Context: an optimization exercise on an open-source flow, tuned for a short achievable clock period. The choices shown serve that exercise and are no tape-out recipe. At most, simulation tests tie the RTL to the original design; equivalence was not proved. The series may have gaps, and a smaller design here may also do less where the tests do not look. Only the layout flow was run in runs 5 to 11; the RTL was not checked for function there. The clock cells of runs 1 and 2 come from the design's own scripts or RTL, not from TritonCTS. The clock port is modelled as an ideal driver, which makes a skipped or thinned clock tree look cheaper than it is; a real chip needs a root buffer or a tree. Power is estimated from default activity; no workload was simulated.

**Run 1: cells coloured by class**

Bar = 50 um. Fill, decap, tap and diode cells in grey.
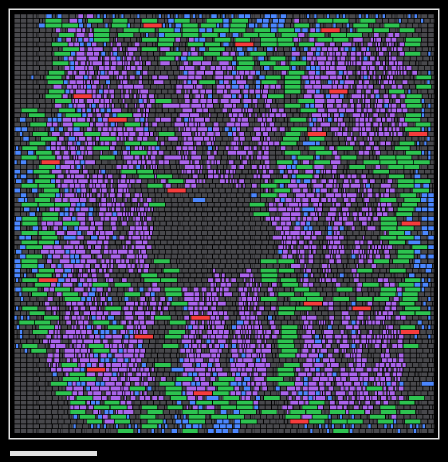
**Run 1: routing congestion**

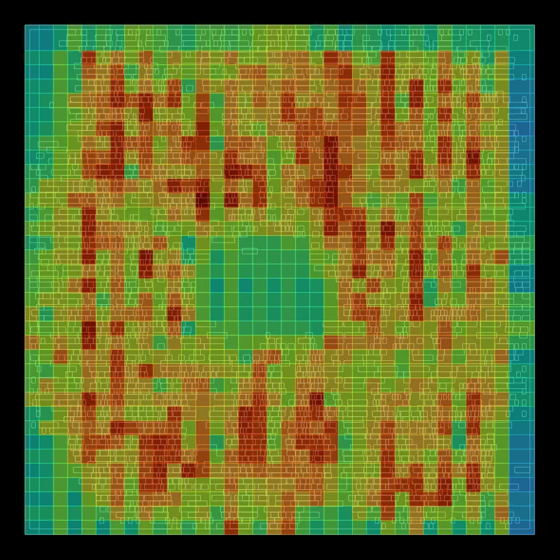
**Run 1: cell outlines without signal wires**

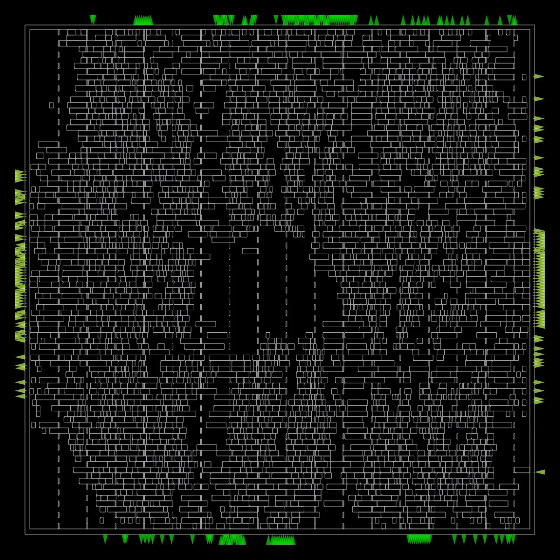
--- flow/design.v: outline only ---
// module fft_4: 2382 lines
// module f4c_g0_sub: 3 lines
// module f4c_g_0001: 3 lines
// module f4c_g_1110: 3 lines
// module f4c_inv: 3 lines
// module f4c_p_001: 3 lines
// module f4c_p_110: 3 lines
// module f4c_pg_add: 4 lines
// module f4c_pg_sub: 4 lines
// module f4c_s_0: 3 lines
// module f4c_s_1: 3 lines
// module f4c_s_buf: 3 lines
// module f4c_s_inv: 3 lines
// module f4c_x_add: 3 lines
// module f4c_x_sub: 3 lines
module fft_4(
        input               clk,
        input               rst_n,
        input wire signed [15:0]  x0_real,
        input wire signed [15:0]  x0_imag,
        input wire signed [15:0]  x1_real,
        input wire signed [15:0]  x1_imag,
        input wire signed [15:0]  x2_real,
        input wire signed [15:0]  x2_imag,
        input wire signed [15:0]  x3_real,
        input wire signed [15:0]  x3_imag,
        output reg signed [15:0]  X0_real,
        output reg signed [15:0]  X0_imag,
        output reg signed [15:0]  X1_real,
        output reg signed [15:0]  X1_imag,
        output reg signed [15:0]  X2_real,
        output reg signed [15:0]  X2_imag,
        output reg signed [15:0]  X3_real,
        output reg signed [15:0]  X3_imag
    );
  // ...
==> flow/flow/run.sh <==
#!/bin/bash
# Own layout flow: the standard flow, except that output flip-flops are
# placed next to their output buffers and the clock tree is a hand-built
# two-level inverter tree (flow/clock_tree.tcl) instead of TritonCTS's.
set -euo pipefail
here=$PWD
export MY_CLK_LEAVES=${MY_CLK_LEAVES:-16}
export MY_CLK_TOP=${MY_CLK_TOP:-4}
export MY_CLK_TOP_CELL=${MY_CLK_TOP_CELL:-sky130_fd_sc_hd__clkinv_16}
export MY_CLK_LEAF_CELL=${MY_CLK_LEAF_CELL:-sky130_fd_sc_hd__clkinv_16}
bash standard.sh synth > log_synth.txt 2>&1
bash standard.sh PRE_DETAIL_PLACE_TCL=$here/flow/pre_dp.tcl place > log_place.txt 2>&1
# a copy of the ORFS scripts whose cts.tcl builds our own tree
rm -rf myscripts; cp -r $FLOW_HOME/scripts myscripts
sed -i "s#log_cmd clock_tree_synthesis {\*}\$cts_args#source $here/flow/clock_tree.tcl#" myscripts/cts.tcl
grep -q "flow/clock_tree.tcl" myscripts/cts.tcl
sed -n 's/^make -C \(.*\) "\${@:-finish}"$/\1/p' standard.sh > make_args.txt
eval "make -C $(cat make_args.txt) SCRIPTS_DIR=$here/myscripts do-4_1_cts do-4_cts" > log_cts.txt 2>&1
bash standard.sh > log_finish.txt 2>&1
==> flow/flow/clock_tree.tcl <==
# Two-level clock tree in place of clock_tree_synthesis. The clock port
# drives NTOP top cells, each of which drives its share of K leaf cells;
# each leaf drives a cluster of flip-flops. With inverters at both levels
# the flip-flops see the clock in its own polarity. Clusters are made by
# k-means with equal cluster sizes, so every flip-flop sees the same tree.
set K $::env(MY_CLK_LEAVES)
set NTOP $::env(MY_CLK_TOP)
set block [ord::get_db_block]
set db [ord::get_db]
set top_master [$db findMaster $::env(MY_CLK_TOP_CELL)]
set leaf_master [$db findMaster $::env(MY_CLK_LEAF_CELL)]
set clk_net [[$block findBTerm clk] getNet]

# balanced k-means: returns {assign cxs cys}
proc bal_kmeans {xs ys K} {
  set n [llength $xs]
  set cap [expr {($n + $K - 1) / $K}]
  set order [lsort -real -indices $xs]
  set cxs {}; set cys {}
  # initial centres: a grid over the bounding box
  set xmin [::tcl::mathfunc::min {*}$xs]; set xmax [::tcl::mathfunc::max {*}$xs]
  set ymin [::tcl::mathfunc::min {*}$ys]; set ymax [::tcl::mathfunc::max {*}$ys]
  set gx [expr {int(ceil(sqrt($K)))}]
  set gy [expr {int(ceil(double($K) / $gx))}]
  for {set k 0} {$k < $K} {incr k} {
    set ix [expr {$k % $gx}]; set iy [expr {$k / $gx}]
    lappend cxs [expr {$xmin + ($ix + 0.5) * ($xmax - $xmin) / $gx}]
    lappend cys [expr {$ymin + ($iy + 0.5) * ($ymax - $ymin) / $gy}]
  }
  set assign [lrepeat $n 0]
  for {set iter 0} {$iter < 30} {incr iter} {
    # order points by how much they lose if not given their nearest centre
    set keyed {}
    for {set i 0} {$i < $n} {incr i} {
      set x [lindex $xs $i]; set y [lindex $ys $i]
      set ds {}
      for {set k 0} {$k < $K} {incr k} {
        lappend ds [expr {abs($x - [lindex $cxs $k]) + abs($y - [lindex $cys $k])}]
      }
      set s [lsort -real $ds]
      lappend keyed [list $i [expr {[lindex $s end] - [lindex $s 0]}] $ds]
    }
    set used [lrepeat $K 0]
    foreach e [lsort -real -decreasing -index 1 $keyed] {
      lassign $e i regret ds
      set best -1; set bd 1e30
      for {set k 0} {$k < $K} {incr k} {
        if {[lindex $used $k] >= $cap} { continue }
        if {[lindex $ds $k] < $bd} { set bd [lindex $ds $k]; set best $k }
      }
      lset assign $i $best
      lset used $best [expr {[lindex $used $best] + 1}]
    }
    set sx [lrepeat $K 0.0]; set sy [lrepeat $K 0.0]; set sc [lrepeat $K 0]
    for {set i 0} {$i < $n} {incr i} {
      set k [lindex $assign $i]
      lset sx $k [expr {[lindex $sx $k] + [lindex $xs $i]}]
      lset sy $k [expr {[lindex $sy $k] + [lindex $ys $i]}]
      lset sc $k [expr {[lindex $sc $k] + 1}]
    }
    for {set k 0} {$k < $K} {incr k} {
      if {[lindex $sc $k] > 0} {
        lset cxs $k [expr {[lindex $sx $k] / [lindex $sc $k]}]
        lset cys $k [expr {[lindex $sy $k] / [lindex $sc $k]}]
      }
    }
  }
  puts "clock_tree: cluster sizes $sc"
  return [list $assign $cxs $cys]
}

proc add_buf {master name x y in_net out_name} {
  global block
  set b [odb::dbInst_create $block $master $name]
  $b setLocation [expr {int($x)}] [expr {int($y)}]
  $b setPlacementStatus PLACED
  set net [odb::dbNet_create $block $out_name]
  $net setSigType CLOCK
  foreach it [$b getITerms] {
    set mt [$it getMTerm]
    if {[$mt getName] eq "A"} { $it connect $in_net }
    if {[$mt getName] eq "X" || [$mt getName] eq "Y"} { $it connect $net }
  }
  return $net
}

set sinks {}
foreach it [$clk_net getITerms] { lappend sinks $it }
set n [llength $sinks]
set xs {}; set ys {}
foreach it $sinks {
  set bb [[$it getInst] getBBox]
  lappend xs [expr {([$bb xMin] + [$bb xMax]) / 2.0}]
  lappend ys [expr {([$bb yMin] + [$bb yMax]) / 2.0}]
}
lassign [bal_kmeans $xs $ys $K] assign cxs cys
lassign [bal_kmeans $cxs $cys $NTOP] tassign tcxs tcys

foreach it $sinks { $it disconnect }
set top_nets {}
for {set t 0} {$t < $NTOP} {incr t} {
  lappend top_nets [add_buf $top_master clktop_$t [lindex $tcxs $t] [lindex $tcys $t] $clk_net clknet_top_$t]
}
set leaf_nets {}
for {set k 0} {$k < $K} {incr k} {
  lappend leaf_nets [add_buf $leaf_master clkleaf_$k [lindex $cxs $k] [lindex $cys $k] \
    [lindex $top_nets [lindex $tassign $k]] clknet_leaf_$k]
}
for {set i 0} {$i < $n} {incr i} {
  [lindex $sinks $i] connect [lindex $leaf_nets [lindex $assign $i]]
}
$clk_net setSigType CLOCK
set_propagated_clock [all_clocks]
==> flow/flow/pre_dp.tcl <==
# Before detailed placement: put each output port's flip-flop right next to
# the port's output buffer, so the flop's Q drives a short wire.
set block [ord::get_db_block]
set moved 0
foreach bterm [$block getBTerms] {
  if { [$bterm getIoType] ne "OUTPUT" } { continue }
  set net [$bterm getNet]
  if { $net eq "NULL" } { continue }
  set buf ""
  foreach it [$net getITerms] {
    if { [$it isOutputSignal] } { set buf [$it getInst] }
  }
  if { $buf eq "" } { continue }
  set ff ""
  foreach it [$buf getITerms] {
    if { [$it isInputSignal] } {
      set n2 [$it getNet]
      foreach it2 [$n2 getITerms] {
        if { [$it2 isOutputSignal] } { set ff [$it2 getInst] }
      }
    }
  }
  if { $ff eq "" } { continue }
  if { ![string match "*DFF*" [[$ff getMaster] getName]] && ![string match "*df*" [[$ff getMaster] getName]] } { continue }
  set bb [$buf getBBox]
  set bx [expr {([$bb xMin] + [$bb xMax]) / 2}]
  set by [expr {([$bb yMin] + [$bb yMax]) / 2}]
  # step from the buffer toward the core centre
  set core [$block getCoreArea]
  set cx [expr {([$core xMin] + [$core xMax]) / 2}]
  set cy [expr {([$core yMin] + [$core yMax]) / 2}]
  set dx [expr {$cx - $bx}]
  set dy [expr {$cy - $by}]
  set d [expr {sqrt($dx*$dx + $dy*$dy)}]
  if { $d < 1 } { set d 1 }
  set step 6000
  set nx [expr {int($bx + $dx / $d * $step)}]
  set ny [expr {int($by + $dy / $d * $step)}]
  $ff setLocation $nx $ny
  incr moved
}
puts "pre_dp: moved $moved output flops next to their buffers"
==> flow/standard.sh <==
#!/bin/bash
# synth_recipe.tcl (not shown) runs the flow's synth.tcl, then flattens the netlist and writes it again
# the make line also repeats each setting of config.mk as NAME=value (left out here)
make -C /OpenROAD-flow-scripts/flow DESIGN_CONFIG=/design/flow/config.mk WORK_HOME=/design/flow/orfs CLKGATE_MAP_FILE= SYNTH_SCRIPT=/design/flow/synth_recipe.tcl "${@:-finish}"
==> flow/config.mk <==
export PLATFORM = sky130hd
export DESIGN_NAME = fft_4
export DESIGN_NICKNAME = fft_4
export VERILOG_FILES = /design/flow/design.v
export SDC_FILE = /design/flow/constraint.sdc
export NUM_CORES = 4
export LEC_CHECK = 0
export CAP_MARGIN = 20
export CORE_MARGIN = 2
export CORE_UTILIZATION = 40
export SETUP_SLACK_MARGIN = 2.0
export SLEW_MARGIN = 20
export SYNTH_HIERARCHICAL = 1
==> flow/constraint.sdc <==
create_clock -name core_clock -period 3.5 [get_ports {clk}]
set_input_delay 0.7000 -clock core_clock [delete_from_list [all_inputs] [get_ports {clk}]]
set_output_delay 0.7000 -clock core_clock [all_outputs]
set_load 0.01 [all_outputs]
==> impl_metrics.env, run 1 <==
export IMPL_run_status="timing/DRC/antenna clean"
export IMPL_pwr_share_comb_pct=54.6
export IMPL_postSynthCellCount=2640
export IMPL_max_vdd_ir_drop_uv=425
export IMPL_synthesis_nets=2770
export IMPL_die_area_um2=61000
export IMPL_worstRegToRegCells=6
export IMPL_clock_skew_final_ns=0.0236
export IMPL_ios=258
export IMPL_synth_area_per_cell_um2=8.94
export IMPL_worstHoldPathType="in -> async"
export IMPL_path_clk_slew_ns=0.07
export IMPL_worst_skew_pair_late_latency_ns=0.23
export IMPL_final_nets=3320
export IMPL_die_height_um=247
export IMPL_clock_share_of_power_pct=11.2
export IMPL_p_int_mw=10.9
export IMPL_fmax_ghz=0.593
export IMPL_synthesis_warnings=7
export IMPL_overall_power_consumption_mw=20.1
export IMPL_final_layout_size_suffix_gt1_share_pct=54.1
export IMPL_area_delta_synth_final_pct=42.9
export IMPL_grt_pass1_vias=19700
export IMPL_drt_pre_antenna_iters=5
export IMPL_detail_route_wirelength_um=75000
export IMPL_antenna_found_initial=7
export IMPL_io_buffer_count=257
export IMPL_grt_start_max_net_pins=81
export IMPL_transition_time_at_the_pin_with_the_least_slew_margin_ns=0.700
export IMPL_avgRoutedWirePerCell_um=18.9
export IMPL_hold_viol_final=0
export IMPL_drt_iter0_drc=844
export IMPL_grt_first_pass_wirelength_um=108000
export IMPL_fin_crit_ns=1.69
export IMPL_timing_max_slew_rel_slack_pct=53.0
export IMPL_final_hold_worst_slack_ns=0.404
export IMPL_cp_data_arrival_time_ns=1.76
export IMPL_via_per_inst=5.12
export IMPL_worst_setup_path_start_kind="register"
export IMPL_drv_max_cap_violation_count=0
export IMPL_postRouteAntennaNets=0
export IMPL_timing_critical_path_fanout_max=5
export IMPL_fraction_of_the_cycle_the_final_worst_path_needs_pct=48.1
export IMPL_net_switching_fraction_of_the_power_pct=45.8
export IMPL_post_synth_instance_area_um2=23600
export IMPL_vias=20300
export IMPL_initial_core_utilization_pct=40.2
export IMPL_overflow=0
export IMPL_cellLeakagePower_nw=13.3
export IMPL_power_per_cell_area_nw_per_um2=595
export IMPL_die_x_um=247
export IMPL_setup_violations_final=0
export IMPL_final_setup_tns_ns=0
export IMPL_placed_cells=3670
export IMPL_drc=0
export IMPL_power_net_switching_mw=9.20
export IMPL_timing_reg2reg_setup_slack_ns=1.81
export IMPL_antenna_cells_inserted=0
export IMPL_worst_setup_path_end_kind="register"
export IMPL_routabilityCongestion=0.932
export IMPL_setup_repair_after_global_routing_missed_its_margin="true"
export IMPL_worstPathRequired_ns=3.57
export IMPL_maxSlewViolCount=0
export IMPL_timing_setup_critical_path_class="reg -> reg"
export IMPL_seq_power_share_pct=34.2
export IMPL_place_detailed_hpwl_um=54500
export IMPL_cts_hold_buffers=0
## Picture notes: 'cells coloured by class'
class	colour	cells	share of their area
other buffers and delay cells	blue	536	13%
flip-flops	green	384	30%
cells driving clock nets	red	20	1.8%
all other logic	purple	2248	55%
Seq area share: 29.3%
Rows: 89
core area: 58700 um2
final design utilization: 57.5%

## Picture notes: 'routing congestion'
global router's overall resource usage: 22.6%
fraction of met2 tracks used by global routing: 38.8%

## Picture notes: 'cell outlines without signal wires'
number of flip-flops and latches: 384
non-filler instance count after layout: 3961
tap cell count: 773
fill cell instance count of the final layout: 4961

-- run 1: power by group through the flow --
stage | sequential (mW) | clock [mW] | combinational, mW
3_3_place_gp | 6.77 | 0 | 8.94
5_1_grt | 7.01 | 2.56 | 11.8
3_5_place_dp | 6.75 | 0 | 9.07
4_1_cts | 6.74 | 2.36 | 9.55
6_report | 6.86 | 2.24 | 11.0
2_1_floorplan | 6.84 | 0 | 5.39
-- run 1: per-layer routing --
metal	global-route usage (%)	routed length, um	up-vias
met5	0	0	-
met4	5.83	2040	0
met3	1.93	2740	109
met2	38.8	37900	434
met1	30.6	32200	9950
li1	-	-	9769
-- run 1: layout by cell type (no fill, tap or decap), drive strengths merged --
| master | count |
|---|---|
| xor2 | 208 |
| clkinv | 20 |
| o21ai | 400 |
| dfrtp | 384 |
| clkdlybuf4s50 | 128 |
| xnor2 | 288 |
| nor2 | 432 |
| clkbuf | 9 |
| buf | 399 |
| inv | 72 |
| nand2 | 296 |
| a21oi | 320 |
| nor2b | 120 |
| nand2b | 112 |
-- run 1: stage by stage --
step                      area, um2  utilization (%)  setup WS [ns]
final                         33700             57.5           1.81
after global routing          33700             57.5           1.77
after CTS                     29700             50.7           1.86
after detailed placement      27200             46.4           1.42
after global placement        27200             46.4           1.60
after floorplan               23600                -           2.03
-- run 1: timing repair --
item / in CTS / in global routing
pin swaps: 81 / 256
endpoints found under the setup margin: 308 / 280
setup buffers: 106 / 165
gates resized for setup: 1013 / 700
-- run 1: final cells by class --
class / instances / area [um2] / area share, %
repair buffers: 536 / 4180 / 12.4
flip-flops and latches: 384 / 9870 / 29.3
well taps: 773 / 967 / 2.87
multi-input cells: 2176 / 17900 / 52.9
inverters: 92 / 871 / 2.58
-- run 1: worst max-delay path, cell delays in order, from the launching register on --
cell	delay (ns)
sky130_fd_sc_hd__dfrtp_2	0.45
sky130_fd_sc_hd__nor2b_4	0.17
sky130_fd_sc_hd__o21ai_4	0.22
sky130_fd_sc_hd__a21oi_4	0.07
sky130_fd_sc_hd__o21ai_2	0.18
sky130_fd_sc_hd__a21oi_2	0.11
sky130_fd_sc_hd__xnor2_2	0.33
--- run 2 (diff from run 1) ---
--- a/flow/flow/run.sh
+++ b/flow/flow/run.sh
@@ -1,13 +1,11 @@
 #!/bin/bash
 # Own layout flow: the standard flow, except that output flip-flops are
 # placed next to their output buffers and the clock tree is a hand-built
-# two-level inverter tree (flow/clock_tree.tcl) instead of TritonCTS's.
+# two-level tree (flow/clock_tree.tcl) instead of TritonCTS's.
 set -euo pipefail
 here=$PWD
 export MY_CLK_LEAVES=${MY_CLK_LEAVES:-16}
 export MY_CLK_TOP=${MY_CLK_TOP:-4}
-export MY_CLK_TOP_CELL=${MY_CLK_TOP_CELL:-sky130_fd_sc_hd__clkinv_16}
-export MY_CLK_LEAF_CELL=${MY_CLK_LEAF_CELL:-sky130_fd_sc_hd__clkinv_16}
 bash standard.sh synth > log_synth.txt 2>&1
 bash standard.sh PRE_DETAIL_PLACE_TCL=$here/flow/pre_dp.tcl place > log_place.txt 2>&1
 # a copy of the ORFS scripts whose cts.tcl builds our own tree
--- a/flow/flow/clock_tree.tcl
+++ b/flow/flow/clock_tree.tcl
@@ -1,14 +1,12 @@
 # Two-level clock tree in place of clock_tree_synthesis. The clock port
-# drives NTOP top cells, each of which drives its share of K leaf cells;
-# each leaf drives a cluster of flip-flops. With inverters at both levels
-# the flip-flops see the clock in its own polarity. Clusters are made by
+# drives NTOP clkbuf_16s, each of which drives its share of K leaf
+# clkbuf_16s; each leaf drives a cluster of flip-flops. Clusters are made by
 # k-means with equal cluster sizes, so every flip-flop sees the same tree.
 set K $::env(MY_CLK_LEAVES)
 set NTOP $::env(MY_CLK_TOP)
 set block [ord::get_db_block]
 set db [ord::get_db]
-set top_master [$db findMaster $::env(MY_CLK_TOP_CELL)]
-set leaf_master [$db findMaster $::env(MY_CLK_LEAF_CELL)]
+set master [$db findMaster sky130_fd_sc_hd__clkbuf_16]
 set clk_net [[$block findBTerm clk] getNet]
 
 # balanced k-means: returns {assign cxs cys}
@@ -69,8 +67,8 @@
   return [list $assign $cxs $cys]
 }
 
-proc add_buf {master name x y in_net out_name} {
-  global block
+proc add_buf {name x y in_net out_name} {
+  global block master
   set b [odb::dbInst_create $block $master $name]
   $b setLocation [expr {int($x)}] [expr {int($y)}]
   $b setPlacementStatus PLACED
@@ -79,7 +77,7 @@
   foreach it [$b getITerms] {
     set mt [$it getMTerm]
     if {[$mt getName] eq "A"} { $it connect $in_net }
-    if {[$mt getName] eq "X" || [$mt getName] eq "Y"} { $it connect $net }
+    if {[$mt getName] eq "X"} { $it connect $net }
   }
   return $net
 }
@@ -99,11 +97,11 @@
 foreach it $sinks { $it disconnect }
 set top_nets {}
 for {set t 0} {$t < $NTOP} {incr t} {
-  lappend top_nets [add_buf $top_master clktop_$t [lindex $tcxs $t] [lindex $tcys $t] $clk_net clknet_top_$t]
+  lappend top_nets [add_buf clktop_$t [lindex $tcxs $t] [lindex $tcys $t] $clk_net clknet_top_$t]
 }
 set leaf_nets {}
 for {set k 0} {$k < $K} {incr k} {
-  lappend leaf_nets [add_buf $leaf_master clkleaf_$k [lindex $cxs $k] [lindex $cys $k] \
+  lappend leaf_nets [add_buf clkleaf_$k [lindex $cxs $k] [lindex $cys $k] \
     [lindex $top_nets [lindex $tassign $k]] clknet_leaf_$k]
 }
 for {set i 0} {$i < $n} {incr i} {
==> run 2 against run 1 <==
  * Still clean on timing, DRC and antenna
  * Clock skew up 0.012 ns
  * Fmax up 0.98%
  * Die area unchanged
  * Global-route usage up 0.31 points
  * Synthesized area unchanged
  * Critical path depth unchanged
  * First-iteration DRC count down 0.83%
  * Critical endpoint unchanged
==> impl_metrics.env, run 2 <==
export IMPL_fraction_of_the_cycle_the_final_worst_path_needs_pct=47.7
export IMPL_worst_setup_path_start_kind="register"
export IMPL_path_clk_slew_ns=0.10
export IMPL_setup_violations_final=0
export IMPL_placed_cell_area_um2=27200
export IMPL_worst_setup_path_end_kind="register"
export IMPL_area_delta_synth_final_pct=44.4
export IMPL_drc=0
export IMPL_fmax_ghz=0.599
export IMPL_timing_setup_critical_path_class="reg -> reg"
export IMPL_p_int_mw=11.8
export IMPL_ios=258
export IMPL_via_per_inst=5.09
export IMPL_postSynthCellCount=2640
export IMPL_antenna_found_initial=6
export IMPL_final_layout_size_suffix_gt1_share_pct=54.5
export IMPL_worst_skew_pair_late_latency_ns=0.36
export IMPL_grt_first_pass_wirelength_um=110000
export IMPL_mostFrequentLayoutCell="sky130_fd_sc_hd__buf_4"
export IMPL_clock_share_of_power_pct=11.6
export IMPL_core_rowCount=89
export IMPL_place_detailed_hpwl_um=54500
export IMPL_initial_core_utilization_pct=40.2
export IMPL_timing_critical_path_fanout_max=5
export IMPL_placed_cells=3670
export IMPL_drv_max_cap_violation_count=0
export IMPL_maxSlewViolCount=0
export IMPL_pwr_share_comb_pct=55.0
export IMPL_cp_data_arrival_time_ns=1.89
export IMPL_post_synth_instance_area_um2=23600
export IMPL_net_switching_fraction_of_the_power_pct=42.9
export IMPL_io_buffer_count=257
export IMPL_seq_power_share_pct=33.4
export IMPL_drt_pre_antenna_iters=6
export IMPL_worstPathRequired_ns=3.72
export IMPL_fin_crit_ns=1.67
export IMPL_timing_reg2reg_setup_slack_ns=1.83
export IMPL_grt_start_max_net_pins=81
export IMPL_final_nets=3353
export IMPL_grt_pass1_vias=19900
export IMPL_cts_hold_buffers=0
export IMPL_synthesis_warnings=7
export IMPL_transition_time_at_the_pin_with_the_least_slew_margin_ns=0.673
export IMPL_timing_max_slew_rel_slack_pct=54.8
export IMPL_preCtsSetupSlack_ns=1.42
export IMPL_postRouteAntennaNets=0
export IMPL_synthesis_nets=2770
export IMPL_finish_instance_area_um2=34100
export IMPL_worstHoldPathType="in -> async"
export IMPL_cellLeakagePower_nw=13.5
export IMPL_synth_area_per_cell_um2=8.94
export IMPL_setup_repair_after_global_routing_missed_its_margin="true"
export IMPL_final_hold_worst_slack_ns=0.350
export IMPL_overflow=0
export IMPL_finalWorstSetupSlack_ns=1.83
export IMPL_hold_viol_final=0
export IMPL_drt_iter0_drc=837
export IMPL_run_status="timing/DRC/antenna clean"
export IMPL_final_setup_tns_ns=0
export IMPL_most_common_layout_cells="sky130_fd_sc_hd__buf_4 (286), sky130_fd_sc_hd__a21oi_2 (264), sky130_fd_sc_hd__xnor2_1 (260), sky130_fd_sc_hd__nand2_1 (239), sky130_fd_sc_hd__dfrtp_2 (218)"
export IMPL_clock_skew_final_ns=0.0353
export IMPL_power_per_cell_area_nw_per_um2=605
export IMPL_routabilityCongestion=0.932
export IMPL_coreArea_um2=58700
export IMPL_worstRegToRegCells=6
export IMPL_power_net_switching_mw=8.86
export IMPL_die_area_um2=61000
export IMPL_overall_power_consumption_mw=20.6
==> run 2: area by class of cell <==
type	count	area [um2]
antenna	1	2.50
buffer	20	500
sequential	384	9880
inverter	72	273
multi-input combinational	2176	17800
timing repair buffer	569	4640
tap	773	967
fill	4937	24600
==> run 2: routing by layer <==
metal / wire, um / GRT usage, % / vias to the layer above
met1: 32900 / 30.8 / 9944
met5: 27 / 0 / -
met4: 2260 / 5.69 / 4
met3: 2480 / 1.93 / 118
met2: 38300 / 39.7 / 411
li1: - / - / 9847
==> run 2: power by group through the flow <==
stage | sequential, mW | combinational (mW) | clock, mW
final | 6.89 | 11.4 | 2.40
after global routing | 7.04 | 12.2 | 2.66
after CTS | 6.75 | 9.70 | 2.50
after detailed placement | 6.75 | 9.07 | 0
after global placement | 6.77 | 8.94 | 0
after floorplan | 6.84 | 5.39 | 0
==> run 2: critical path: stages, from the launching register on <==
cell                       delay (ns)
sky130_fd_sc_hd__dfrtp_2         0.47
sky130_fd_sc_hd__nand2b_4        0.19
sky130_fd_sc_hd__o21ai_4         0.24
sky130_fd_sc_hd__a21oi_4         0.08
sky130_fd_sc_hd__o21ai_4         0.21
sky130_fd_sc_hd__a21oi_4         0.10
sky130_fd_sc_hd__xnor2_4         0.25
==> run 2: what timing repair did <==
item / 4_1_cts / 5_1_grt
endpoints found under the setup margin: 311 / 299
setup buffers: 133 / 171
resized for setup: 1093 / 673
cloned: 0 / 0
pin swaps: 95 / 281
**Run 2: routed metal, one colour a layer**

Bar = 50 um. Only two layers are drawn.
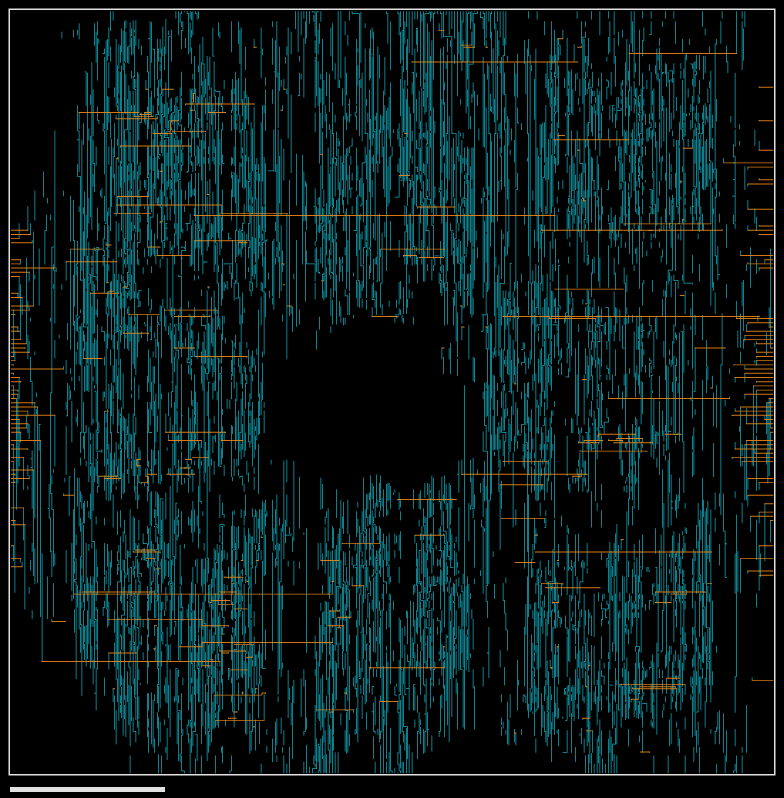
layer	colour	wire length
met2	cyan	38.3 mm
met3	orange	2480 um
wire length reported by the detailed router: 76000 um
number of vias in the routed layout: 20300
global router's overall resource usage: 22.9%
Avg WL per Cell: 19.0 um

**Run 2: routing congestion**

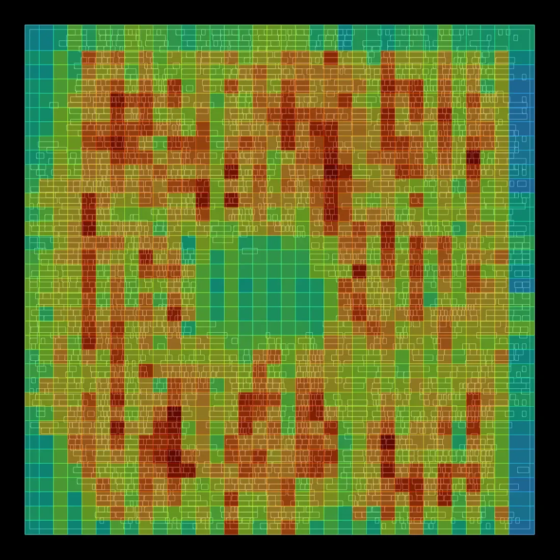
grt peak-use layer: met2
Global Route met1 Usage: 30.8%
final design utilization: 58.1%

**Run 2: supply network**

Bar = 50 um. Pins as bars on the die edge.
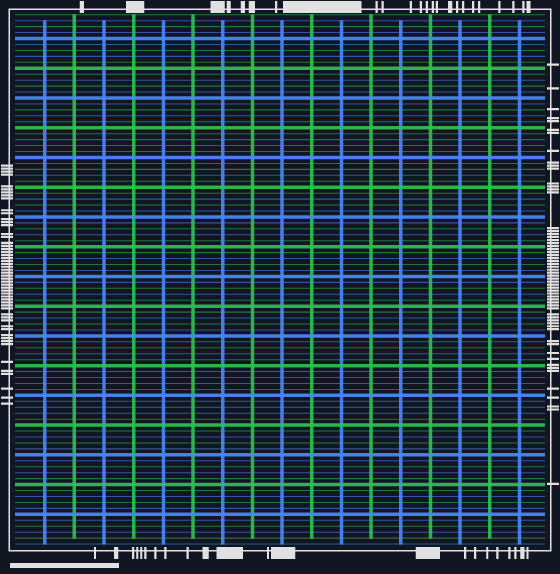
net	colour
VSS	blue
VDD	green
met1 rails	90
rows	89
met4 straps	17
signal pins	258
met5 straps	17
chip height: 247 um
Peak VDD IR: 507 uV
Horiz. Die Dim: 247 um

**Run 2: cell outlines without signal wires**

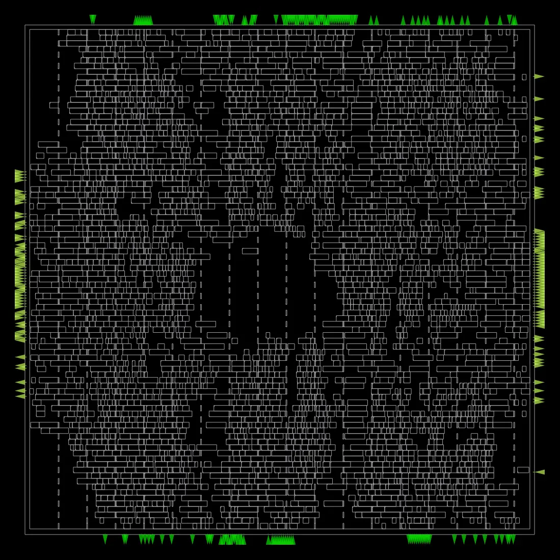
fill cell instance count of the final layout: 4937
non-filler instance count after layout: 3995

--- run 3 (diff from run 2) ---
==> flow/run.sh (new file) <==
#!/bin/bash
# synth_recipe.tcl (not shown) runs the flow's synth.tcl, then flattens the netlist and writes it again
# the make line also repeats each setting of config.mk as NAME=value (left out here)
make -C /OpenROAD-flow-scripts/flow DESIGN_CONFIG=/design/flow/config.mk WORK_HOME=/design/flow/orfs CLKGATE_MAP_FILE= SYNTH_SCRIPT=/design/flow/synth_recipe.tcl finish
--- a/flow/config.mk
+++ b/flow/config.mk
@@ -8,6 +8,9 @@
 export CAP_MARGIN = 20
 export CORE_MARGIN = 2
 export CORE_UTILIZATION = 40
+export CTS_CLUSTER_DIAMETER = 100
+export CTS_CLUSTER_SIZE = 30
+export GPL_TIMING_DRIVEN = 1
 export SETUP_SLACK_MARGIN = 2.0
 export SLEW_MARGIN = 20
 export SYNTH_HIERARCHICAL = 1
removed: flow/flow/run.sh
removed: flow/flow/clock_tree.tcl
removed: flow/flow/pre_dp.tcl
removed: flow/standard.sh
==> run 3 against run 2 <==
  * Highest routed layer is now met4
  * Critical path type is now reg -> out
  * Wire length decreased by 1.5%
  * Still clean on timing, DRC and antenna
  * Cell count increased by 0.23%
  * Critical path depth decreased by 5
  * Hold slack got worse by 0.25 ns
  * Sequential share of layout area decreased by 0.19 points
==> impl_metrics.env, run 3 <==
export IMPL_mostFrequentLayoutCell="sky130_fd_sc_hd__buf_4"
export IMPL_most_common_layout_cells="sky130_fd_sc_hd__buf_4 (270), sky130_fd_sc_hd__a21oi_2 (269), sky130_fd_sc_hd__xnor2_1 (262), sky130_fd_sc_hd__nand2_1 (240), sky130_fd_sc_hd__dfrtp_2 (220)"
export IMPL_drt_iter0_drc=828
export IMPL_clock_tree_htree_level_count=1
export IMPL_critPathBufInv=1
export IMPL_worst_path_cell_chain="buf_6"
export IMPL_fraction_of_the_cycle_the_final_worst_path_needs_pct=54.6
export IMPL_clock_share_of_power_pct=14.2
export IMPL_synthesis_warnings=7
export IMPL_timing_max_slew_rel_slack_pct=53.6
export IMPL_postSynthCellCount=2640
export IMPL_ctsRootBufferMaster="sky130_fd_sc_hd__clkbuf_16"
export IMPL_worst_skew_pair_late_latency_ns=0.59
export IMPL_post_synth_instance_area_um2=23600
export IMPL_power_per_cell_area_nw_per_um2=605
export IMPL_clock_skew_final_ns=0.0208
export IMPL_worst_path_depth=1
export IMPL_cpLargestDelayFamily="flip-flops"
export IMPL_die_x_um=247
export IMPL_cellLeakagePower_nw=13.6
export IMPL_max_vdd_ir_drop_uv=482
export IMPL_placed_cells=3670
export IMPL_clockBufferDepth=3
export IMPL_grt_start_max_net_pins=81
export IMPL_via_per_inst=5.08
export IMPL_final_layout_size_suffix_gt1_share_pct=54.5
export IMPL_worstHoldPathType="in -> async"
export IMPL_coreArea_um2=58700
export IMPL_p_int_mw=11.8
export IMPL_worstPathRequired_ns=2.80
export IMPL_overflow=0
export IMPL_routabilityCongestion=0.932
export IMPL_critical_path_slowest_cell="sky130_fd_sc_hd__dfrtp_2"
export IMPL_timing_reg2reg_setup_slack_ns=1.84
export IMPL_ios=258
export IMPL_maxSlewViolCount=0
export IMPL_net_switching_fraction_of_the_power_pct=43.1
export IMPL_drt_pre_antenna_iters=8
export IMPL_transition_time_at_the_pin_with_the_least_slew_margin_ns=0.692
export IMPL_drc=0
export IMPL_cts_hold_buffers=0
export IMPL_postRouteAntennaNets=0
export IMPL_core_rowCount=89
export IMPL_seq_power_share_pct=33.5
export IMPL_die_height_um=247
export IMPL_power_net_switching_mw=8.95
export IMPL_fin_crit_ns=1.91
export IMPL_initial_core_utilization_pct=40.2
export IMPL_cp_data_arrival_time_ns=1.21
export IMPL_synth_area_per_cell_um2=8.94
export IMPL_worst_setup_path_start_kind="register"
export IMPL_tritoncts="yes"
export IMPL_place_detailed_hpwl_um=54000
export IMPL_run_status="timing/DRC/antenna clean"
export IMPL_grt_first_pass_wirelength_um=108000
export IMPL_grt_pass1_vias=19700
export IMPL_die_area_um2=61000
export IMPL_io_buffer_count=257
export IMPL_cts_buffers_inserted=21
export IMPL_setup_repair_after_global_routing_missed_its_margin="true"
export IMPL_final_nets=3347
export IMPL_worstRegToRegCells=6
export IMPL_sinks_on_clock_net=384
export IMPL_hold_viol_final=0
export IMPL_setup_violations_final=0
export IMPL_timing_critical_path_fanout_max=1
export IMPL_critical_path_max_stage_delay_ns=0.49
export IMPL_worst_setup_path_end_kind="output pin"
export IMPL_synthesis_nets=2770
export IMPL_pwr_share_comb_pct=52.4
export IMPL_antenna_found_initial=3
export IMPL_fmax_ghz=0.524
export IMPL_path_clk_slew_ns=0.10
export IMPL_area_delta_synth_final_pct=45.4
export IMPL_timing_setup_critical_path_class="reg -> out"
export IMPL_final_setup_tns_ns=0
export IMPL_drv_max_cap_violation_count=0
## run 3: cell type report
| class | instances | area (um2) | share of cell area (%) |
|---|---|---|---|
| multi-input combinational | 2176 | 17800 | 51.9 |
| sequential | 384 | 9880 | 28.8 |
| timing repair buffer | 562 | 4650 | 13.5 |
| tap | 773 | 967 | 2.82 |
| clock buffer | 23 | 543 | 1.58 |
| inverter | 72 | 270 | 0.787 |
| clock inverter | 13 | 190 | 0.554 |
| antenna | 1 | 2.50 | 0.00729 |
## run 3: power groups by stage
stage	registers [mW]	clock network, mW	logic [mW]
2_1_floorplan	6.84	0	5.39
3_3_place_gp	6.77	0	8.94
3_5_place_dp	6.80	0	8.88
4_1_cts	6.79	3.06	9.14
5_1_grt	7.08	3.24	11.8
6_report	6.95	2.95	10.9
## run 3: metrics by stage
stage	worst slack (ns)	hold WS [ns]	total power [mW]	cell area [um2]	util (%)
floorplan	2.03	0.404	12.2	23600	-
global placement	1.60	0.519	15.7	27200	46.4
detailed placement	1.62	0.527	15.7	27200	46.4
CTS	1.56	0.0958	19.0	29900	50.9
global route	1.56	0.126	22.1	34300	58.5
finish	1.59	0.105	20.8	34300	58.5
## run 3: timing repair
| item | CTS | global route |
|---|---|---|
| pin swaps | 83 | 269 |
| resized for setup | 1060 | 713 |
| setup endpoints to repair | 304 | 292 |
| buffers inserted | 110 | 187 |
## run 3: routing by layer
layer / part of all wire (%) / track usage [%] / up-vias / routed length (um)
met3: 3.4 / 1.91 / 121 / 2550
met1: 44 / 30.7 / 9952 / 32700
li1: - / - / 9853 / -
met4: 3.1 / 6.47 / 0 / 2340
met5: 0 / 0 / - / 0
met2: 50 / 38.8 / 412 / 37300
**Run 3: cell outlines without signal wires**

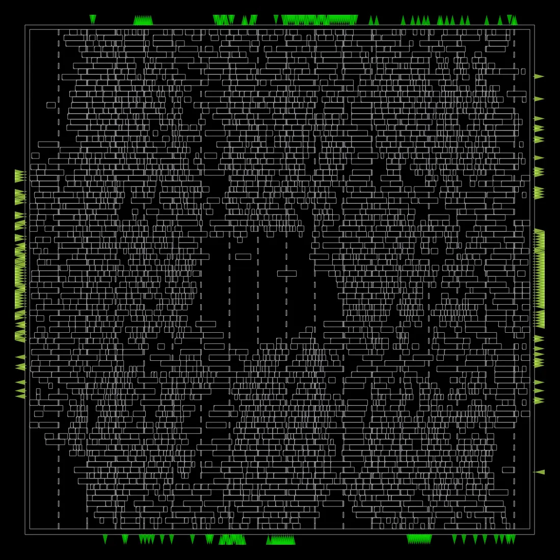
Seq area share: 28.8%
non-filler instance count after layout: 4004
fill cell instance count of the final layout: 4907
final design utilization: 58.5%

**Run 3: cells coloured by class**

Bar = 50 um. Fill, decap, tap and diode cells in grey.
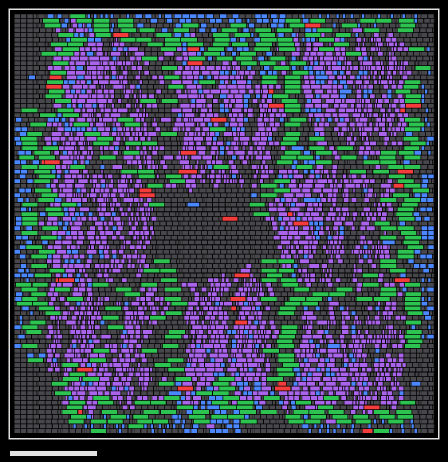
class	colour	cells	share of their area
clock drivers and dummy loads	red	36	2.2%
all other logic	purple	2248	54%
flip-flops	green	384	30%
other buffers and delay cells	blue	562	14%
final instance area: 34300 um2

**Run 3: routing congestion**

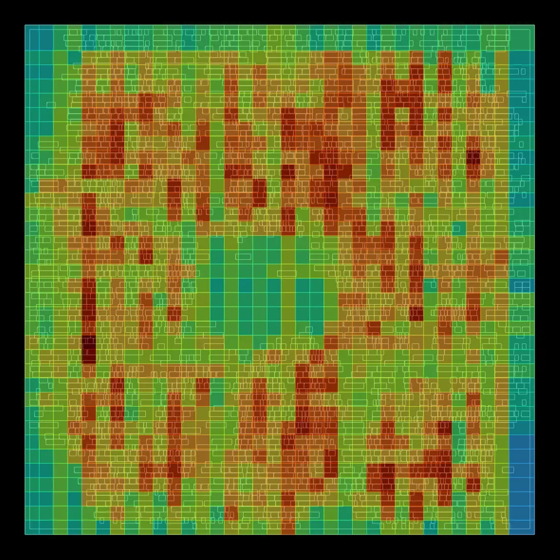
Global Route met1 Usage: 30.7%
met3 Resource Use GR: 1.91%

**Run 3: routed metal, one colour a layer**

Bar = 50 um. Only two layers are drawn.
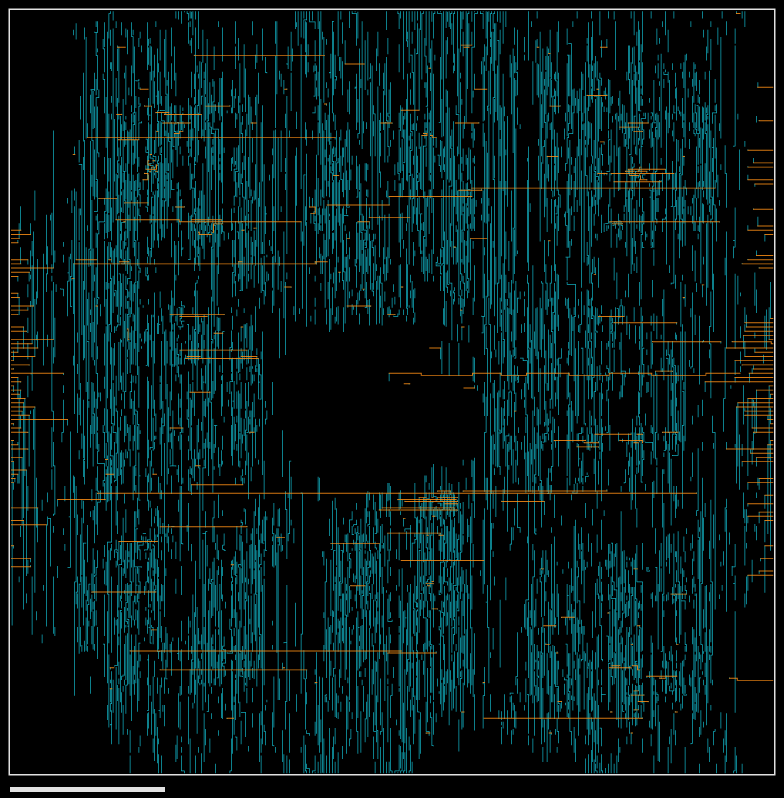
layer	colour	wire length
met3	orange	2550 um
met2	cyan	37.3 mm
wire length reported by the detailed router: 74800 um
Avg WL per Cell: 18.7 um
global router's overall resource usage: 22.7%
number of vias in the routed layout: 20300

--- run 4 (diff from run 3) ---
--- a/flow/config.mk
+++ b/flow/config.mk
@@ -7,10 +7,9 @@
 export LEC_CHECK = 0
 export CAP_MARGIN = 20
 export CORE_MARGIN = 2
-export CORE_UTILIZATION = 40
-export CTS_CLUSTER_DIAMETER = 100
-export CTS_CLUSTER_SIZE = 30
+export CORE_UTILIZATION = 70
 export GPL_TIMING_DRIVEN = 1
+export PLACE_DENSITY = 0.8
 export SETUP_SLACK_MARGIN = 2.0
 export SLEW_MARGIN = 20
 export SYNTH_HIERARCHICAL = 1
==> run 4 against run 3 <==
  * Synthesized cell count did not move
  * The flow now stops in global routing (5_1_grt)
  * Synthesized area unchanged
==> impl_metrics.env, run 4 <==
export IMPL_die_x_um=188
export IMPL_ctsRootBufferMaster="sky130_fd_sc_hd__clkbuf_16"
export IMPL_lastStage="global routing (5_1_grt)"
export IMPL_run_stop_error="[ERROR DPL-0038] Utilization greater than 100%, impossible to legalize"
export IMPL_clockBufferDepth=3
export IMPL_grt_start_max_net_pins=92
export IMPL_synthesis_nets=2770
export IMPL_cts_hold_buffers=0
export IMPL_core_rowCount=67
export IMPL_io_buffer_count=257
export IMPL_cts_buffers_inserted=41
export IMPL_ios=258
export IMPL_worst_endpoint_kind="primary output"
export IMPL_placed_cell_area_um2=26800
export IMPL_die_height_um=188
export IMPL_preCtsSetupSlack_ns=1.51
export IMPL_run_status="did not finish"
export IMPL_postSynthCellCount=2640
export IMPL_sinks_on_clock_net=384
export IMPL_place_detailed_hpwl_um=51900
export IMPL_synth_area_per_cell_um2=8.94
export IMPL_post_synth_instance_area_um2=23600
export IMPL_initial_core_utilization_pct=70.8
export IMPL_clock_tree_htree_level_count=2
export IMPL_routabilityCongestion=1.02
export IMPL_synthesis_warnings=7
run 4: stage by stage:
step	hold slack, ns	instances
after floorplan	0.404	2640
after global placement	0.526	3346
after detailed placement	0.532	3346
after CTS	0.178	3499
run 4: repair_timing:
item / 4_1_cts
pin swaps: 101
gates resized for setup: 1147
endpoints found under the setup margin: 310
gates cloned: 0
setup buffers: 81
run 4: power groups by stage:
stage | sequential (mW) | clock (mW) | combinational [mW]
floorplan | 6.84 | 0 | 5.39
global placement | 6.81 | 0 | 8.55
CTS | 6.94 | 4.60 | 9.52
detailed placement | 6.87 | 0 | 8.78
==> run 5: a larger rewrite; changed files in full <==
==> flow/design.v <==
`timescale 1ns / 1ps
module fft_4(
        input               clk,
        input               rst_n,
        input wire signed [ 15:0]                   x0_real, 
        input wire signed [ 15:0]                   x0_imag,
        input wire signed [ 15:0]                   x1_real,
        input wire signed [ 15:0]                   x1_imag,
        input wire signed [ 15:0]                   x2_real,
        input wire signed [ 15:0]                   x2_imag,
        input wire signed [ 15:0]                   x3_real,
        input wire signed [ 15:0]                   x3_imag,
        output reg signed [ 15:0]                   X0_real,
        output reg signed [ 15:0]                   X0_imag,
        output reg signed [ 15:0]                   X1_real,
        output reg signed [ 15:0]                   X1_imag,            
        output reg signed [ 15:0]                   X2_real,
        output reg signed [ 15:0]                   X2_imag,
        output reg signed [ 15:0]                   X3_real,
        output reg signed [ 15:0]                   X3_imag
    );
parameter W4_0_real = 16'h7FFF; 
parameter W4_0_imag = 16'h0000;
parameter W4_1_real = 16'h0000;
parameter W4_1_imag = 16'h8000; 
parameter W4_2_real = 16'h8000; 
parameter W4_2_imag = 16'h0000; 
parameter W4_3_real = 16'h0000;   
parameter W4_3_imag = 16'h7FFF; 
        reg signed [ 15:0]              s0_real;
        reg signed [ 15:0]              s0_imag;
        reg signed [ 15:0]              s1_real;
        reg signed [ 15:0]              s1_imag;
        reg signed [ 15:0]              s2_real;
        reg signed [ 15:0]              s2_imag;
        reg signed [ 15:0]              s3_real;
        reg signed [ 15:0]              s3_imag;
        reg signed [ 15:0]              r0_real;
        reg signed [ 15:0]              r0_imag;
        reg signed [ 15:0]              r1_real;
        reg signed [ 15:0]              r1_imag;
        reg signed [ 15:0]              r2_real;
        reg signed [ 15:0]              r2_imag;
        reg signed [ 15:0]              r3_real;
        reg signed [ 15:0]              r3_imag;       
always @(posedge clk or negedge rst_n) begin
    if(!rst_n)begin
        s0_real     <=      'h0;
        s0_imag     <=      'h0;      
        s1_real     <=      'h0;
        s1_imag     <=      'h0;
        s2_real     <=      'h0;
        s2_imag     <=      'h0;
        s3_real     <=      'h0;
        s3_imag     <=      'h0;
    end
    else begin
        s0_real     <=      x0_real + x1_real;
        s0_imag     <=      x0_imag + x1_imag;
        s1_real     <=      x0_real - x1_real;
        s1_imag     <=      x0_imag - x1_imag;  
        s2_real     <=      x2_real + x3_real;
        s2_imag     <=      x2_imag + x3_imag;
        s3_real     <=      x2_real - x3_real;
        s3_imag     <=      x2_imag - x3_imag;
    end
end
always@(posedge clk or negedge rst_n)begin
    if (!rst_n)begin
        r0_real     <=      'h0;      
        r0_imag     <=      'h0;
        r1_real     <=      'h0;
        r1_imag     <=      'h0;
        r2_real     <=      'h0;
        r2_imag     <=      'h0;
        r3_real     <=      'h0;
        r3_imag     <=      'h0;
    end
    else begin
        r0_real     <=      s0_real + s2_real;
        r0_imag     <=      s0_imag + s2_imag;
        r2_real     <=      s0_real - s2_real;
        r2_imag     <=      s0_imag - s2_imag;
        r1_real     <=      s1_real + s3_imag;
        r1_imag     <=      s1_imag - s3_real;
        r3_real     <=      s1_real - s3_imag;
        r3_imag     <=      s1_imag + s3_real;
    end
end
always@(posedge clk or negedge rst_n)begin
    if (!rst_n)begin
        X0_real    <=       'b0;    
        X0_imag    <=       'b0; 
        X1_real    <=       'b0; 
        X1_imag    <=       'b0; 
        X2_real    <=       'b0; 
        X2_imag    <=       'b0; 
        X3_real    <=       'b0; 
        X3_imag    <=       'b0;
    end
    else begin
        X0_real    <=       r0_real;
        X0_imag    <=       r0_imag;
        X1_real    <=       r1_real;
        X1_imag    <=       r1_imag;
        X2_real    <=       r2_real;
        X2_imag    <=       r2_imag;
        X3_real    <=       r3_real;
        X3_imag    <=       r3_imag;
        end
end
endmodule
==> flow/config.mk <==
export PLATFORM = sky130hd
export DESIGN_NAME = fft_4
export DESIGN_NICKNAME = fft_4
export VERILOG_FILES = /design/flow/design.v
export SDC_FILE = /design/flow/constraint.sdc
export NUM_CORES = 4
export LEC_CHECK = 0
export CAP_MARGIN = 20
export CORE_MARGIN = 2
export CORE_UTILIZATION = 40
export SLEW_MARGIN = 20
==> run 5 against run 4 <==
  * Synthesized cell count shrank 21%
  * The run now finishes clean
  * Synthesized area down 11%
==> impl_metrics.env, run 5 <==
export IMPL_run_status="timing/DRC/antenna clean"
export IMPL_clockBufferDepth=3
export IMPL_hold_viol_final=0
export IMPL_io_buffer_count=257
export IMPL_post_synth_instance_area_um2=21000
export IMPL_maxSlewViolCount=0
export IMPL_worstRegToRegCells=10
export IMPL_overflow=0
export IMPL_postSynthCellCount=2093
export IMPL_yosysMostFrequentCell="sky130_fd_sc_hd__dfrtp_1"
export IMPL_timing_reg2reg_setup_slack_ns=0.69
export IMPL_fin_crit_ns=2.89
export IMPL_path_common_cell="sky130_fd_sc_hd__o21ai_1"
export IMPL_grt_first_pass_wirelength_um=83800
export IMPL_critPathBufInv=2
export IMPL_cts_post_setup_buffers_inserted=0
export IMPL_drv_max_cap_violation_count=0
export IMPL_async_flop_share_pct=100
export IMPL_timing_critical_path_fanout_max=4
export IMPL_worst_setup_path_start_kind="input port"
export IMPL_cp_data_arrival_time_ns=3.31
export IMPL_path_clk_slew_ns=0.06
export IMPL_tritoncts="yes"
export IMPL_synth_fa_ha_area_share_pct=15.8
export IMPL_power_per_cell_area_nw_per_um2=740
export IMPL_die_area_um2=54400
export IMPL_avgRoutedWirePerCell_um=17.5
export IMPL_synth_compound_area_share_pct=15.2
export IMPL_synth_area_per_cell_um2=10.0
export IMPL_clock_tree_htree_level_count=2
export IMPL_worstHoldPathType="in -> async"
export IMPL_ys_top_cells_by_area="sky130_fd_sc_hd__dfrtp_1 (44%), sky130_fd_sc_hd__ha_1 (14%), sky130_fd_sc_hd__xnor2_1 (6.8%), sky130_fd_sc_hd__a21oi_1 (4.6%), sky130_fd_sc_hd__inv_1 (3.9%)"
export IMPL_clock_skew_final_ns=0.00755
export IMPL_worst_path_cell_chain="clkdlybuf4s50_1 > inv_1 > ha_1 > nor2b_1 > o21ai_1 > o211a_1 > a211o_1 > o41ai_1 > o21ai_1 > xnor2_1"
export IMPL_synth_cell_types=80
export IMPL_via_per_inst=5.04
export IMPL_synthesis_warnings=1
export IMPL_timing_setup_critical_path_class="in -> reg"
export IMPL_final_nets=2714
export IMPL_antenna_found_initial=6
export IMPL_transition_time_at_the_pin_with_the_least_slew_margin_ns=0.756
export IMPL_synth_top_family_by_area="adder cells"
export IMPL_postRouteAntennaNets=0
export IMPL_routabilityCongestion=0.922
export IMPL_synth_ff_type="sky130_fd_sc_hd__dfrtp_1"
export IMPL_grt_start_max_net_pins=96
export IMPL_post_synth_top_area_cell="sky130_fd_sc_hd__dfrtp_1"
export IMPL_worst_skew_pair_late_latency_ns=0.56
export IMPL_synthMuxAreaShare_pct=0.101
export IMPL_final_layout_size_suffix_gt1_share_pct=4.49
export IMPL_cts_resized=0
export IMPL_worst_path_depth=10
export IMPL_yosys_area_share_xor_xnor_pct=8.67
export IMPL_cellLeakagePower_nw=11.7
export IMPL_fraction_of_the_cycle_the_final_worst_path_needs_pct=82.6
export IMPL_ios=258
export IMPL_postSynthRegisterBits=372
export IMPL_grt_pass1_vias=15700
export IMPL_synth_simple_area_share_pct=10.3
export IMPL_cpLargestDelayFamily="compound AO/OA/AOI/OAI gates"
export IMPL_worst_setup_path_end_kind="register"
export IMPL_most_common_layout_cells="sky130_fd_sc_hd__dfrtp_1 (372), sky130_fd_sc_hd__clkdlybuf4s50_1 (256), sky130_fd_sc_hd__ha_1 (240), sky130_fd_sc_hd__inv_1 (220), sky130_fd_sc_hd__a21oi_1 (191)"
export IMPL_setup_violations_final=0
export IMPL_place_detailed_hpwl_um=41700
export IMPL_synth_cells_most_frequent="sky130_fd_sc_hd__dfrtp_1 (372), sky130_fd_sc_hd__ha_1 (240), sky130_fd_sc_hd__inv_1 (220)"
export IMPL_mostFrequentLayoutCell="sky130_fd_sc_hd__dfrtp_1"
export IMPL_initial_core_utilization_pct=40.7
export IMPL_worstPathRequired_ns=3.92
export IMPL_synthesis_nets=2479
export IMPL_critical_path_max_stage_delay_ns=0.60
export IMPL_proportion_of_synthesized_chip_area_in_sequential_cells_pct=44.3
export IMPL_critical_path_slowest_cell="sky130_fd_sc_hd__clkdlybuf4s50_1"
export IMPL_cts_hold_buffers=0
export IMPL_drt_pre_antenna_iters=5
export IMPL_fmax_ghz=0.346
export IMPL_area_delta_synth_final_pct=22.6
export IMPL_drc=0
export IMPL_ctsRootBufferMaster="sky130_fd_sc_hd__clkbuf_16"
export IMPL_synth_edff_count=0
export IMPL_timing_max_slew_rel_slack_pct=49.0
export IMPL_drt_iter0_drc=898
export IMPL_core_rowCount=83
export IMPL_cts_buffers_inserted=42
export IMPL_final_setup_tns_ns=0
export IMPL_synth_top_area_share_pct=44.3
export IMPL_sinks_on_clock_net=372
export IMPL_setup_repair_after_global_routing_missed_its_margin="false"
run 5: report_power, final:
| group | internal [mW] | leakage (nW) | total (mW) | switching, mW |
|---|---|---|---|---|
| combinational | 3.62 | 6.65 | 7.68 | 4.06 |
| sequential | 6.06 | 4.33 | 6.76 | 0.700 |
| clock | 2.90 | 0.713 | 4.62 | 1.72 |
run 5: per-stage QoR:
step	cells	area [um2]	setup slack, ns	power (mW)	hold WS, ns
3_5_place_dp	2964	24300	0.0881	14.5	0.335
4_1_cts	3039	25700	0.654	19.3	0.198
5_1_grt	3042	25700	0.416	20.4	0.208
6_report	3042	25700	0.609	19.1	0.152
3_3_place_gp	2964	24300	0.230	14.5	0.333
2_1_floorplan	2093	21000	0.873	11.3	0.331
run 5: layout make-up:
class                      count  area (um2)  area share [%]
multi-input combinational   1411       10500            40.8
sequential                   372        9310            36.2
timing repair buffer         271        2730            10.6
clock buffer                  60        1230            4.79
inverter                     230         863            3.35
tap                          680         851            3.30
clock inverter                15         244           0.948
antenna                        3        7.51          0.0292
run 5: cell families (layout without fill, tap and decap cells):
logic type               count (synthesis)  in the layout
AO/OA/AOI/OAI                          502            502
AND/OR/NAND/NOR                        443            443
flip-flops                             372            372
buffers and inverters                  310            576
adder cells (fa/ha/maj)                256            256
XOR/XNOR                               208            208
multiplexers                             2              2
other                                    0              3
run 5: routing by layer:
metal / share of wire, % / up-vias / track usage [%]
met5: 0.051 / - / 0
met4: 3.4 / 4 / 7.52
met3: 4.2 / 100 / 3.03
met2: 47 / 333 / 32.4
met1: 45 / 7424 / 26.2
li1: - / 7474 / -
**Run 5: routed metal, one colour a layer**

Bar = 50 um. Only two layers are drawn.
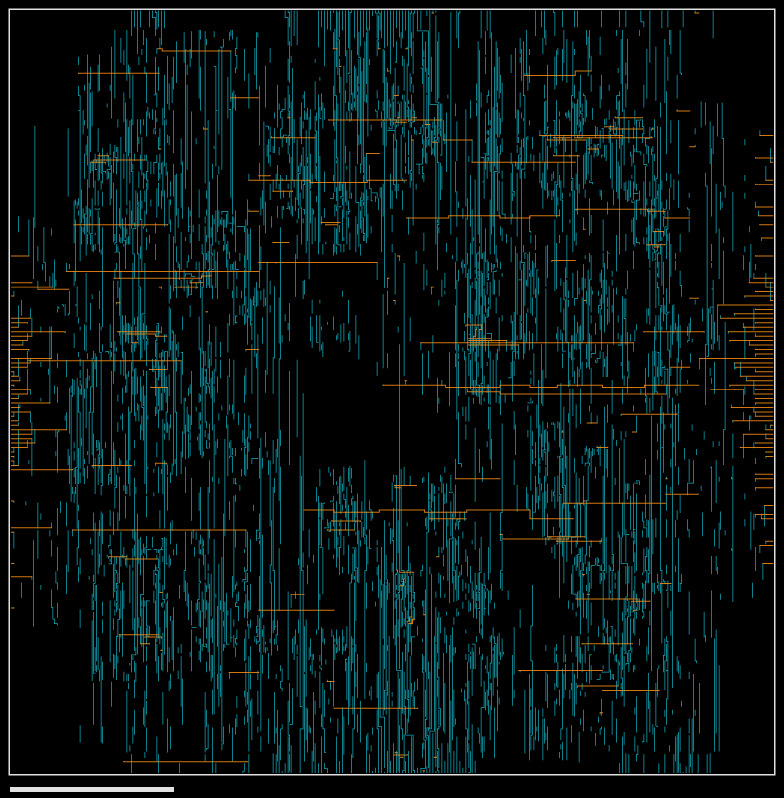
layer	colour	wire length
met3	orange	2250 um
met2	cyan	24.9 mm
global router's overall resource usage: 19.7%
number of vias in the routed layout: 15300
wire length reported by the detailed router: 53100 um

**Run 5: supply network**

Bar = 50 um. Pins as bars on the die edge.
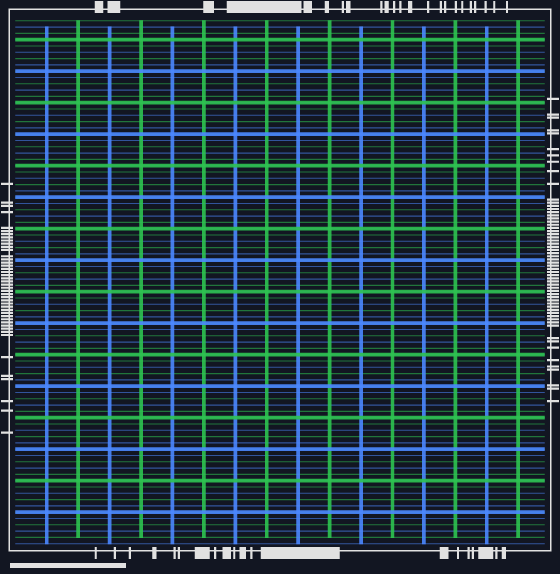
net	colour
VSS	blue
VDD	green
met4 straps	16
signal pins	258
met1 rails	84
met5 straps	16
rows	83
Peak VDD IR: 383 uV
core area: 51600 um2
chip height: 233 um
Horiz. Die Dim: 233 um

**Run 5: cells coloured by class**

Bar = 50 um. Fill, decap, tap and diode cells in grey.
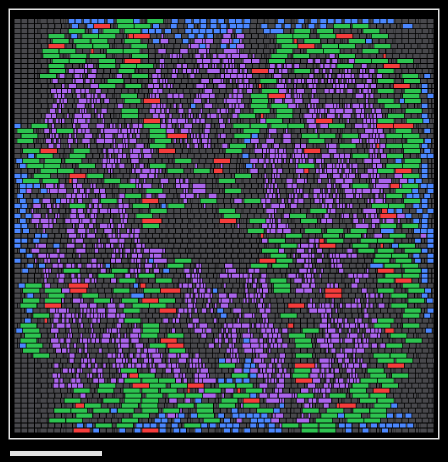
class	colour	cells	share of their area
all other logic	purple	1641	46%
other buffers and delay cells	blue	271	11%
clock drivers and dummy loads	red	75	5.9%
flip-flops	green	372	37%
final design utilization: 49.9%
final instance area: 25700 um2

**Run 5: cell outlines without signal wires**

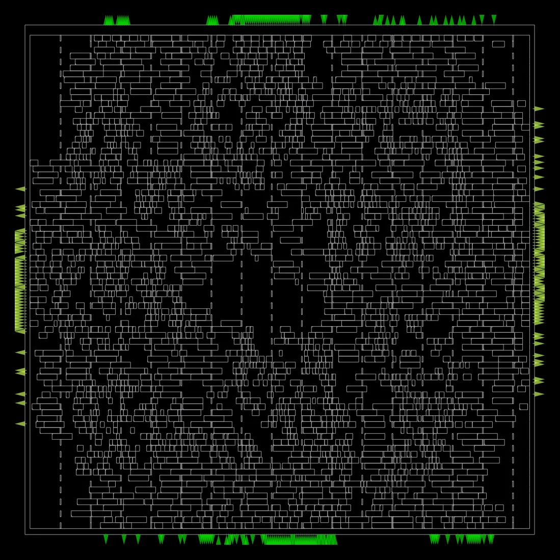
non-filler instance count after layout: 3042
Seq area share: 36.2%
fill cell instance count of the final layout: 4793

--- run 6 (diff from run 5) ---
==> flow/design.v (replaced) <==
module fft_4(
        input               clk,
        input               rst_n,
        input wire signed [15:0]  x0_real,
        input wire signed [15:0]  x0_imag,
        input wire signed [15:0]  x1_real,
        input wire signed [15:0]  x1_imag,
        input wire signed [15:0]  x2_real,
        input wire signed [15:0]  x2_imag,
        input wire signed [15:0]  x3_real,
        input wire signed [15:0]  x3_imag,
        output reg signed [15:0]  X0_real,
        output reg signed [15:0]  X0_imag,
        output reg signed [15:0]  X1_real,
        output reg signed [15:0]  X1_imag,
        output reg signed [15:0]  X2_real,
        output reg signed [15:0]  X2_imag,
        output reg signed [15:0]  X3_real,
        output reg signed [15:0]  X3_imag
    );
reg [15:0] a0_real, a0_imag, a1_real, a1_imag;
reg [15:0] a2_real, a2_imag, a3_real, a3_imag;
reg [15:0] s0_real, s0_imag, s1_real, s1_imag;
reg [15:0] s2_real, s2_imag, s3_real, s3_imag;
always @(posedge clk or negedge rst_n) begin
    if (!rst_n) begin
        a0_real <= 16'h0; a0_imag <= 16'h0;
        a1_real <= 16'h0; a1_imag <= 16'h0;
        a2_real <= 16'h0; a2_imag <= 16'h0;
        a3_real <= 16'h0; a3_imag <= 16'h0;
    end else begin
        a0_real <= x0_real; a0_imag <= x0_imag;
        a1_real <= x1_real; a1_imag <= x1_imag;
        a2_real <= x2_real; a2_imag <= x2_imag;
        a3_real <= x3_real; a3_imag <= x3_imag;
    end
end
always @(posedge clk or negedge rst_n) begin
    if (!rst_n) begin
        s0_real <= 16'h0; s0_imag <= 16'h0;
        s1_real <= 16'h0; s1_imag <= 16'h0;
        s2_real <= 16'h0; s2_imag <= 16'h0;
        s3_real <= 16'h0; s3_imag <= 16'h0;
    end else begin
        s0_real <= a0_real + a1_real;
        s0_imag <= a0_imag + a1_imag;
        s1_real <= a0_real - a1_real;
        s1_imag <= a0_imag - a1_imag;
        s2_real <= a2_real + a3_real;
        s2_imag <= a2_imag + a3_imag;
        s3_real <= a2_real - a3_real;
        s3_imag <= a2_imag - a3_imag;
    end
end
always @(posedge clk or negedge rst_n) begin
    if (!rst_n) begin
        X0_real <= 16'h0; X0_imag <= 16'h0;
        X1_real <= 16'h0; X1_imag <= 16'h0;
        X2_real <= 16'h0; X2_imag <= 16'h0;
        X3_real <= 16'h0; X3_imag <= 16'h0;
    end else begin
        X0_real <= s0_real + s2_real;
        X0_imag <= s0_imag + s2_imag;
        X2_real <= s0_real - s2_real;
        X2_imag <= s0_imag - s2_imag;
        X1_real <= s1_real + s3_imag;
        X1_imag <= s1_imag - s3_real;
        X3_real <= s1_real - s3_imag;
        X3_imag <= s1_imag + s3_real;
    end
end
endmodule
==> run 6 against run 5 <==
  * Still clean
  * Critical path depth down 1
  * Cell count about the same
  * Register-to-register slack worse by 0.03 ns
  * Design area up 0.60%
  * Fmax up 1.7%
==> impl_metrics.env, run 6 <==
export IMPL_run_status="timing/DRC/antenna clean"
export IMPL_layout_cells_non_filler=3043
export IMPL_power_net_switching_mw=6.54
export IMPL_finalWorstSetupSlack_ns=0.656
export IMPL_synth_cells_most_frequent="sky130_fd_sc_hd__dfrtp_1 (376), sky130_fd_sc_hd__ha_1 (240), sky130_fd_sc_hd__inv_1 (222)"
export IMPL_die_area_um2=54800
export IMPL_placed_cell_area_um2=24300
export IMPL_pwr_share_comb_pct=41.1
export IMPL_cts_hold_buffers=0
export IMPL_final_layout_size_suffix_gt1_share_pct=4.89
export IMPL_cts_buffers_inserted=43
export IMPL_async_flop_share_pct=100
export IMPL_timing_max_slew_rel_slack_pct=58.3
export IMPL_power_per_cell_area_nw_per_um2=718
export IMPL_critical_path_max_stage_delay_ns=0.52
export IMPL_critical_path_slowest_cell="sky130_fd_sc_hd__or4b_4"
export IMPL_synth_top_area_share_pct=44.4
export IMPL_worstPathRequired_ns=3.98
export IMPL_most_common_layout_cells="sky130_fd_sc_hd__dfrtp_1 (376), sky130_fd_sc_hd__clkdlybuf4s50_1 (256), sky130_fd_sc_hd__ha_1 (240), sky130_fd_sc_hd__inv_1 (222)"
export IMPL_via_per_inst=5.07
export IMPL_grt_first_pass_wirelength_um=84200
export IMPL_final_nets=2706
export IMPL_drv_max_cap_violation_count=0
export IMPL_placed_cells=2963
export IMPL_proportion_of_synthesized_chip_area_in_sequential_cells_pct=44.4
export IMPL_grt_pass1_vias=15600
export IMPL_timing_setup_critical_path_class="reg -> reg"
export IMPL_setup_violations_final=0
export IMPL_timing_critical_path_fanout_max=4
export IMPL_postRouteAntennaNets=0
export IMPL_initial_core_utilization_pct=40.4
export IMPL_io_buffer_count=257
export IMPL_cp_data_arrival_time_ns=3.33
export IMPL_detail_route_wirelength_um=53600
export IMPL_yosysMostFrequentCell="sky130_fd_sc_hd__dfrtp_1"
export IMPL_post_synth_instance_area_um2=21200
export IMPL_cts_post_setup_buffers_inserted=0
export IMPL_final_setup_tns_ns=0
export IMPL_clock_tree_htree_level_count=2
export IMPL_path_clk_slew_ns=0.06
export IMPL_p_int_mw=12.1
export IMPL_hold_viol_final=0
export IMPL_worstRegToRegCells=9
export IMPL_cts_resized=0
export IMPL_fmax_ghz=0.352
export IMPL_synth_edff_count=0
export IMPL_drt_pre_antenna_iters=7
export IMPL_overflow=0
export IMPL_synthesis_warnings=1
export IMPL_vias=15400
export IMPL_postSynthCellCount=2093
export IMPL_transition_time_at_the_pin_with_the_least_slew_margin_ns=0.626
export IMPL_groute_usage_overall_pct=19.8
export IMPL_synthesis_nets=2479
export IMPL_worstHoldPathType="in -> async"
export IMPL_sinks_on_clock_net=376
export IMPL_area_delta_synth_final_pct=22.4
export IMPL_tritoncts="yes"
export IMPL_clock_share_of_power_pct=26.1
export IMPL_place_detailed_hpwl_um=41500
export IMPL_worst_setup_path_start_kind="register"
export IMPL_timing_reg2reg_setup_slack_ns=0.66
export IMPL_ios=258
export IMPL_routabilityCongestion=0.886
export IMPL_cellLeakagePower_nw=11.7
export IMPL_fraction_of_the_cycle_the_final_worst_path_needs_pct=81.2
export IMPL_drc=0
export IMPL_seq_area_um2=9410
export IMPL_maxSlewViolCount=0
export IMPL_worst_skew_pair_late_latency_ns=0.57
export IMPL_antenna_found_initial=3
export IMPL_synth_area_per_cell_um2=10.1
export IMPL_clock_skew_final_ns=0.0128
export IMPL_grt_start_max_net_pins=74
export IMPL_worst_path_cell_chain="ha_1 > fa_1 > nor2b_2 > o21ai_1 > or4b_4 > a311oi_4 > o21ai_1 > a21oi_1 > xnor2_1"
export IMPL_net_switching_fraction_of_the_power_pct=35.1
export IMPL_clockBufferDepth=3
export IMPL_multi_input_comb_area_um2=10500
export IMPL_synth_cell_types=75
export IMPL_drt_iter0_drc=866
export IMPL_fin_crit_ns=2.84
export IMPL_seq_power_share_pct=32.8
[run 6: kinds of logic after synthesis]
kind of cell | synth area share (%)
XOR/XNOR | 8.40
AO/OA/AOI/OAI | 15.4
AND/OR/NAND/NOR | 9.94
adder cells (fa/ha/maj) | 15.7
flip-flops | 44.4
multiplexers | 0.142
buffers and inverters | 5.97
[run 6: power groups by stage]
| stage | Combinational (mW) | Clock (mW) | Sequential (mW) |
|---|---|---|---|
| 5_1_grt | 8.45 | 5.19 | 6.22 |
| 3_5_place_dp | 7.65 | 0 | 6.20 |
| 6_report | 7.64 | 4.85 | 6.11 |
| 2_1_floorplan | 4.37 | 0 | 6.32 |
| 3_3_place_gp | 7.62 | 0 | 6.21 |
| 4_1_cts | 7.72 | 5.01 | 6.14 |
[run 6: cell type report]
class	instances	area share (%)
Clock buffer	60	5.03
Inverter	241	3.49
Clock inverter	18	0.966
Tap cell	688	3.32
Antenna cell	2	0.0193
Multi-Input combinational cell	1395	40.5
Timing Repair Buffer	263	10.3
Sequential cell	376	36.3
[run 6: critical path: cells and delay by family (launching register included)]
| kind | cells | cell delay [ns] |
|---|---|---|
| compound gates | 4 | 0.85 |
| fa+ha+maj | 2 | 0.66 |
| flops | 1 | 0.42 |
| xor+xnor | 1 | 0.14 |
| simple gates | 2 | 0.70 |
[run 6: metrics by stage]
step,total power [mW],hold slack (ns)
2_1_floorplan,10.7,0.404
3_3_place_gp,13.8,0.523
3_5_place_dp,13.8,0.533
4_1_cts,18.9,0.106
5_1_grt,19.9,0.114
6_report,18.6,0.0804
[run 6: metal layers]
metal	global-route usage, %	share of wire [%]
met2	31.8	46
met3	2.85	4.2
met5	0	0
met4	6.76	2.8
met1	27.4	47
**Run 6: routing congestion**

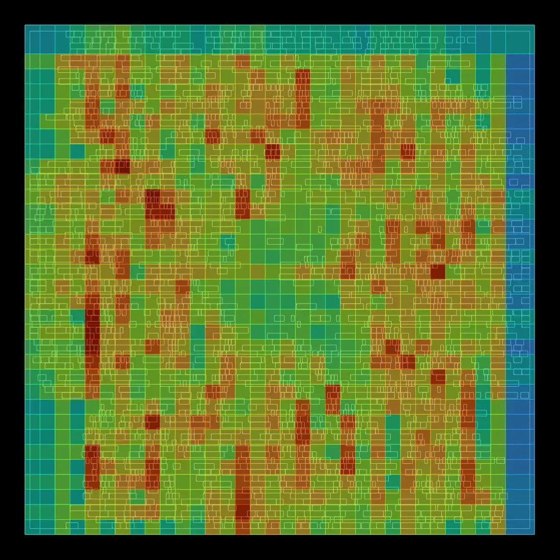
fraction of met2 tracks used by global routing: 31.8%
Avg WL per Cell: 17.6 um
met3 Resource Use GR: 2.85%
final design utilization: 49.4%

**Run 6: cells coloured by class**

Bar = 50 um. Fill, decap, tap and diode cells in grey.
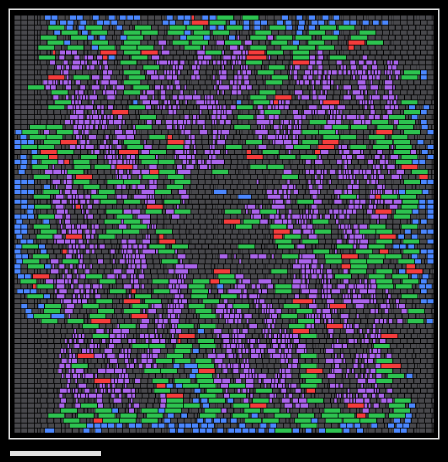
class	colour	cells	share of their area
other buffers and delay cells	blue	263	11%
all other logic	purple	1636	46%
flip-flops	green	376	38%
clock drivers and dummy loads	red	78	6.2%
final instance area: 25900 um2
Rows: 84
Seq area share: 36.3%
core area: 52400 um2

**Run 6: supply network**

Bar = 50 um. Pins as bars on the die edge.
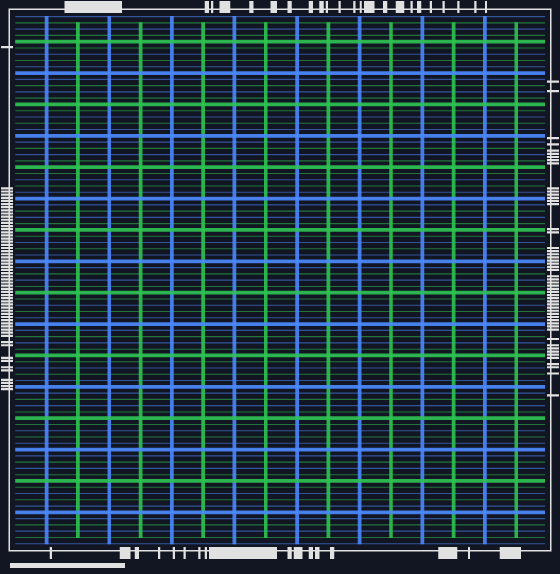
net	colour
VSS	blue
VDD	green
met5 straps	16
met4 straps	16
met1 rails	85
Horiz. Die Dim: 234 um
Peak VDD IR: 497 uV
chip height: 234 um

**Run 6: cell outlines without signal wires**

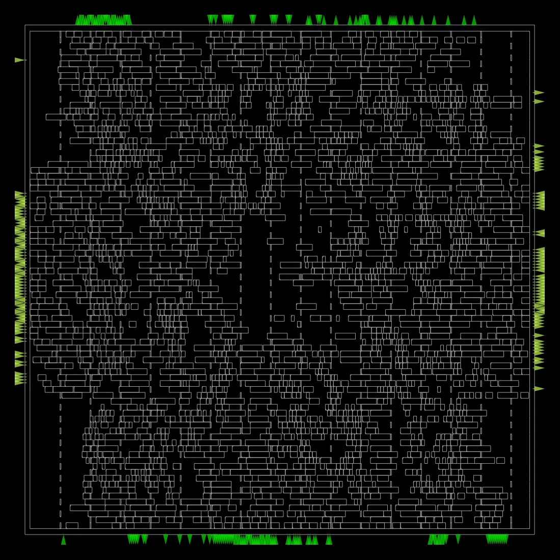
fill cell instance count of the final layout: 4755
number of flip-flops and latches: 376

--- run 7 (diff from run 6) ---
--- a/flow/config.mk
+++ b/flow/config.mk
@@ -5,7 +5,9 @@
 export SDC_FILE = /design/flow/constraint.sdc
 export NUM_CORES = 4
 export LEC_CHECK = 0
+export ABC_CLOCK_PERIOD_IN_PS = 1200
 export CAP_MARGIN = 20
 export CORE_MARGIN = 2
 export CORE_UTILIZATION = 40
+export SETUP_SLACK_MARGIN = 2.2
 export SLEW_MARGIN = 20
==> run 7 against run 6 <==
  * Synthesized cell count did not move
  * Cell count rose by 7.2%
  * Setup slack improved by 0.36 ns
  * Hold slack improved by 0.088 ns
  * Sequential share of layout area fell by 5.6 points
  * Register-to-register slack improved by 0.36 ns
  * Critical path type unchanged
  * Clock power fell by 7.0%
==> impl_metrics.env, run 7 <==
export IMPL_detail_route_wirelength_um=60000
export IMPL_die_x_um=234
export IMPL_ios=258
export IMPL_drc=0
export IMPL_coreArea_um2=52400
export IMPL_critical_path_slowest_cell="sky130_fd_sc_hd__or4b_4"
export IMPL_worstHoldPathType="in -> async"
export IMPL_timing_max_slew_rel_slack_pct=49.7
export IMPL_worst_path_cell_chain="ha_2 > fa_2 > nor2b_4 > o21ai_2 > or4b_4 > a311oi_4 > o21bai_1 > a21oi_1 > xnor2_1"
export IMPL_synth_edff_count=0
export IMPL_post_synth_top_area_cell="sky130_fd_sc_hd__dfrtp_1"
export IMPL_synth_top_area_share_pct=44.4
export IMPL_drt_pre_antenna_iters=5
export IMPL_power_net_switching_mw=7.54
export IMPL_net_switching_fraction_of_the_power_pct=37.0
export IMPL_worstPathRequired_ns=3.98
export IMPL_synth_ff_type="sky130_fd_sc_hd__dfrtp_1"
export IMPL_most_common_layout_cells="sky130_fd_sc_hd__dfrtp_1 (357), sky130_fd_sc_hd__inv_1 (186), sky130_fd_sc_hd__ha_1 (151), sky130_fd_sc_hd__nor2_1 (144), sky130_fd_sc_hd__buf_4 (133)"
export IMPL_clock_tree_htree_level_count=2
export IMPL_worst_setup_path_end_kind="register"
export IMPL_grt_first_pass_wirelength_um=90300
export IMPL_via_per_inst=5.09
export IMPL_postSynthCellCount=2093
export IMPL_grt_pass1_vias=16400
export IMPL_routabilityCongestion=0.848
export IMPL_die_height_um=234
export IMPL_worst_setup_path_start_kind="register"
export IMPL_path_clk_slew_ns=0.06
export IMPL_critPathBufInv=0
export IMPL_clock_skew_final_ns=0.0154
export IMPL_power_per_cell_area_nw_per_um2=664
export IMPL_cellLeakagePower_nw=13.6
export IMPL_final_setup_tns_ns=0
export IMPL_area_delta_synth_final_pct=44.9
export IMPL_cts_buffers_inserted=43
export IMPL_ys_top_cells_by_area="sky130_fd_sc_hd__dfrtp_1 (44%), sky130_fd_sc_hd__ha_1 (14%), sky130_fd_sc_hd__xnor2_1 (6.9%), sky130_fd_sc_hd__a21oi_1 (4.0%), sky130_fd_sc_hd__inv_1 (3.9%)"
export IMPL_postRouteAntennaNets=0
export IMPL_yosysMostFrequentCell="sky130_fd_sc_hd__dfrtp_1"
export IMPL_place_detailed_hpwl_um=42200
export IMPL_fraction_of_the_cycle_the_final_worst_path_needs_pct=71.0
export IMPL_tritoncts="yes"
export IMPL_vias=16600
export IMPL_seq_power_share_pct=30.2
export IMPL_pwr_share_comb_pct=47.7
export IMPL_final_nets=2924
export IMPL_hold_viol_final=0
export IMPL_grt_start_max_net_pins=92
export IMPL_worstRegToRegCells=9
export IMPL_final_layout_size_suffix_gt1_share_pct=37.4
export IMPL_core_rowCount=84
export IMPL_run_status="timing/DRC/antenna clean"
export IMPL_synthesis_warnings=1
export IMPL_timing_critical_path_fanout_max=3
export IMPL_die_area_um2=54800
-- run 7: cells by family after synthesis --
group,share of synthesized area (%)
flip-flops,44.4
adder cells (fa/ha/maj),15.7
multiplexers,0.142
AO/OA/AOI/OAI,15.4
AND/OR/NAND/NOR,9.94
buffers and inverters,5.97
XOR/XNOR,8.40
-- run 7: final cells by class --
type	instances	area, um2
timing repair buffer	481	4140
tap	688	861
multi-input combinational	1395	13900
inverter	241	922
sequential	376	9430
antenna	1	2.50
clock inverter	21	184
fill	4324	21800
clock buffer	58	1230
-- run 7: per-layer routing --
metal  vias up  wire [um]  global-route usage [%]  share of wire [%]
met1      8199      26500                    28.5                 44
met3       104       2350                    2.95                3.9
met5         -          0                       0                  0
met2       347      29400                    35.4                 49
li1       7942          -                       -                  -
met4         0       1830                    7.10                3.0
-- run 7: timing repair --
action	CTS	global route
resized for setup	903	240
setup buffers	144	70
pin swaps	203	187
endpoints found under the setup margin	351	362
-- run 7: power groups by stage --
| stage | clock (mW) | sequential [mW] | combinational [mW] |
|---|---|---|---|
| finish | 4.51 | 6.14 | 9.70 |
| CTS | 4.62 | 6.14 | 8.79 |
| global route | 4.82 | 6.24 | 10.5 |
| floorplan | 0 | 6.32 | 4.88 |
| global placement | 0 | 6.16 | 8.00 |
| detailed placement | 0 | 6.18 | 7.99 |
-- run 7: through the flow --
stage | worst slack (ns) | hold WS [ns] | power, mW | util, % | cells
floorplan | 1.17 | 0.404 | 11.2 | - | 2093
global placement | 0.975 | 0.537 | 14.2 | 47.9 | 2967
detailed placement | 0.958 | 0.539 | 14.2 | 47.9 | 2967
CTS | 1.03 | 0.166 | 19.5 | 55.1 | 3190
global route | 0.894 | 0.206 | 21.6 | 58.5 | 3260
finish | 1.02 | 0.168 | 20.3 | 58.5 | 3261
**Run 7: cells coloured by class**

Bar = 50 um. Fill, decap, tap and diode cells in grey.
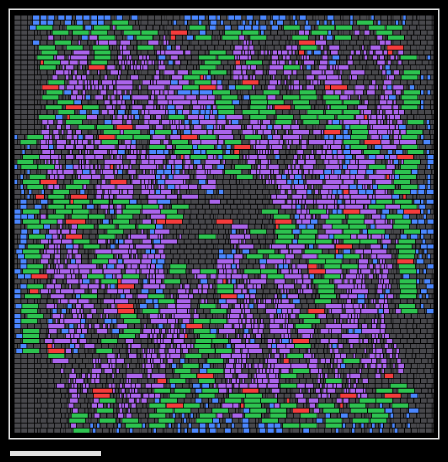
class	colour	cells	share of their area
all other logic	purple	1636	50%
clock drivers and dummy loads	red	79	4.8%
other buffers and delay cells	blue	481	14%
flip-flops	green	376	32%
final instance area: 30700 um2
Seq area share: 30.8%
final design utilization: 58.5%

**Run 7: routing congestion**

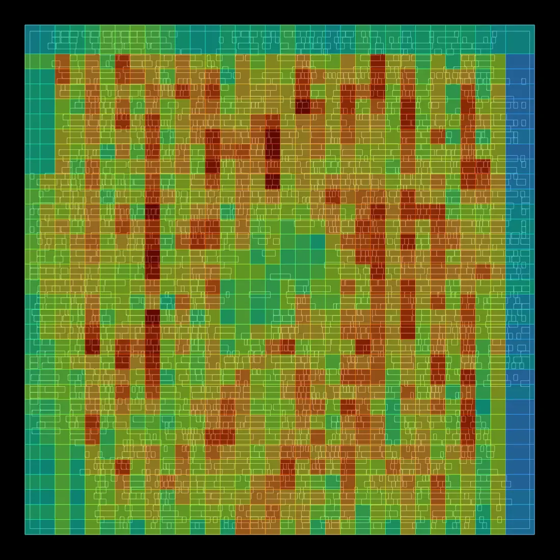
Global Route met1 Usage: 28.5%
Avg WL per Cell: 18.4 um
fraction of met2 tracks used by global routing: 35.4%
met3 Resource Use GR: 2.95%
global router's overall resource usage: 21.2%

**Run 7: cell outlines without signal wires**

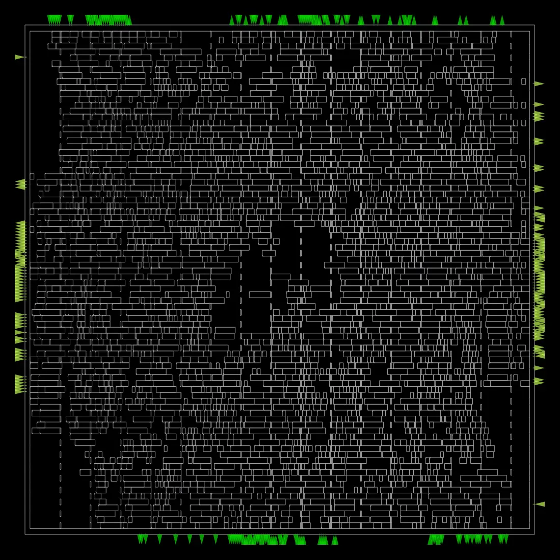
fill cell instance count of the final layout: 4324
tap cell count: 688
non-filler instance count after layout: 3261

**Run 7: supply network**

Bar = 50 um. Pins as bars on the die edge.
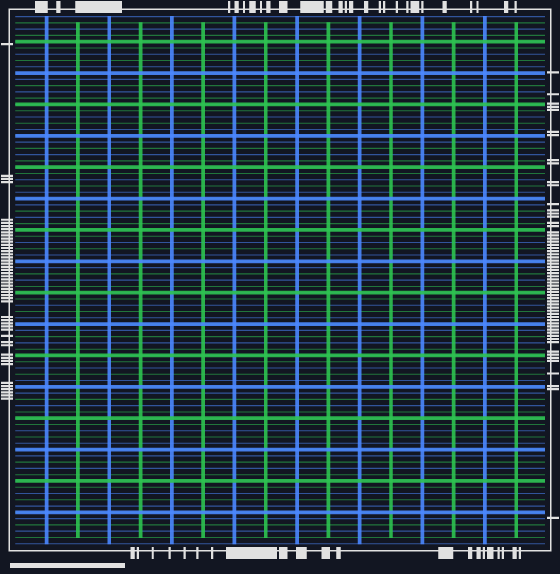
net	colour
VDD	green
VSS	blue
signal pins	258
met1 rails	85
met5 straps	16
rows	84
met4 straps	16
Peak VDD IR: 493 uV

--- run 8 (diff from run 7) ---
--- a/flow/design.v
+++ b/flow/design.v
@@ -18,6 +18,26 @@
         output reg signed [15:0]  X3_real,
         output reg signed [15:0]  X3_imag
     );
+function [15:0] add16;
+    input [15:0] a;
+    input [15:0] b;
+    input        cin;
+    reg   [15:0] g, p, gg, pp;
+    integer i, d;
+    begin
+        g = a & b;
+        p = a ^ b;
+        gg = g;
+        pp = p;
+        gg[0] = g[0] | (p[0] & cin);
+        for (d = 1; d < 16; d = d * 2)
+            for (i = 15; i >= d; i = i - 1) begin
+                gg[i] = gg[i] | (pp[i] & gg[i-d]);
+                pp[i] = pp[i] & pp[i-d];
+            end
+        add16 = p ^ {gg[14:0], cin};
+    end
+endfunction
 reg [15:0] a0_real, a0_imag, a1_real, a1_imag;
 reg [15:0] a2_real, a2_imag, a3_real, a3_imag;
 reg [15:0] s0_real, s0_imag, s1_real, s1_imag;
@@ -42,14 +62,14 @@
         s2_real <= 16'h0; s2_imag <= 16'h0;
         s3_real <= 16'h0; s3_imag <= 16'h0;
     end else begin
-        s0_real <= a0_real + a1_real;
-        s0_imag <= a0_imag + a1_imag;
-        s1_real <= a0_real - a1_real;
-        s1_imag <= a0_imag - a1_imag;
-        s2_real <= a2_real + a3_real;
-        s2_imag <= a2_imag + a3_imag;
-        s3_real <= a2_real - a3_real;
-        s3_imag <= a2_imag - a3_imag;
+        s0_real <= add16(a0_real, a1_real, 1'b0);
+        s0_imag <= add16(a0_imag, a1_imag, 1'b0);
+        s1_real <= add16(a0_real, ~a1_real, 1'b1);
+        s1_imag <= add16(a0_imag, ~a1_imag, 1'b1);
+        s2_real <= add16(a2_real, a3_real, 1'b0);
+        s2_imag <= add16(a2_imag, a3_imag, 1'b0);
+        s3_real <= add16(a2_real, ~a3_real, 1'b1);
+        s3_imag <= add16(a2_imag, ~a3_imag, 1'b1);
     end
 end
 always @(posedge clk or negedge rst_n) begin
@@ -59,14 +79,14 @@
         X2_real <= 16'h0; X2_imag <= 16'h0;
         X3_real <= 16'h0; X3_imag <= 16'h0;
     end else begin
-        X0_real <= s0_real + s2_real;
-        X0_imag <= s0_imag + s2_imag;
-        X2_real <= s0_real - s2_real;
-        X2_imag <= s0_imag - s2_imag;
-        X1_real <= s1_real + s3_imag;
-        X1_imag <= s1_imag - s3_real;
-        X3_real <= s1_real - s3_imag;
-        X3_imag <= s1_imag + s3_real;
+        X0_real <= add16(s0_real, s2_real, 1'b0);
+        X0_imag <= add16(s0_imag, s2_imag, 1'b0);
+        X2_real <= add16(s0_real, ~s2_real, 1'b1);
+        X2_imag <= add16(s0_imag, ~s2_imag, 1'b1);
+        X1_real <= add16(s1_real, s3_imag, 1'b0);
+        X1_imag <= add16(s1_imag, ~s3_real, 1'b1);
+        X3_real <= add16(s1_real, ~s3_imag, 1'b1);
+        X3_imag <= add16(s1_imag, s3_real, 1'b0);
     end
 end
 endmodule
==> run 8 against run 7 <==
  * Combinational power hardly changed
  * Count of clock-buffer cells in the layout increased by 5
  * First-iteration DRC count shrank 7.7%
  * Non-clock buffer count rose by 68
  * Global-route usage shrank 0.27 points
  * Sequential power increased by 0.7%
  * Critical path type unchanged
  * Critical endpoint is now s2_imag[14]
==> impl_metrics.env, run 8 <==
export IMPL_grt_start_max_net_pins=89
export IMPL_clockBufferDepth=3
export IMPL_hold_viol_final=0
export IMPL_place_detailed_hpwl_um=39400
export IMPL_yosys_area_share_xor_xnor_pct=8.70
export IMPL_timing_max_slew_rel_slack_pct=55.3
export IMPL_avgRoutedWirePerCell_um=18.1
export IMPL_mostFrequentLayoutCell="sky130_fd_sc_hd__dfrtp_1"
export IMPL_io_buffer_count=257
export IMPL_synthMuxAreaShare_pct=0
export IMPL_fin_crit_ns=2.43
export IMPL_most_common_layout_cells="sky130_fd_sc_hd__dfrtp_1 (351), sky130_fd_sc_hd__inv_1 (179), sky130_fd_sc_hd__buf_6 (157), sky130_fd_sc_hd__buf_4 (156), sky130_fd_sc_hd__ha_1 (148)"
export IMPL_postSynthCellCount=1995
export IMPL_worst_setup_path_start_kind="register"
export IMPL_sinks_on_clock_net=376
export IMPL_grt_first_pass_wirelength_um=88200
export IMPL_worstHoldPathType="in -> async"
export IMPL_postRouteAntennaNets=0
export IMPL_area_delta_synth_final_pct=50.9
export IMPL_synth_top_area_share_pct=45.4
export IMPL_cp_data_arrival_time_ns=2.93
export IMPL_synthesis_nets=2381
export IMPL_final_setup_tns_ns=0
export IMPL_seq_area_um2=9440
export IMPL_via_per_inst=4.95
export IMPL_worst_setup_path_end_kind="register"
export IMPL_cellLeakagePower_nw=13.9
export IMPL_critical_path_max_stage_delay_ns=0.41
export IMPL_synth_simple_area_share_pct=9.66
export IMPL_net_switching_fraction_of_the_power_pct=35.9
export IMPL_worst_skew_pair_late_latency_ns=0.57
export IMPL_async_flop_share_pct=100
export IMPL_run_status="timing/DRC/antenna clean"
export IMPL_vias=16000
export IMPL_postSynthRegisterBits=376
export IMPL_ios=258
export IMPL_yosysMostFrequentCell="sky130_fd_sc_hd__dfrtp_1"
export IMPL_worst_path_cell_chain="ha_2 > fa_2 > a21oi_4 > o21ai_2 > a21oi_4 > o22ai_2 > o41a_1 > or4_1 > nand3_1"
export IMPL_die_area_um2=53700
export IMPL_worstRegToRegCells=9
export IMPL_worst_path_depth=9
export IMPL_n_fill_cell=4081
export IMPL_cts_buffers_inserted=44
export IMPL_drt_iter0_drc=718
export IMPL_power_per_cell_area_nw_per_um2=670
export IMPL_worstPathRequired_ns=4.00
export IMPL_synth_compound_area_share_pct=14.5
export IMPL_timing_reg2reg_setup_slack_ns=1.07
export IMPL_ctsRootBufferMaster="sky130_fd_sc_hd__clkbuf_16"
export IMPL_transition_time_at_the_pin_with_the_least_slew_margin_ns=0.663
export IMPL_cts_hold_buffers=0
export IMPL_drc=0
export IMPL_fraction_of_the_cycle_the_final_worst_path_needs_pct=69.4
export IMPL_timing_setup_critical_path_class="reg -> reg"
export IMPL_synthesis_warnings=1
export IMPL_synth_cells_most_frequent="sky130_fd_sc_hd__dfrtp_1 (376), sky130_fd_sc_hd__ha_1 (240), sky130_fd_sc_hd__inv_1 (232)"
export IMPL_antenna_cells_inserted=0
export IMPL_pwr_share_comb_pct=47.8
export IMPL_fmax_ghz=0.412
export IMPL_antenna_found_initial=1
export IMPL_setup_repair_after_global_routing_missed_its_margin="true"
export IMPL_clock_skew_final_ns=0.0142
export IMPL_timing_critical_path_fanout_max=3
export IMPL_synth_area_per_cell_um2=10.4
export IMPL_path_clk_slew_ns=0.06
export IMPL_cpLargestDelayFamily="compound AO/OA/AOI/OAI gates"
export IMPL_setup_violations_final=0
export IMPL_initial_core_utilization_pct=40.4
export IMPL_post_synth_instance_area_um2=20700
export IMPL_maxSlewViolCount=0
export IMPL_drt_pre_antenna_iters=5
export IMPL_path_common_cell="sky130_fd_sc_hd__a21oi_4"
run 8: worst register-to-register path, delay by kind of cell, from the launching register on:
| kind | cells | cell delay, ns |
|---|---|---|
| AOI/OAI and AO/OA | 5 | 0.90 |
| adders and majority gates | 2 | 0.60 |
| and+or+nand+nor | 2 | 0.50 |
| DFF | 1 | 0.39 |
run 8: logic make-up after synthesis:
logic type / count (synthesis)
buf+inv: 303
simple gates: 400
flops: 376
fa+ha+maj: 256
xor+xnor: 206
compound gates: 454
run 8: metrics by stage:
stage,worst slack [ns],area [um2],power (mW),util (%)
after global placement,1.01,24700,13.8,48.1
final,1.07,31300,21.0,61.0
after CTS,1.09,29000,19.7,56.5
after global routing,0.986,31300,22.1,61.0
after floorplan,1.18,21600,10.9,-
after detailed placement,0.965,24700,13.8,48.1
run 8: timing repair:
action / 4_1_cts / 5_1_grt
endpoints found under the setup margin: 351 / 361
resized for setup: 944 / 310
setup buffers: 187 / 97
pin swaps: 257 / 217
run 8: power by group through the flow:
stage                     clock network [mW]  logic, mW  registers [mW]
final                                   4.75       10.0            6.18
after global routing                    5.07       10.8            6.29
after detailed placement                   0       7.60            6.19
after floorplan                            0       4.53            6.33
after CTS                               4.90       8.64            6.16
after global placement                     0       7.59            6.21
run 8: area by class of cell:
class	instances	share of cell area, %
Multi-Input combinational cell	1316	43.9
Sequential cell	376	30.2
Timing Repair Buffer	549	15.4
Clock buffer	63	4.33
Inverter	235	2.86
Tap cell	680	2.72
Clock inverter	17	0.568
run 8: metal layers:
layer	global-route usage [%]	share of wire, %	wire length, um	up-vias
met5	0	0	0	-
met4	5.75	2.4	1430	0
met3	3.19	4.2	2450	88
met2	36.8	51	29800	352
met1	26.8	42	24900	7837
li1	-	-	-	7732
**Run 8: cell outlines without signal wires**

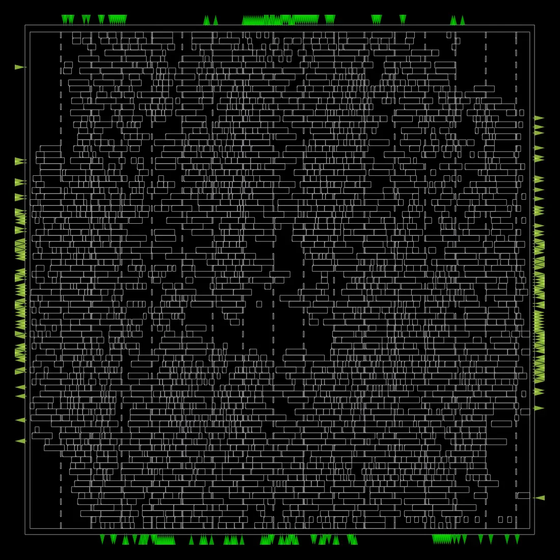
tap cell count: 680
non-filler instance count after layout: 3236

**Run 8: supply network**

Bar = 50 um. Pins as bars on the die edge.
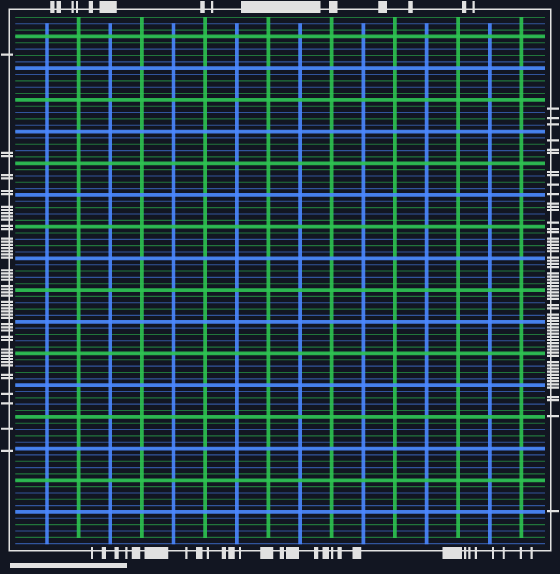
net	colour
VSS	blue
VDD	green
met4 straps	16
met1 rails	84
met5 straps	16
signal pins	258
rows	83
Peak VDD IR: 480 uV
Horiz. Die Dim: 232 um

**Run 8: local utilization**

Bar = 50 um. 23 x 23 tiles, from white (low) to dark blue (high), 0 to 100% covered.
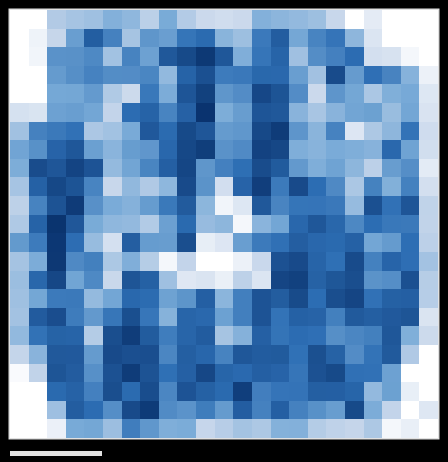
mean over tiles	57%
fullest tile	99%
nearly empty tiles	5.7%
emptiest ninth of the die	upper right
tiles over 75% full	32%
core area: 51300 um2
final design utilization: 61.0%

**Run 8: cells coloured by class**

Bar = 50 um. Fill, decap, tap and diode cells in grey.
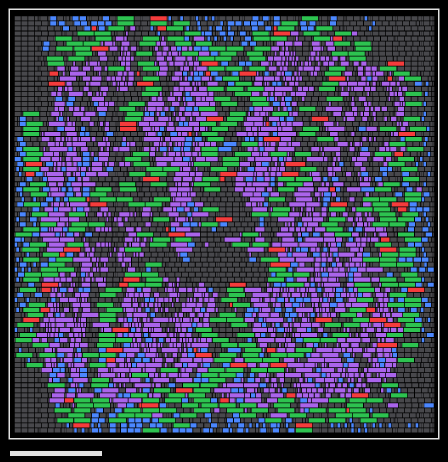
class	colour	cells	share of their area
other buffers and delay cells	blue	549	16%
all other logic	purple	1551	48%
flip-flops	green	376	31%
clock drivers and dummy loads	red	80	5.0%
Seq area share: 30.2%
Rows: 83
final instance area: 31300 um2

--- run 9 (diff from run 8) ---
--- a/flow/config.mk
+++ b/flow/config.mk
@@ -5,7 +5,6 @@
 export SDC_FILE = /design/flow/constraint.sdc
 export NUM_CORES = 4
 export LEC_CHECK = 0
-export ABC_CLOCK_PERIOD_IN_PS = 1200
 export CAP_MARGIN = 20
 export CORE_MARGIN = 2
 export CORE_UTILIZATION = 40
==> run 9 against run 8 <==
  * Register-to-register slack hardly changed
  * Design area stayed put
  * Still clean
  * Critical path type unchanged
  * Highest routed layer unchanged
  * First-iteration DRC count stayed put
  * Hold slack stayed put
  * Cell count stayed put
  * Utilization stayed put
==> impl_metrics.env, run 9 <==
export IMPL_hold_viol_final=0
export IMPL_tritoncts="yes"
export IMPL_overflow=0
export IMPL_worstRegToRegCells=9
export IMPL_fmax_ghz=0.412
export IMPL_antenna_found_initial=1
export IMPL_postSynthCellCount=1995
export IMPL_die_x_um=232
export IMPL_proportion_of_synthesized_chip_area_in_sequential_cells_pct=45.4
export IMPL_pwr_share_comb_pct=47.8
export IMPL_synth_cell_types=78
export IMPL_postSynthRegisterBits=376
export IMPL_grt_start_max_net_pins=89
export IMPL_path_clk_slew_ns=0.06
export IMPL_setup_repair_after_global_routing_missed_its_margin="true"
export IMPL_finish_instance_area_um2=31300
export IMPL_coreArea_um2=51300
export IMPL_fraction_of_the_cycle_the_final_worst_path_needs_pct=69.4
export IMPL_ios=258
export IMPL_seq_power_share_pct=29.5
export IMPL_clockBufferDepth=3
export IMPL_initial_core_utilization_pct=40.4
export IMPL_final_setup_tns_ns=0
export IMPL_overall_power_consumption_mw=21.0
export IMPL_mostFrequentLayoutCell="sky130_fd_sc_hd__dfrtp_1"
export IMPL_final_layout_size_suffix_gt1_share_pct=42.7
export IMPL_timing_max_slew_rel_slack_pct=55.3
export IMPL_core_rowCount=83
export IMPL_yosysMostFrequentCell="sky130_fd_sc_hd__dfrtp_1"
export IMPL_clock_skew_final_ns=0.0142
export IMPL_cts_hold_buffers=0
export IMPL_placed_cell_area_um2=24700
export IMPL_routabilityCongestion=0.842
export IMPL_grt_pass1_vias=16500
export IMPL_area_delta_synth_final_pct=50.9
export IMPL_antenna_cells_inserted=0
export IMPL_die_height_um=232
export IMPL_post_synth_instance_area_um2=20700
export IMPL_timing_critical_path_fanout_max=3
export IMPL_fin_crit_ns=2.43
export IMPL_synthesis_warnings=1
export IMPL_via_per_inst=4.95
export IMPL_worstPathRequired_ns=4.00
export IMPL_cts_buffers_inserted=44
export IMPL_timing_reg2reg_setup_slack_ns=1.07
export IMPL_synth_area_per_cell_um2=10.4
export IMPL_place_detailed_hpwl_um=39400
export IMPL_worst_setup_path_end_kind="register"
export IMPL_synth_top_area_share_pct=45.4
export IMPL_synth_edff_count=0
export IMPL_setup_violations_final=0
export IMPL_worst_setup_path_start_kind="register"
export IMPL_p_int_mw=13.4
export IMPL_groute_usage_overall_pct=21.0
export IMPL_timing_setup_critical_path_class="reg -> reg"
export IMPL_sinks_on_clock_net=376
export IMPL_net_switching_fraction_of_the_power_pct=35.9
export IMPL_cp_data_arrival_time_ns=2.93
export IMPL_drt_iter0_drc=718
export IMPL_die_area_um2=53700
export IMPL_final_nets=2908
export IMPL_maxSlewViolCount=0
export IMPL_cellLeakagePower_nw=13.9
export IMPL_post_synth_top_area_cell="sky130_fd_sc_hd__dfrtp_1"
export IMPL_clock_share_of_power_pct=22.7
export IMPL_drc=0
export IMPL_max_vdd_ir_drop_uv=480
export IMPL_power_per_cell_area_nw_per_um2=670
export IMPL_clock_tree_htree_level_count=2
export IMPL_final_hold_worst_slack_ns=0.117
export IMPL_ys_top_cells_by_area="sky130_fd_sc_hd__dfrtp_1 (45%), sky130_fd_sc_hd__ha_1 (14%), sky130_fd_sc_hd__xnor2_1 (6.5%), sky130_fd_sc_hd__inv_1 (4.2%), sky130_fd_sc_hd__a21oi_1 (4.0%)"
export IMPL_drv_max_cap_violation_count=0
export IMPL_worst_skew_pair_late_latency_ns=0.57
export IMPL_async_flop_share_pct=100
export IMPL_n_fill_cell=4081
export IMPL_io_buffer_count=257
export IMPL_most_common_layout_cells="sky130_fd_sc_hd__dfrtp_1 (351), sky130_fd_sc_hd__inv_1 (179), sky130_fd_sc_hd__buf_6 (157), sky130_fd_sc_hd__buf_4 (156), sky130_fd_sc_hd__ha_1 (148)"
export IMPL_transition_time_at_the_pin_with_the_least_slew_margin_ns=0.663
export IMPL_synth_ff_type="sky130_fd_sc_hd__dfrtp_1"
export IMPL_synthesis_nets=2381
export IMPL_power_net_switching_mw=7.53
export IMPL_postRouteAntennaNets=0
export IMPL_grt_first_pass_wirelength_um=88200
export IMPL_synth_cells_most_frequent="sky130_fd_sc_hd__dfrtp_1 (376), sky130_fd_sc_hd__ha_1 (240), sky130_fd_sc_hd__inv_1 (232)"
export IMPL_postLayoutCoreUtil_pct=61.0
export IMPL_run_status="timing/DRC/antenna clean"
export IMPL_drt_pre_antenna_iters=5
export IMPL_ctsRootBufferMaster="sky130_fd_sc_hd__clkbuf_16"
export IMPL_worstHoldPathType="in -> async"
[run 9: cell counts in the layout (fill, tap and decap cells not counted)]
No cell type changed its count.
[run 9: routing by layer]
layer	vias up	GRT usage, %	share of wire, %
met3	88	3.19	4.2
met2	352	36.8	51
li1	7732	-	-
met5	-	0	0
met4	0	5.75	2.4
met1	7837	26.8	42
[run 9: worst max-delay path, stage by stage (launching register included)]
cell and delay [ns]:
sky130_fd_sc_hd__dfrtp_1 0.39, sky130_fd_sc_hd__ha_2 0.21, sky130_fd_sc_hd__fa_2 0.39, sky130_fd_sc_hd__a21oi_4 0.16, sky130_fd_sc_hd__o21ai_2 0.09, sky130_fd_sc_hd__a21oi_4 0.18
sky130_fd_sc_hd__o22ai_2 0.12, sky130_fd_sc_hd__o41a_1 0.35, sky130_fd_sc_hd__or4_1 0.41, sky130_fd_sc_hd__nand3_1 0.09
[run 9: through the flow]
stage	instances	setup slack, ns
floorplan	1995	1.18
global placement	2872	1.01
detailed placement	2872	0.965
CTS	3139	1.09
global route	3236	0.986
finish	3236	1.07
[run 9: layout make-up]
class / count / area, um2 / share of cell area, %
multi-input combinational: 1316 / 13700 / 43.9
clock buffer: 63 / 1350 / 4.33
timing repair buffer: 549 / 4830 / 15.4
inverter: 235 / 896 / 2.86
sequential: 376 / 9440 / 30.2
clock inverter: 17 / 178 / 0.568
tap: 680 / 851 / 2.72
[run 9: cells by family (layout without fill, tap and decap cells)]
logic type | after synthesis | in the layout | share of synthesized area [%]
AO/OA/AOI/OAI | 454 | 454 | 14.5
XOR/XNOR | 206 | 206 | 8.70
adder cells (fa/ha/maj) | 256 | 256 | 16.0
buffers and inverters | 303 | 864 | 5.78
flip-flops | 376 | 376 | 45.4
AND/OR/NAND/NOR | 400 | 400 | 9.66
[run 9: power by group through the flow]
stage,combinational (mW),sequential [mW],clock (mW)
floorplan,4.53,6.33,0
global placement,7.59,6.21,0
detailed placement,7.60,6.19,0
CTS,8.64,6.16,4.90
global route,10.8,6.29,5.07
finish,10.0,6.18,4.75
[run 9: what timing repair did]
action	in CTS	in global routing
pin swaps	257	217
gates resized for setup	944	310
setup buffers	187	97
endpoints found under the setup margin	351	361
**Run 9: routing congestion**

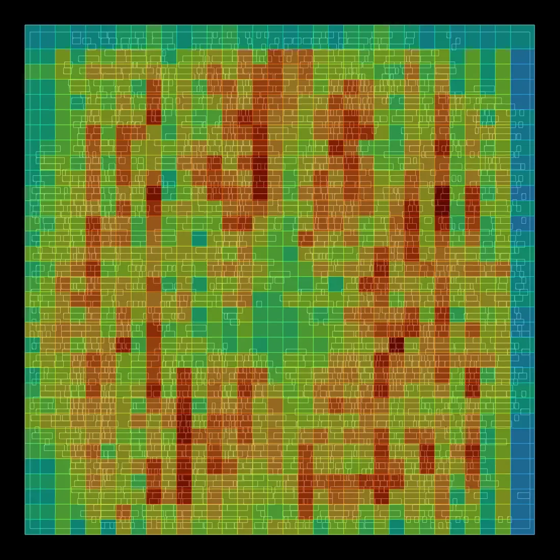
fraction of met2 tracks used by global routing: 36.8%
met3 Resource Use GR: 3.19%

**Run 9: routed metal, one colour a layer**

Bar = 50 um. Only two layers are drawn.
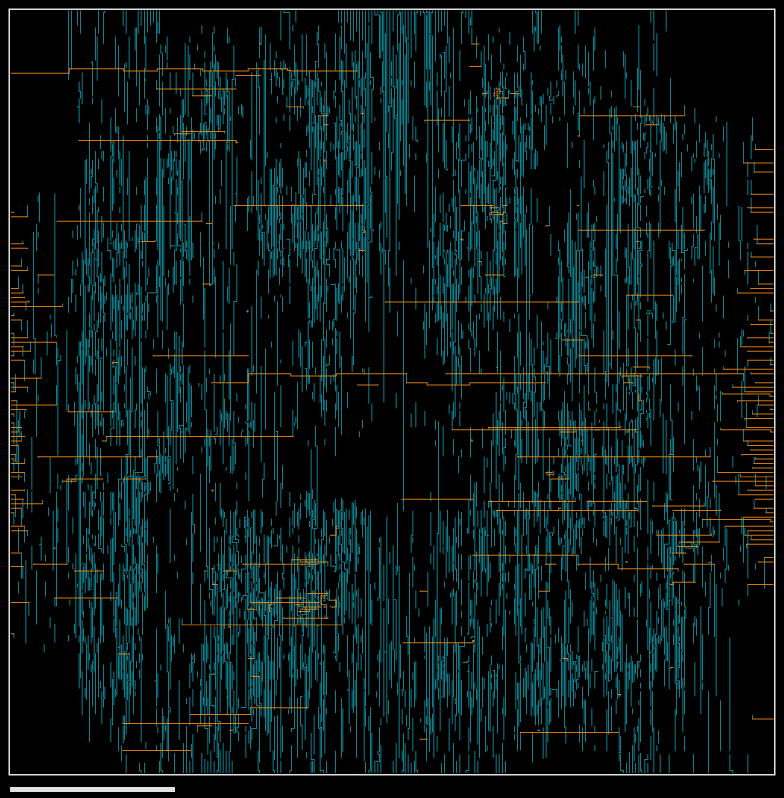
layer	colour	wire length
met3	orange	2450 um
met2	cyan	29.8 mm
wire length reported by the detailed router: 58600 um
number of vias in the routed layout: 16000
Avg WL per Cell: 18.1 um

--- run 10: outline of the changes from run 9 ---
flow/design.v: 92 -> 2361 lines; modules unchanged: 0
  fft_4: edited, 92 -> 2314 lines
  f4c_g0_sub: new, 3 lines
  f4c_g_0001: new, 3 lines
  f4c_g_0011: new, 3 lines
  f4c_g_1100: new, 3 lines
  f4c_g_1110: new, 3 lines
  f4c_p_001: new, 3 lines
  f4c_p_110: new, 3 lines
  f4c_pg_add: new, 4 lines
  f4c_pg_sub: new, 4 lines
  f4c_s_0: new, 3 lines
  f4c_s_1: new, 3 lines
  f4c_s_buf: new, 3 lines
  f4c_s_inv: new, 3 lines
  f4c_x_add: new, 3 lines
  f4c_x_sub: new, 3 lines
==> module f4c_g_0011 as of run 10 <==
module f4c_g_0011(input gh, input ph, input gl, output g);
    assign g = ((~gh) | ((~ph) & (gl)));
endmodule
==> module f4c_p_110 as of run 10 <==
module f4c_p_110(input ph, input pl, output p);
    assign p = ~((ph) & (pl));
endmodule
==> module f4c_g_1110 as of run 10 <==
module f4c_g_1110(input gh, input ph, input gl, output g);
    assign g = ~((gh) | ((ph) & (gl)));
endmodule
==> module f4c_x_sub as of run 10 <==
module f4c_x_sub(input a, input b, output x);
    assign x = a ^ ~b;
endmodule
==> module f4c_pg_add as of run 10 <==
module f4c_pg_add(input a, input b, output gn, output pn);
    assign gn = ~(a & b);
    assign pn = ~(a | b);
endmodule
==> module f4c_x_add as of run 10 <==
module f4c_x_add(input a, input b, output x);
    assign x = a ^ b;
endmodule
==> module f4c_s_0 as of run 10 <==
module f4c_s_0(input x, input c, output s);
    assign s = x ^ ~c;
endmodule
==> module f4c_g_0001 as of run 10 <==
module f4c_g_0001(input gh, input ph, input gl, output g);
    assign g = ((~gh) | ((~ph) & (~gl)));
endmodule
==> module f4c_s_buf as of run 10 <==
module f4c_s_buf(input x, output s);
    assign s = x;
endmodule
==> module f4c_p_001 as of run 10 <==
module f4c_p_001(input ph, input pl, output p);
    assign p = ((~ph) & (~pl));
endmodule
==> module f4c_g_1100 as of run 10 <==
module f4c_g_1100(input gh, input ph, input gl, output g);
    assign g = ~((gh) | ((ph) & (~gl)));
endmodule
==> module f4c_s_inv as of run 10 <==
module f4c_s_inv(input x, output s);
    assign s = ~x;
endmodule
==> module f4c_s_1 as of run 10 <==
module f4c_s_1(input x, input c, output s);
    assign s = x ^ c;
endmodule
==> module f4c_g0_sub as of run 10 <==
module f4c_g0_sub(input a, input b, output gn);
    assign gn = ~(a | ~b);
endmodule
==> module f4c_pg_sub as of run 10 <==
module f4c_pg_sub(input a, input b, output gn, output pn);
    assign gn = ~(a & ~b);
    assign pn = ~(a | ~b);
endmodule
--- a/flow/config.mk
+++ b/flow/config.mk
@@ -9,4 +9,4 @@
 export CORE_MARGIN = 2
 export CORE_UTILIZATION = 40
-export SETUP_SLACK_MARGIN = 2.2
 export SLEW_MARGIN = 20
+export SYNTH_HIERARCHICAL = 1
==> run 10 against run 9 <==
  * Design area decreased by 7.7%
  * Sequential share of layout area increased by 3.1 points
  * Largest power group unchanged
  * Count of clock-buffer cells in the layout decreased by 8
  * Synthesized area increased by 14%
  * Global-route usage increased by 1.2 points
  * Die area increased by 14%
  * Utilization decreased by 12 points
  * Clock power increased by 1%
  * Critical path depth decreased by 8
  * Non-clock buffer count decreased by 282
  * Synthesized cell count increased by 33%
==> impl_metrics.env, run 10 <==
export IMPL_worst_setup_path_end_kind="output pin"
export IMPL_run_status="timing/DRC/antenna clean"
export IMPL_detail_route_wirelength_um=68600
export IMPL_final_setup_tns_ns=0
export IMPL_overflow=0
export IMPL_fraction_of_the_cycle_the_final_worst_path_needs_pct=68.2
export IMPL_worst_setup_path_start_kind="register"
export IMPL_cpLargestDelayFamily="buffers and inverters"
export IMPL_ios=258
export IMPL_postRouteAntennaNets=0
export IMPL_initial_core_utilization_pct=40.4
export IMPL_antenna_found_initial=6
export IMPL_critical_path_max_stage_delay_ns=0.62
export IMPL_final_layout_size_suffix_gt1_share_pct=18.2
export IMPL_worstPathRequired_ns=2.80
export IMPL_synthesis_nets=2786
export IMPL_final_nets=3091
export IMPL_fin_crit_ns=2.39
export IMPL_clockBufferDepth=3
export IMPL_clock_tree_htree_level_count=2
export IMPL_io_buffer_count=257
export IMPL_worstRegToRegCells=6
export IMPL_via_per_inst=5.08
export IMPL_power_per_cell_area_nw_per_um2=711
export IMPL_critical_path_slowest_cell="sky130_fd_sc_hd__clkdlybuf4s50_1"
export IMPL_timing_setup_critical_path_class="reg -> out"
export IMPL_post_synth_instance_area_um2=23700
export IMPL_tritoncts="yes"
export IMPL_synthesis_warnings=7
export IMPL_place_detailed_hpwl_um=55300
export IMPL_clock_skew_final_ns=0.0188
export IMPL_routabilityCongestion=0.905
export IMPL_die_area_um2=61300
export IMPL_fmax_ghz=0.419
export IMPL_path_clk_slew_ns=0.06
export IMPL_worstHoldPathType="in -> async"
export IMPL_cellLeakagePower_nw=11.5
export IMPL_mostFrequentLayoutCell="sky130_fd_sc_hd__nor2_1"
export IMPL_overall_power_consumption_mw=20.5
export IMPL_cts_resized=0
==> run 10: metrics by stage <==
stage	worst slack (ns)	util [%]	hold slack, ns	cells
floorplan	2.06	-	0.404	2656
global placement	1.26	46.5	0.524	3688
detailed placement	1.22	46.5	0.523	3688
CTS	1.05	49.1	0.116	3768
global route	1.04	49.1	0.149	3768
finish	1.11	49.1	0.121	3768
==> run 10: final cells by class <==
class,count,area (um2)
clock inverters,25,289
multi-input cells,2176,13700
repair buffers,267,2720
well taps,773,967
clock buffers,55,1230
fillers,5590,29900
inverters,88,330
flip-flops and latches,384,9610
==> run 10: per-layer routing <==
metal	track usage, %	vias to the layer above	share of wire (%)
met2	35.9	492	45
met5	0	-	0
li1	-	9411	-
met3	3.31	97	5.3
met1	31.2	9130	47
met4	5.57	0	2.1
==> run 10: where the power goes <==
| part | switching (mW) | internal (mW) | total, mW |
|---|---|---|---|
| Sequential | 1.15 | 5.61 | 6.76 |
| Clock | 1.92 | 2.89 | 4.80 |
| Combinational | 4.90 | 4.07 | 8.97 |
| Total | 7.97 | 12.6 | 20.5 |
**Run 10: cells coloured by class**

Bar = 50 um. Fill, decap, tap and diode cells in grey.
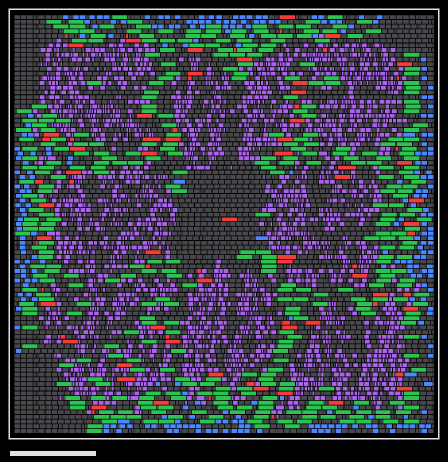
class	colour	cells	share of their area
clock drivers and dummy loads	red	80	5.5%
all other logic	purple	2264	50%
flip-flops	green	384	34%
other buffers and delay cells	blue	267	9.7%
Seq area share: 33.3%
Rows: 89
final design utilization: 49.1%
final instance area: 28900 um2

**Run 10: cell outlines without signal wires**

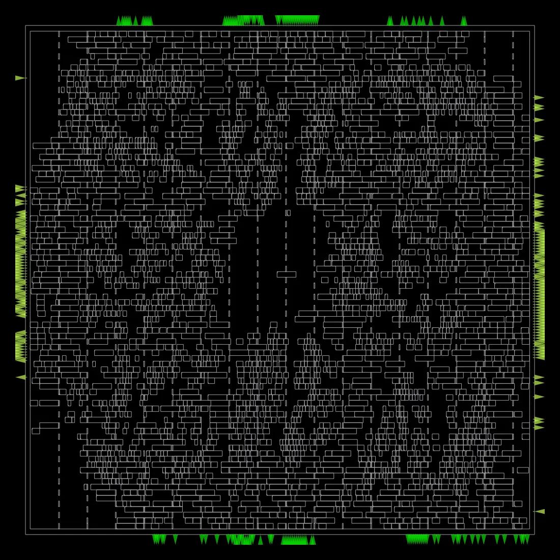
fill cell instance count of the final layout: 5590
core area: 58800 um2
non-filler instance count after layout: 3768

**Run 10: routing congestion**

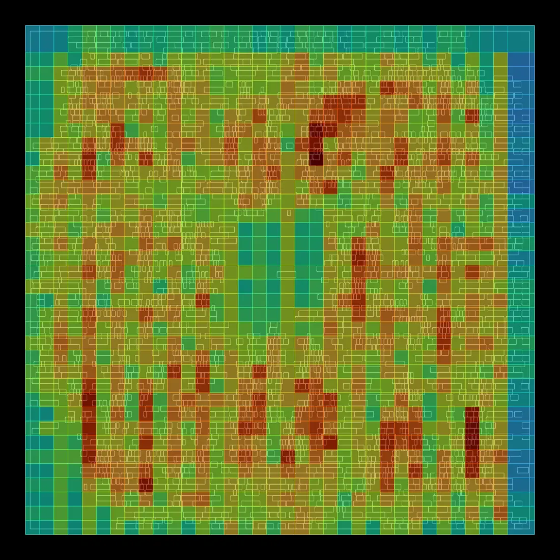
Global Route met1 Usage: 31.2%
met3 Resource Use GR: 3.31%
Avg WL per Cell: 18.2 um
fraction of met2 tracks used by global routing: 35.9%
global router's overall resource usage: 22.2%

**Run 10: supply network**

Bar = 50 um. Pins as bars on the die edge.
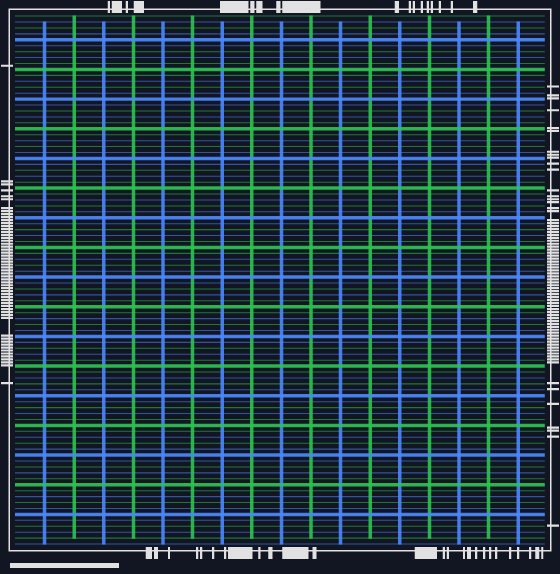
net	colour
VDD	green
VSS	blue
met1 rails	90
rows	89
met5 straps	17
met4 straps	17
Peak VDD IR: 449 uV
Horiz. Die Dim: 248 um
chip height: 248 um

--- run 11 (diff from run 10) ---
--- a/flow/config.mk
+++ b/flow/config.mk
@@ -8,5 +8,6 @@
 export CAP_MARGIN = 20
 export CORE_MARGIN = 2
 export CORE_UTILIZATION = 40
+export SETUP_SLACK_MARGIN = 2.0
 export SLEW_MARGIN = 20
 export SYNTH_HIERARCHICAL = 1
==> run 11 against run 10 <==
  * Die area unchanged
  * Utilization increased by 9.3 points
  * Global-route usage increased by 0.96 points
  * Design area increased by 19%
  * Wire length increased by 12%
  * Register-to-register slack improved by 0.65 ns
  * Critical path depth unchanged
  * Fmax increased by 25%
  * Critical endpoint is now X1_real[15]
==> impl_metrics.env, run 11 <==
export IMPL_timing_reg2reg_setup_slack_ns=1.85
export IMPL_critical_path_slowest_cell="sky130_fd_sc_hd__dfrtp_2"
export IMPL_p_int_mw=13.3
export IMPL_setup_violations_final=0
export IMPL_core_rowCount=89
export IMPL_final_hold_worst_slack_ns=0.116
export IMPL_drt_iter0_drc=1089
export IMPL_clock_share_of_power_pct=21.5
export IMPL_cp_data_arrival_time_ns=1.21
export IMPL_seq_power_share_pct=31.3
export IMPL_fraction_of_the_cycle_the_final_worst_path_needs_pct=54.5
export IMPL_routabilityCongestion=0.905
export IMPL_postSynthCellCount=2656
export IMPL_final_layout_size_suffix_gt1_share_pct=52.3
export IMPL_critPathBufInv=1
export IMPL_grt_pass1_vias=19800
export IMPL_max_vdd_ir_drop_uv=444
export IMPL_timing_max_slew_rel_slack_pct=56.7
export IMPL_final_setup_tns_ns=0
export IMPL_coreArea_um2=58800
export IMPL_transition_time_at_the_pin_with_the_least_slew_margin_ns=0.645
export IMPL_area_delta_synth_final_pct=44.7
export IMPL_path_clk_slew_ns=0.06
export IMPL_drc=0
export IMPL_die_height_um=248
export IMPL_via_per_inst=5.15
export IMPL_synthesis_warnings=7
export IMPL_worstPathRequired_ns=2.80
export IMPL_mostFrequentLayoutCell="sky130_fd_sc_hd__a21oi_2"
export IMPL_cts_buffers_inserted=44
export IMPL_worst_skew_pair_late_latency_ns=0.57
export IMPL_clock_skew_final_ns=0.0162
export IMPL_worstRegToRegCells=6
export IMPL_ctsRootBufferMaster="sky130_fd_sc_hd__clkbuf_16"
export IMPL_synthesis_nets=2786
export IMPL_grt_start_max_net_pins=79
export IMPL_overall_power_consumption_mw=22.5
export IMPL_grt_first_pass_wirelength_um=110000
export IMPL_tritoncts="yes"
export IMPL_die_x_um=248
export IMPL_worst_path_cell_chain="buf_6"
export IMPL_most_common_layout_cells="sky130_fd_sc_hd__a21oi_2 (275), sky130_fd_sc_hd__xnor2_1 (268), sky130_fd_sc_hd__nand2_1 (253), sky130_fd_sc_hd__buf_4 (217), sky130_fd_sc_hd__dfrtp_2 (216)"
export IMPL_die_area_um2=61300
export IMPL_cpLargestDelayFamily="flip-flops"
export IMPL_run_status="timing/DRC/antenna clean"
export IMPL_pwr_share_comb_pct=47.3
export IMPL_fin_crit_ns=1.91
export IMPL_io_buffer_count=257
export IMPL_power_net_switching_mw=9.15
export IMPL_overflow=0
export IMPL_timing_critical_path_fanout_max=1
export IMPL_hold_viol_final=0
export IMPL_drv_max_cap_violation_count=0
export IMPL_drt_pre_antenna_iters=5
==> run 11: cell count changes in the layout (fill, tap and decap cells not counted), moves of 65 or more <==
cell	before	now
sky130_fd_sc_hd__buf_2	0	94
sky130_fd_sc_hd__buf_4	5	217
sky130_fd_sc_hd__clkdlybuf4s50_1	256	128
sky130_fd_sc_hd__dfrtp_1	384	168
sky130_fd_sc_hd__dfrtp_2	0	216
sky130_fd_sc_hd__nor2_1	432	181
sky130_fd_sc_hd__nor2_2	0	131
sky130_fd_sc_hd__nor2_4	0	120
sky130_fd_sc_hd__nor2b_2	112	35
sky130_fd_sc_hd__nor2b_4	8	85
sky130_fd_sc_hd__o21ai_1	384	179
sky130_fd_sc_hd__o21ai_2	16	156
sky130_fd_sc_hd__o21ai_4	0	65
==> run 11: repair_timing <==
action                                  CTS  global route
setup buffers                            78           154
endpoints found under the hold margin     0             0
setup endpoints to repair               312           298
gates cloned                              0             0
hold buffers                              0             0
pin swaps                                74           231
gates resized for setup                1039           635
==> run 11: final cells by class <==
cell class / count / area [um2]
well taps: 773 / 967
diodes: 2 / 5.00
repair buffers: 499 / 4130
inverters: 88 / 333
clock buffers: 55 / 1230
flip-flops and latches: 384 / 9880
fillers: 5010 / 24500
multi-input cells: 2176 / 17500
clock inverters: 25 / 289
==> run 11: metrics by stage <==
stage | cell area [um2] | instances | setup slack, ns
floorplan | 23700 | 2656 | 2.06
detailed placement | 27400 | 3688 | 1.22
finish | 34300 | 4002 | 1.59
CTS | 30500 | 3846 | 1.56
global route | 34300 | 4000 | 1.56
global placement | 27400 | 3688 | 1.26
==> run 11: power by group through the flow <==
stage	Clock, mW	Sequential [mW]	Combinational (mW)
after floorplan	0	6.84	5.43
after global placement	0	6.81	9.01
after detailed placement	0	6.84	8.98
after CTS	4.94	6.87	9.12
after global routing	5.13	7.15	11.5
final	4.82	7.02	10.6
==> run 11: routing by layer <==
metal	share of wire, %	vias to the layer above
met5	0	-
met4	2.9	0
met3	4.7	151
met2	48	541
met1	45	10100
li1	-	9840
**Run 11: local utilization**

Bar = 50 um. 25 x 25 tiles, from white (low) to dark blue (high), 0 to 100% covered.
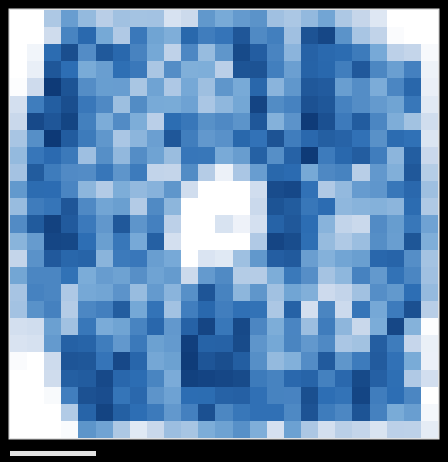
mean over tiles	54%
densest ninth of the die	bottom centre
emptiest ninth of the die	centre
nearly empty tiles	6.2%
fullest tile	96%
tiles over 75% full	23%
final design utilization: 58.4%
initial core utilization: 40.4%

**Run 11: routing congestion**

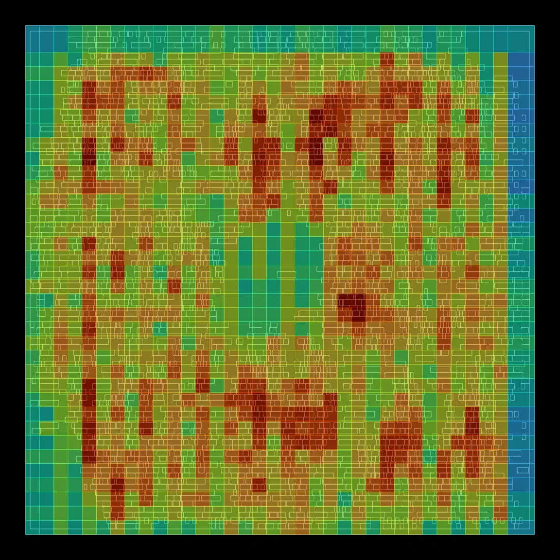
met3 Resource Use GR: 3.19%
Avg WL per Cell: 19.2 um
Global Route met1 Usage: 32.0%

**Run 11: cells coloured by class**

Bar = 50 um. Fill, decap, tap and diode cells in grey.
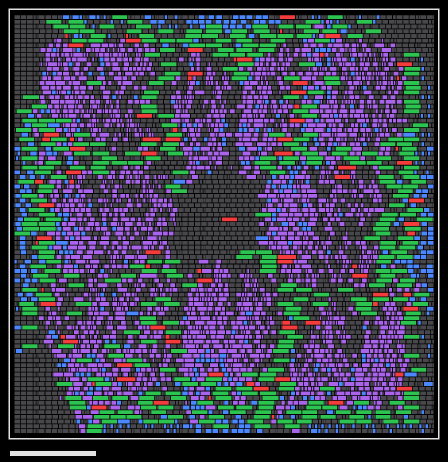
class	colour	cells	share of their area
flip-flops	green	384	30%
clock drivers and dummy loads	red	80	4.6%
other buffers and delay cells	blue	499	12%
all other logic	purple	2264	53%
Seq area share: 28.8%
final instance area: 34300 um2

**Run 11: routed metal, one colour a layer**

Bar = 50 um. Only two layers are drawn.
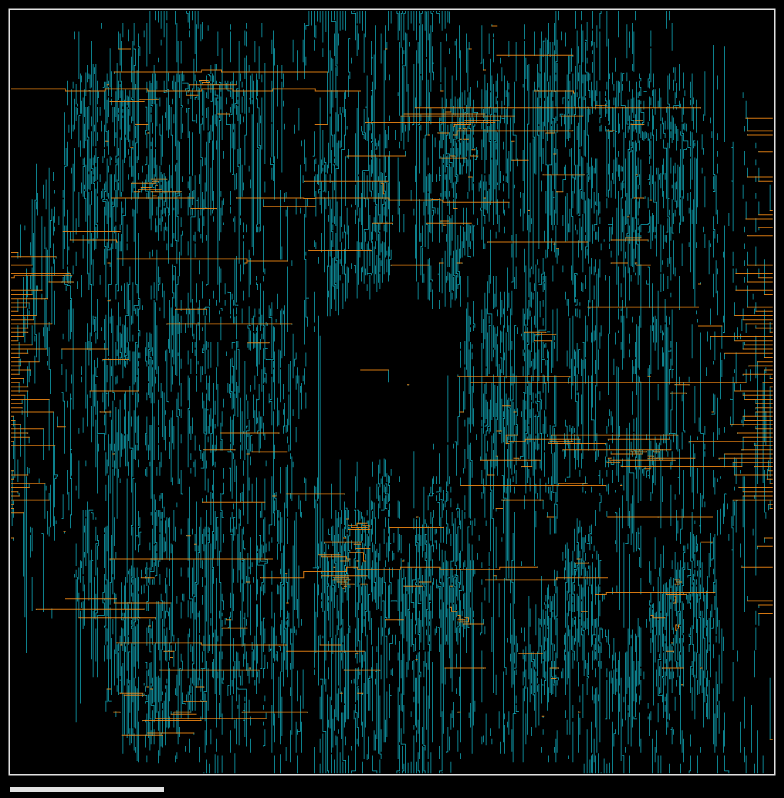
layer	colour	wire length
met3	orange	3590 um
met2	cyan	36.7 mm
global router's overall resource usage: 23.2%
number of vias in the routed layout: 20600
wire length reported by the detailed router: 77000 um

port drivers added, routing unchanged:
The flow's constraints put no driver on any port. The routed layouts listed below were extracted and timed again, unchanged, in two steps. Step 1 (the two cells are an assumption about what drives the block):
set clk [get_ports {clk}]
set_driving_cell -lib_cell sky130_fd_sc_hd__clkbuf_16 $clk
set_driving_cell -lib_cell sky130_fd_sc_hd__buf_2 [delete_from_list [all_inputs] $clk]
Step 2 also shifts input and output timing later by t, the mid clock arrival at the registers, as if the neighbouring blocks saw the same clock. Slacks: no drivers / after step 1 / after step 2; pairs: no drivers / after step 1.
run | t, ns | setup slack, ns | clock arrival spread, ns
run 1 | 0.474 | 1.815 / 1.794 / 1.815 | 0.025 / 0.025
run 2 | 0.476 | 1.831 / 1.779 / 1.828 | 0.036 / 0.036
run 3 | 0.635 | 1.590 / 1.531 / 1.837 | 0.022 / 0.022
run 5 | 0.607 | 0.609 / 0.636 / 0.029 | 0.009 / 0.009
run 6 | 0.618 | 0.656 / 0.656 / 0.656 | 0.014 / 0.014
run 7 | 0.621 | 1.015 / 1.015 / 1.015 | 0.016 / 0.016
run 8 | 0.623 | 1.070 / 1.070 / 1.070 | 0.017 / 0.017
run 9 | 0.623 | 1.070 / 1.070 / 1.070 | 0.017 / 0.017
run 10 | 0.616 | 1.113 / 1.055 / 1.204 | 0.025 / 0.024
run 11 | 0.622 | 1.594 / 1.533 / 1.850 | 0.022 / 0.022
After both steps setup and hold are still met in every run listed. The setup slack of run 5, which loses most, moves by +0.027 ns with the drivers and by -0.580 ns with both steps. Setup slack includes reset recovery checks.
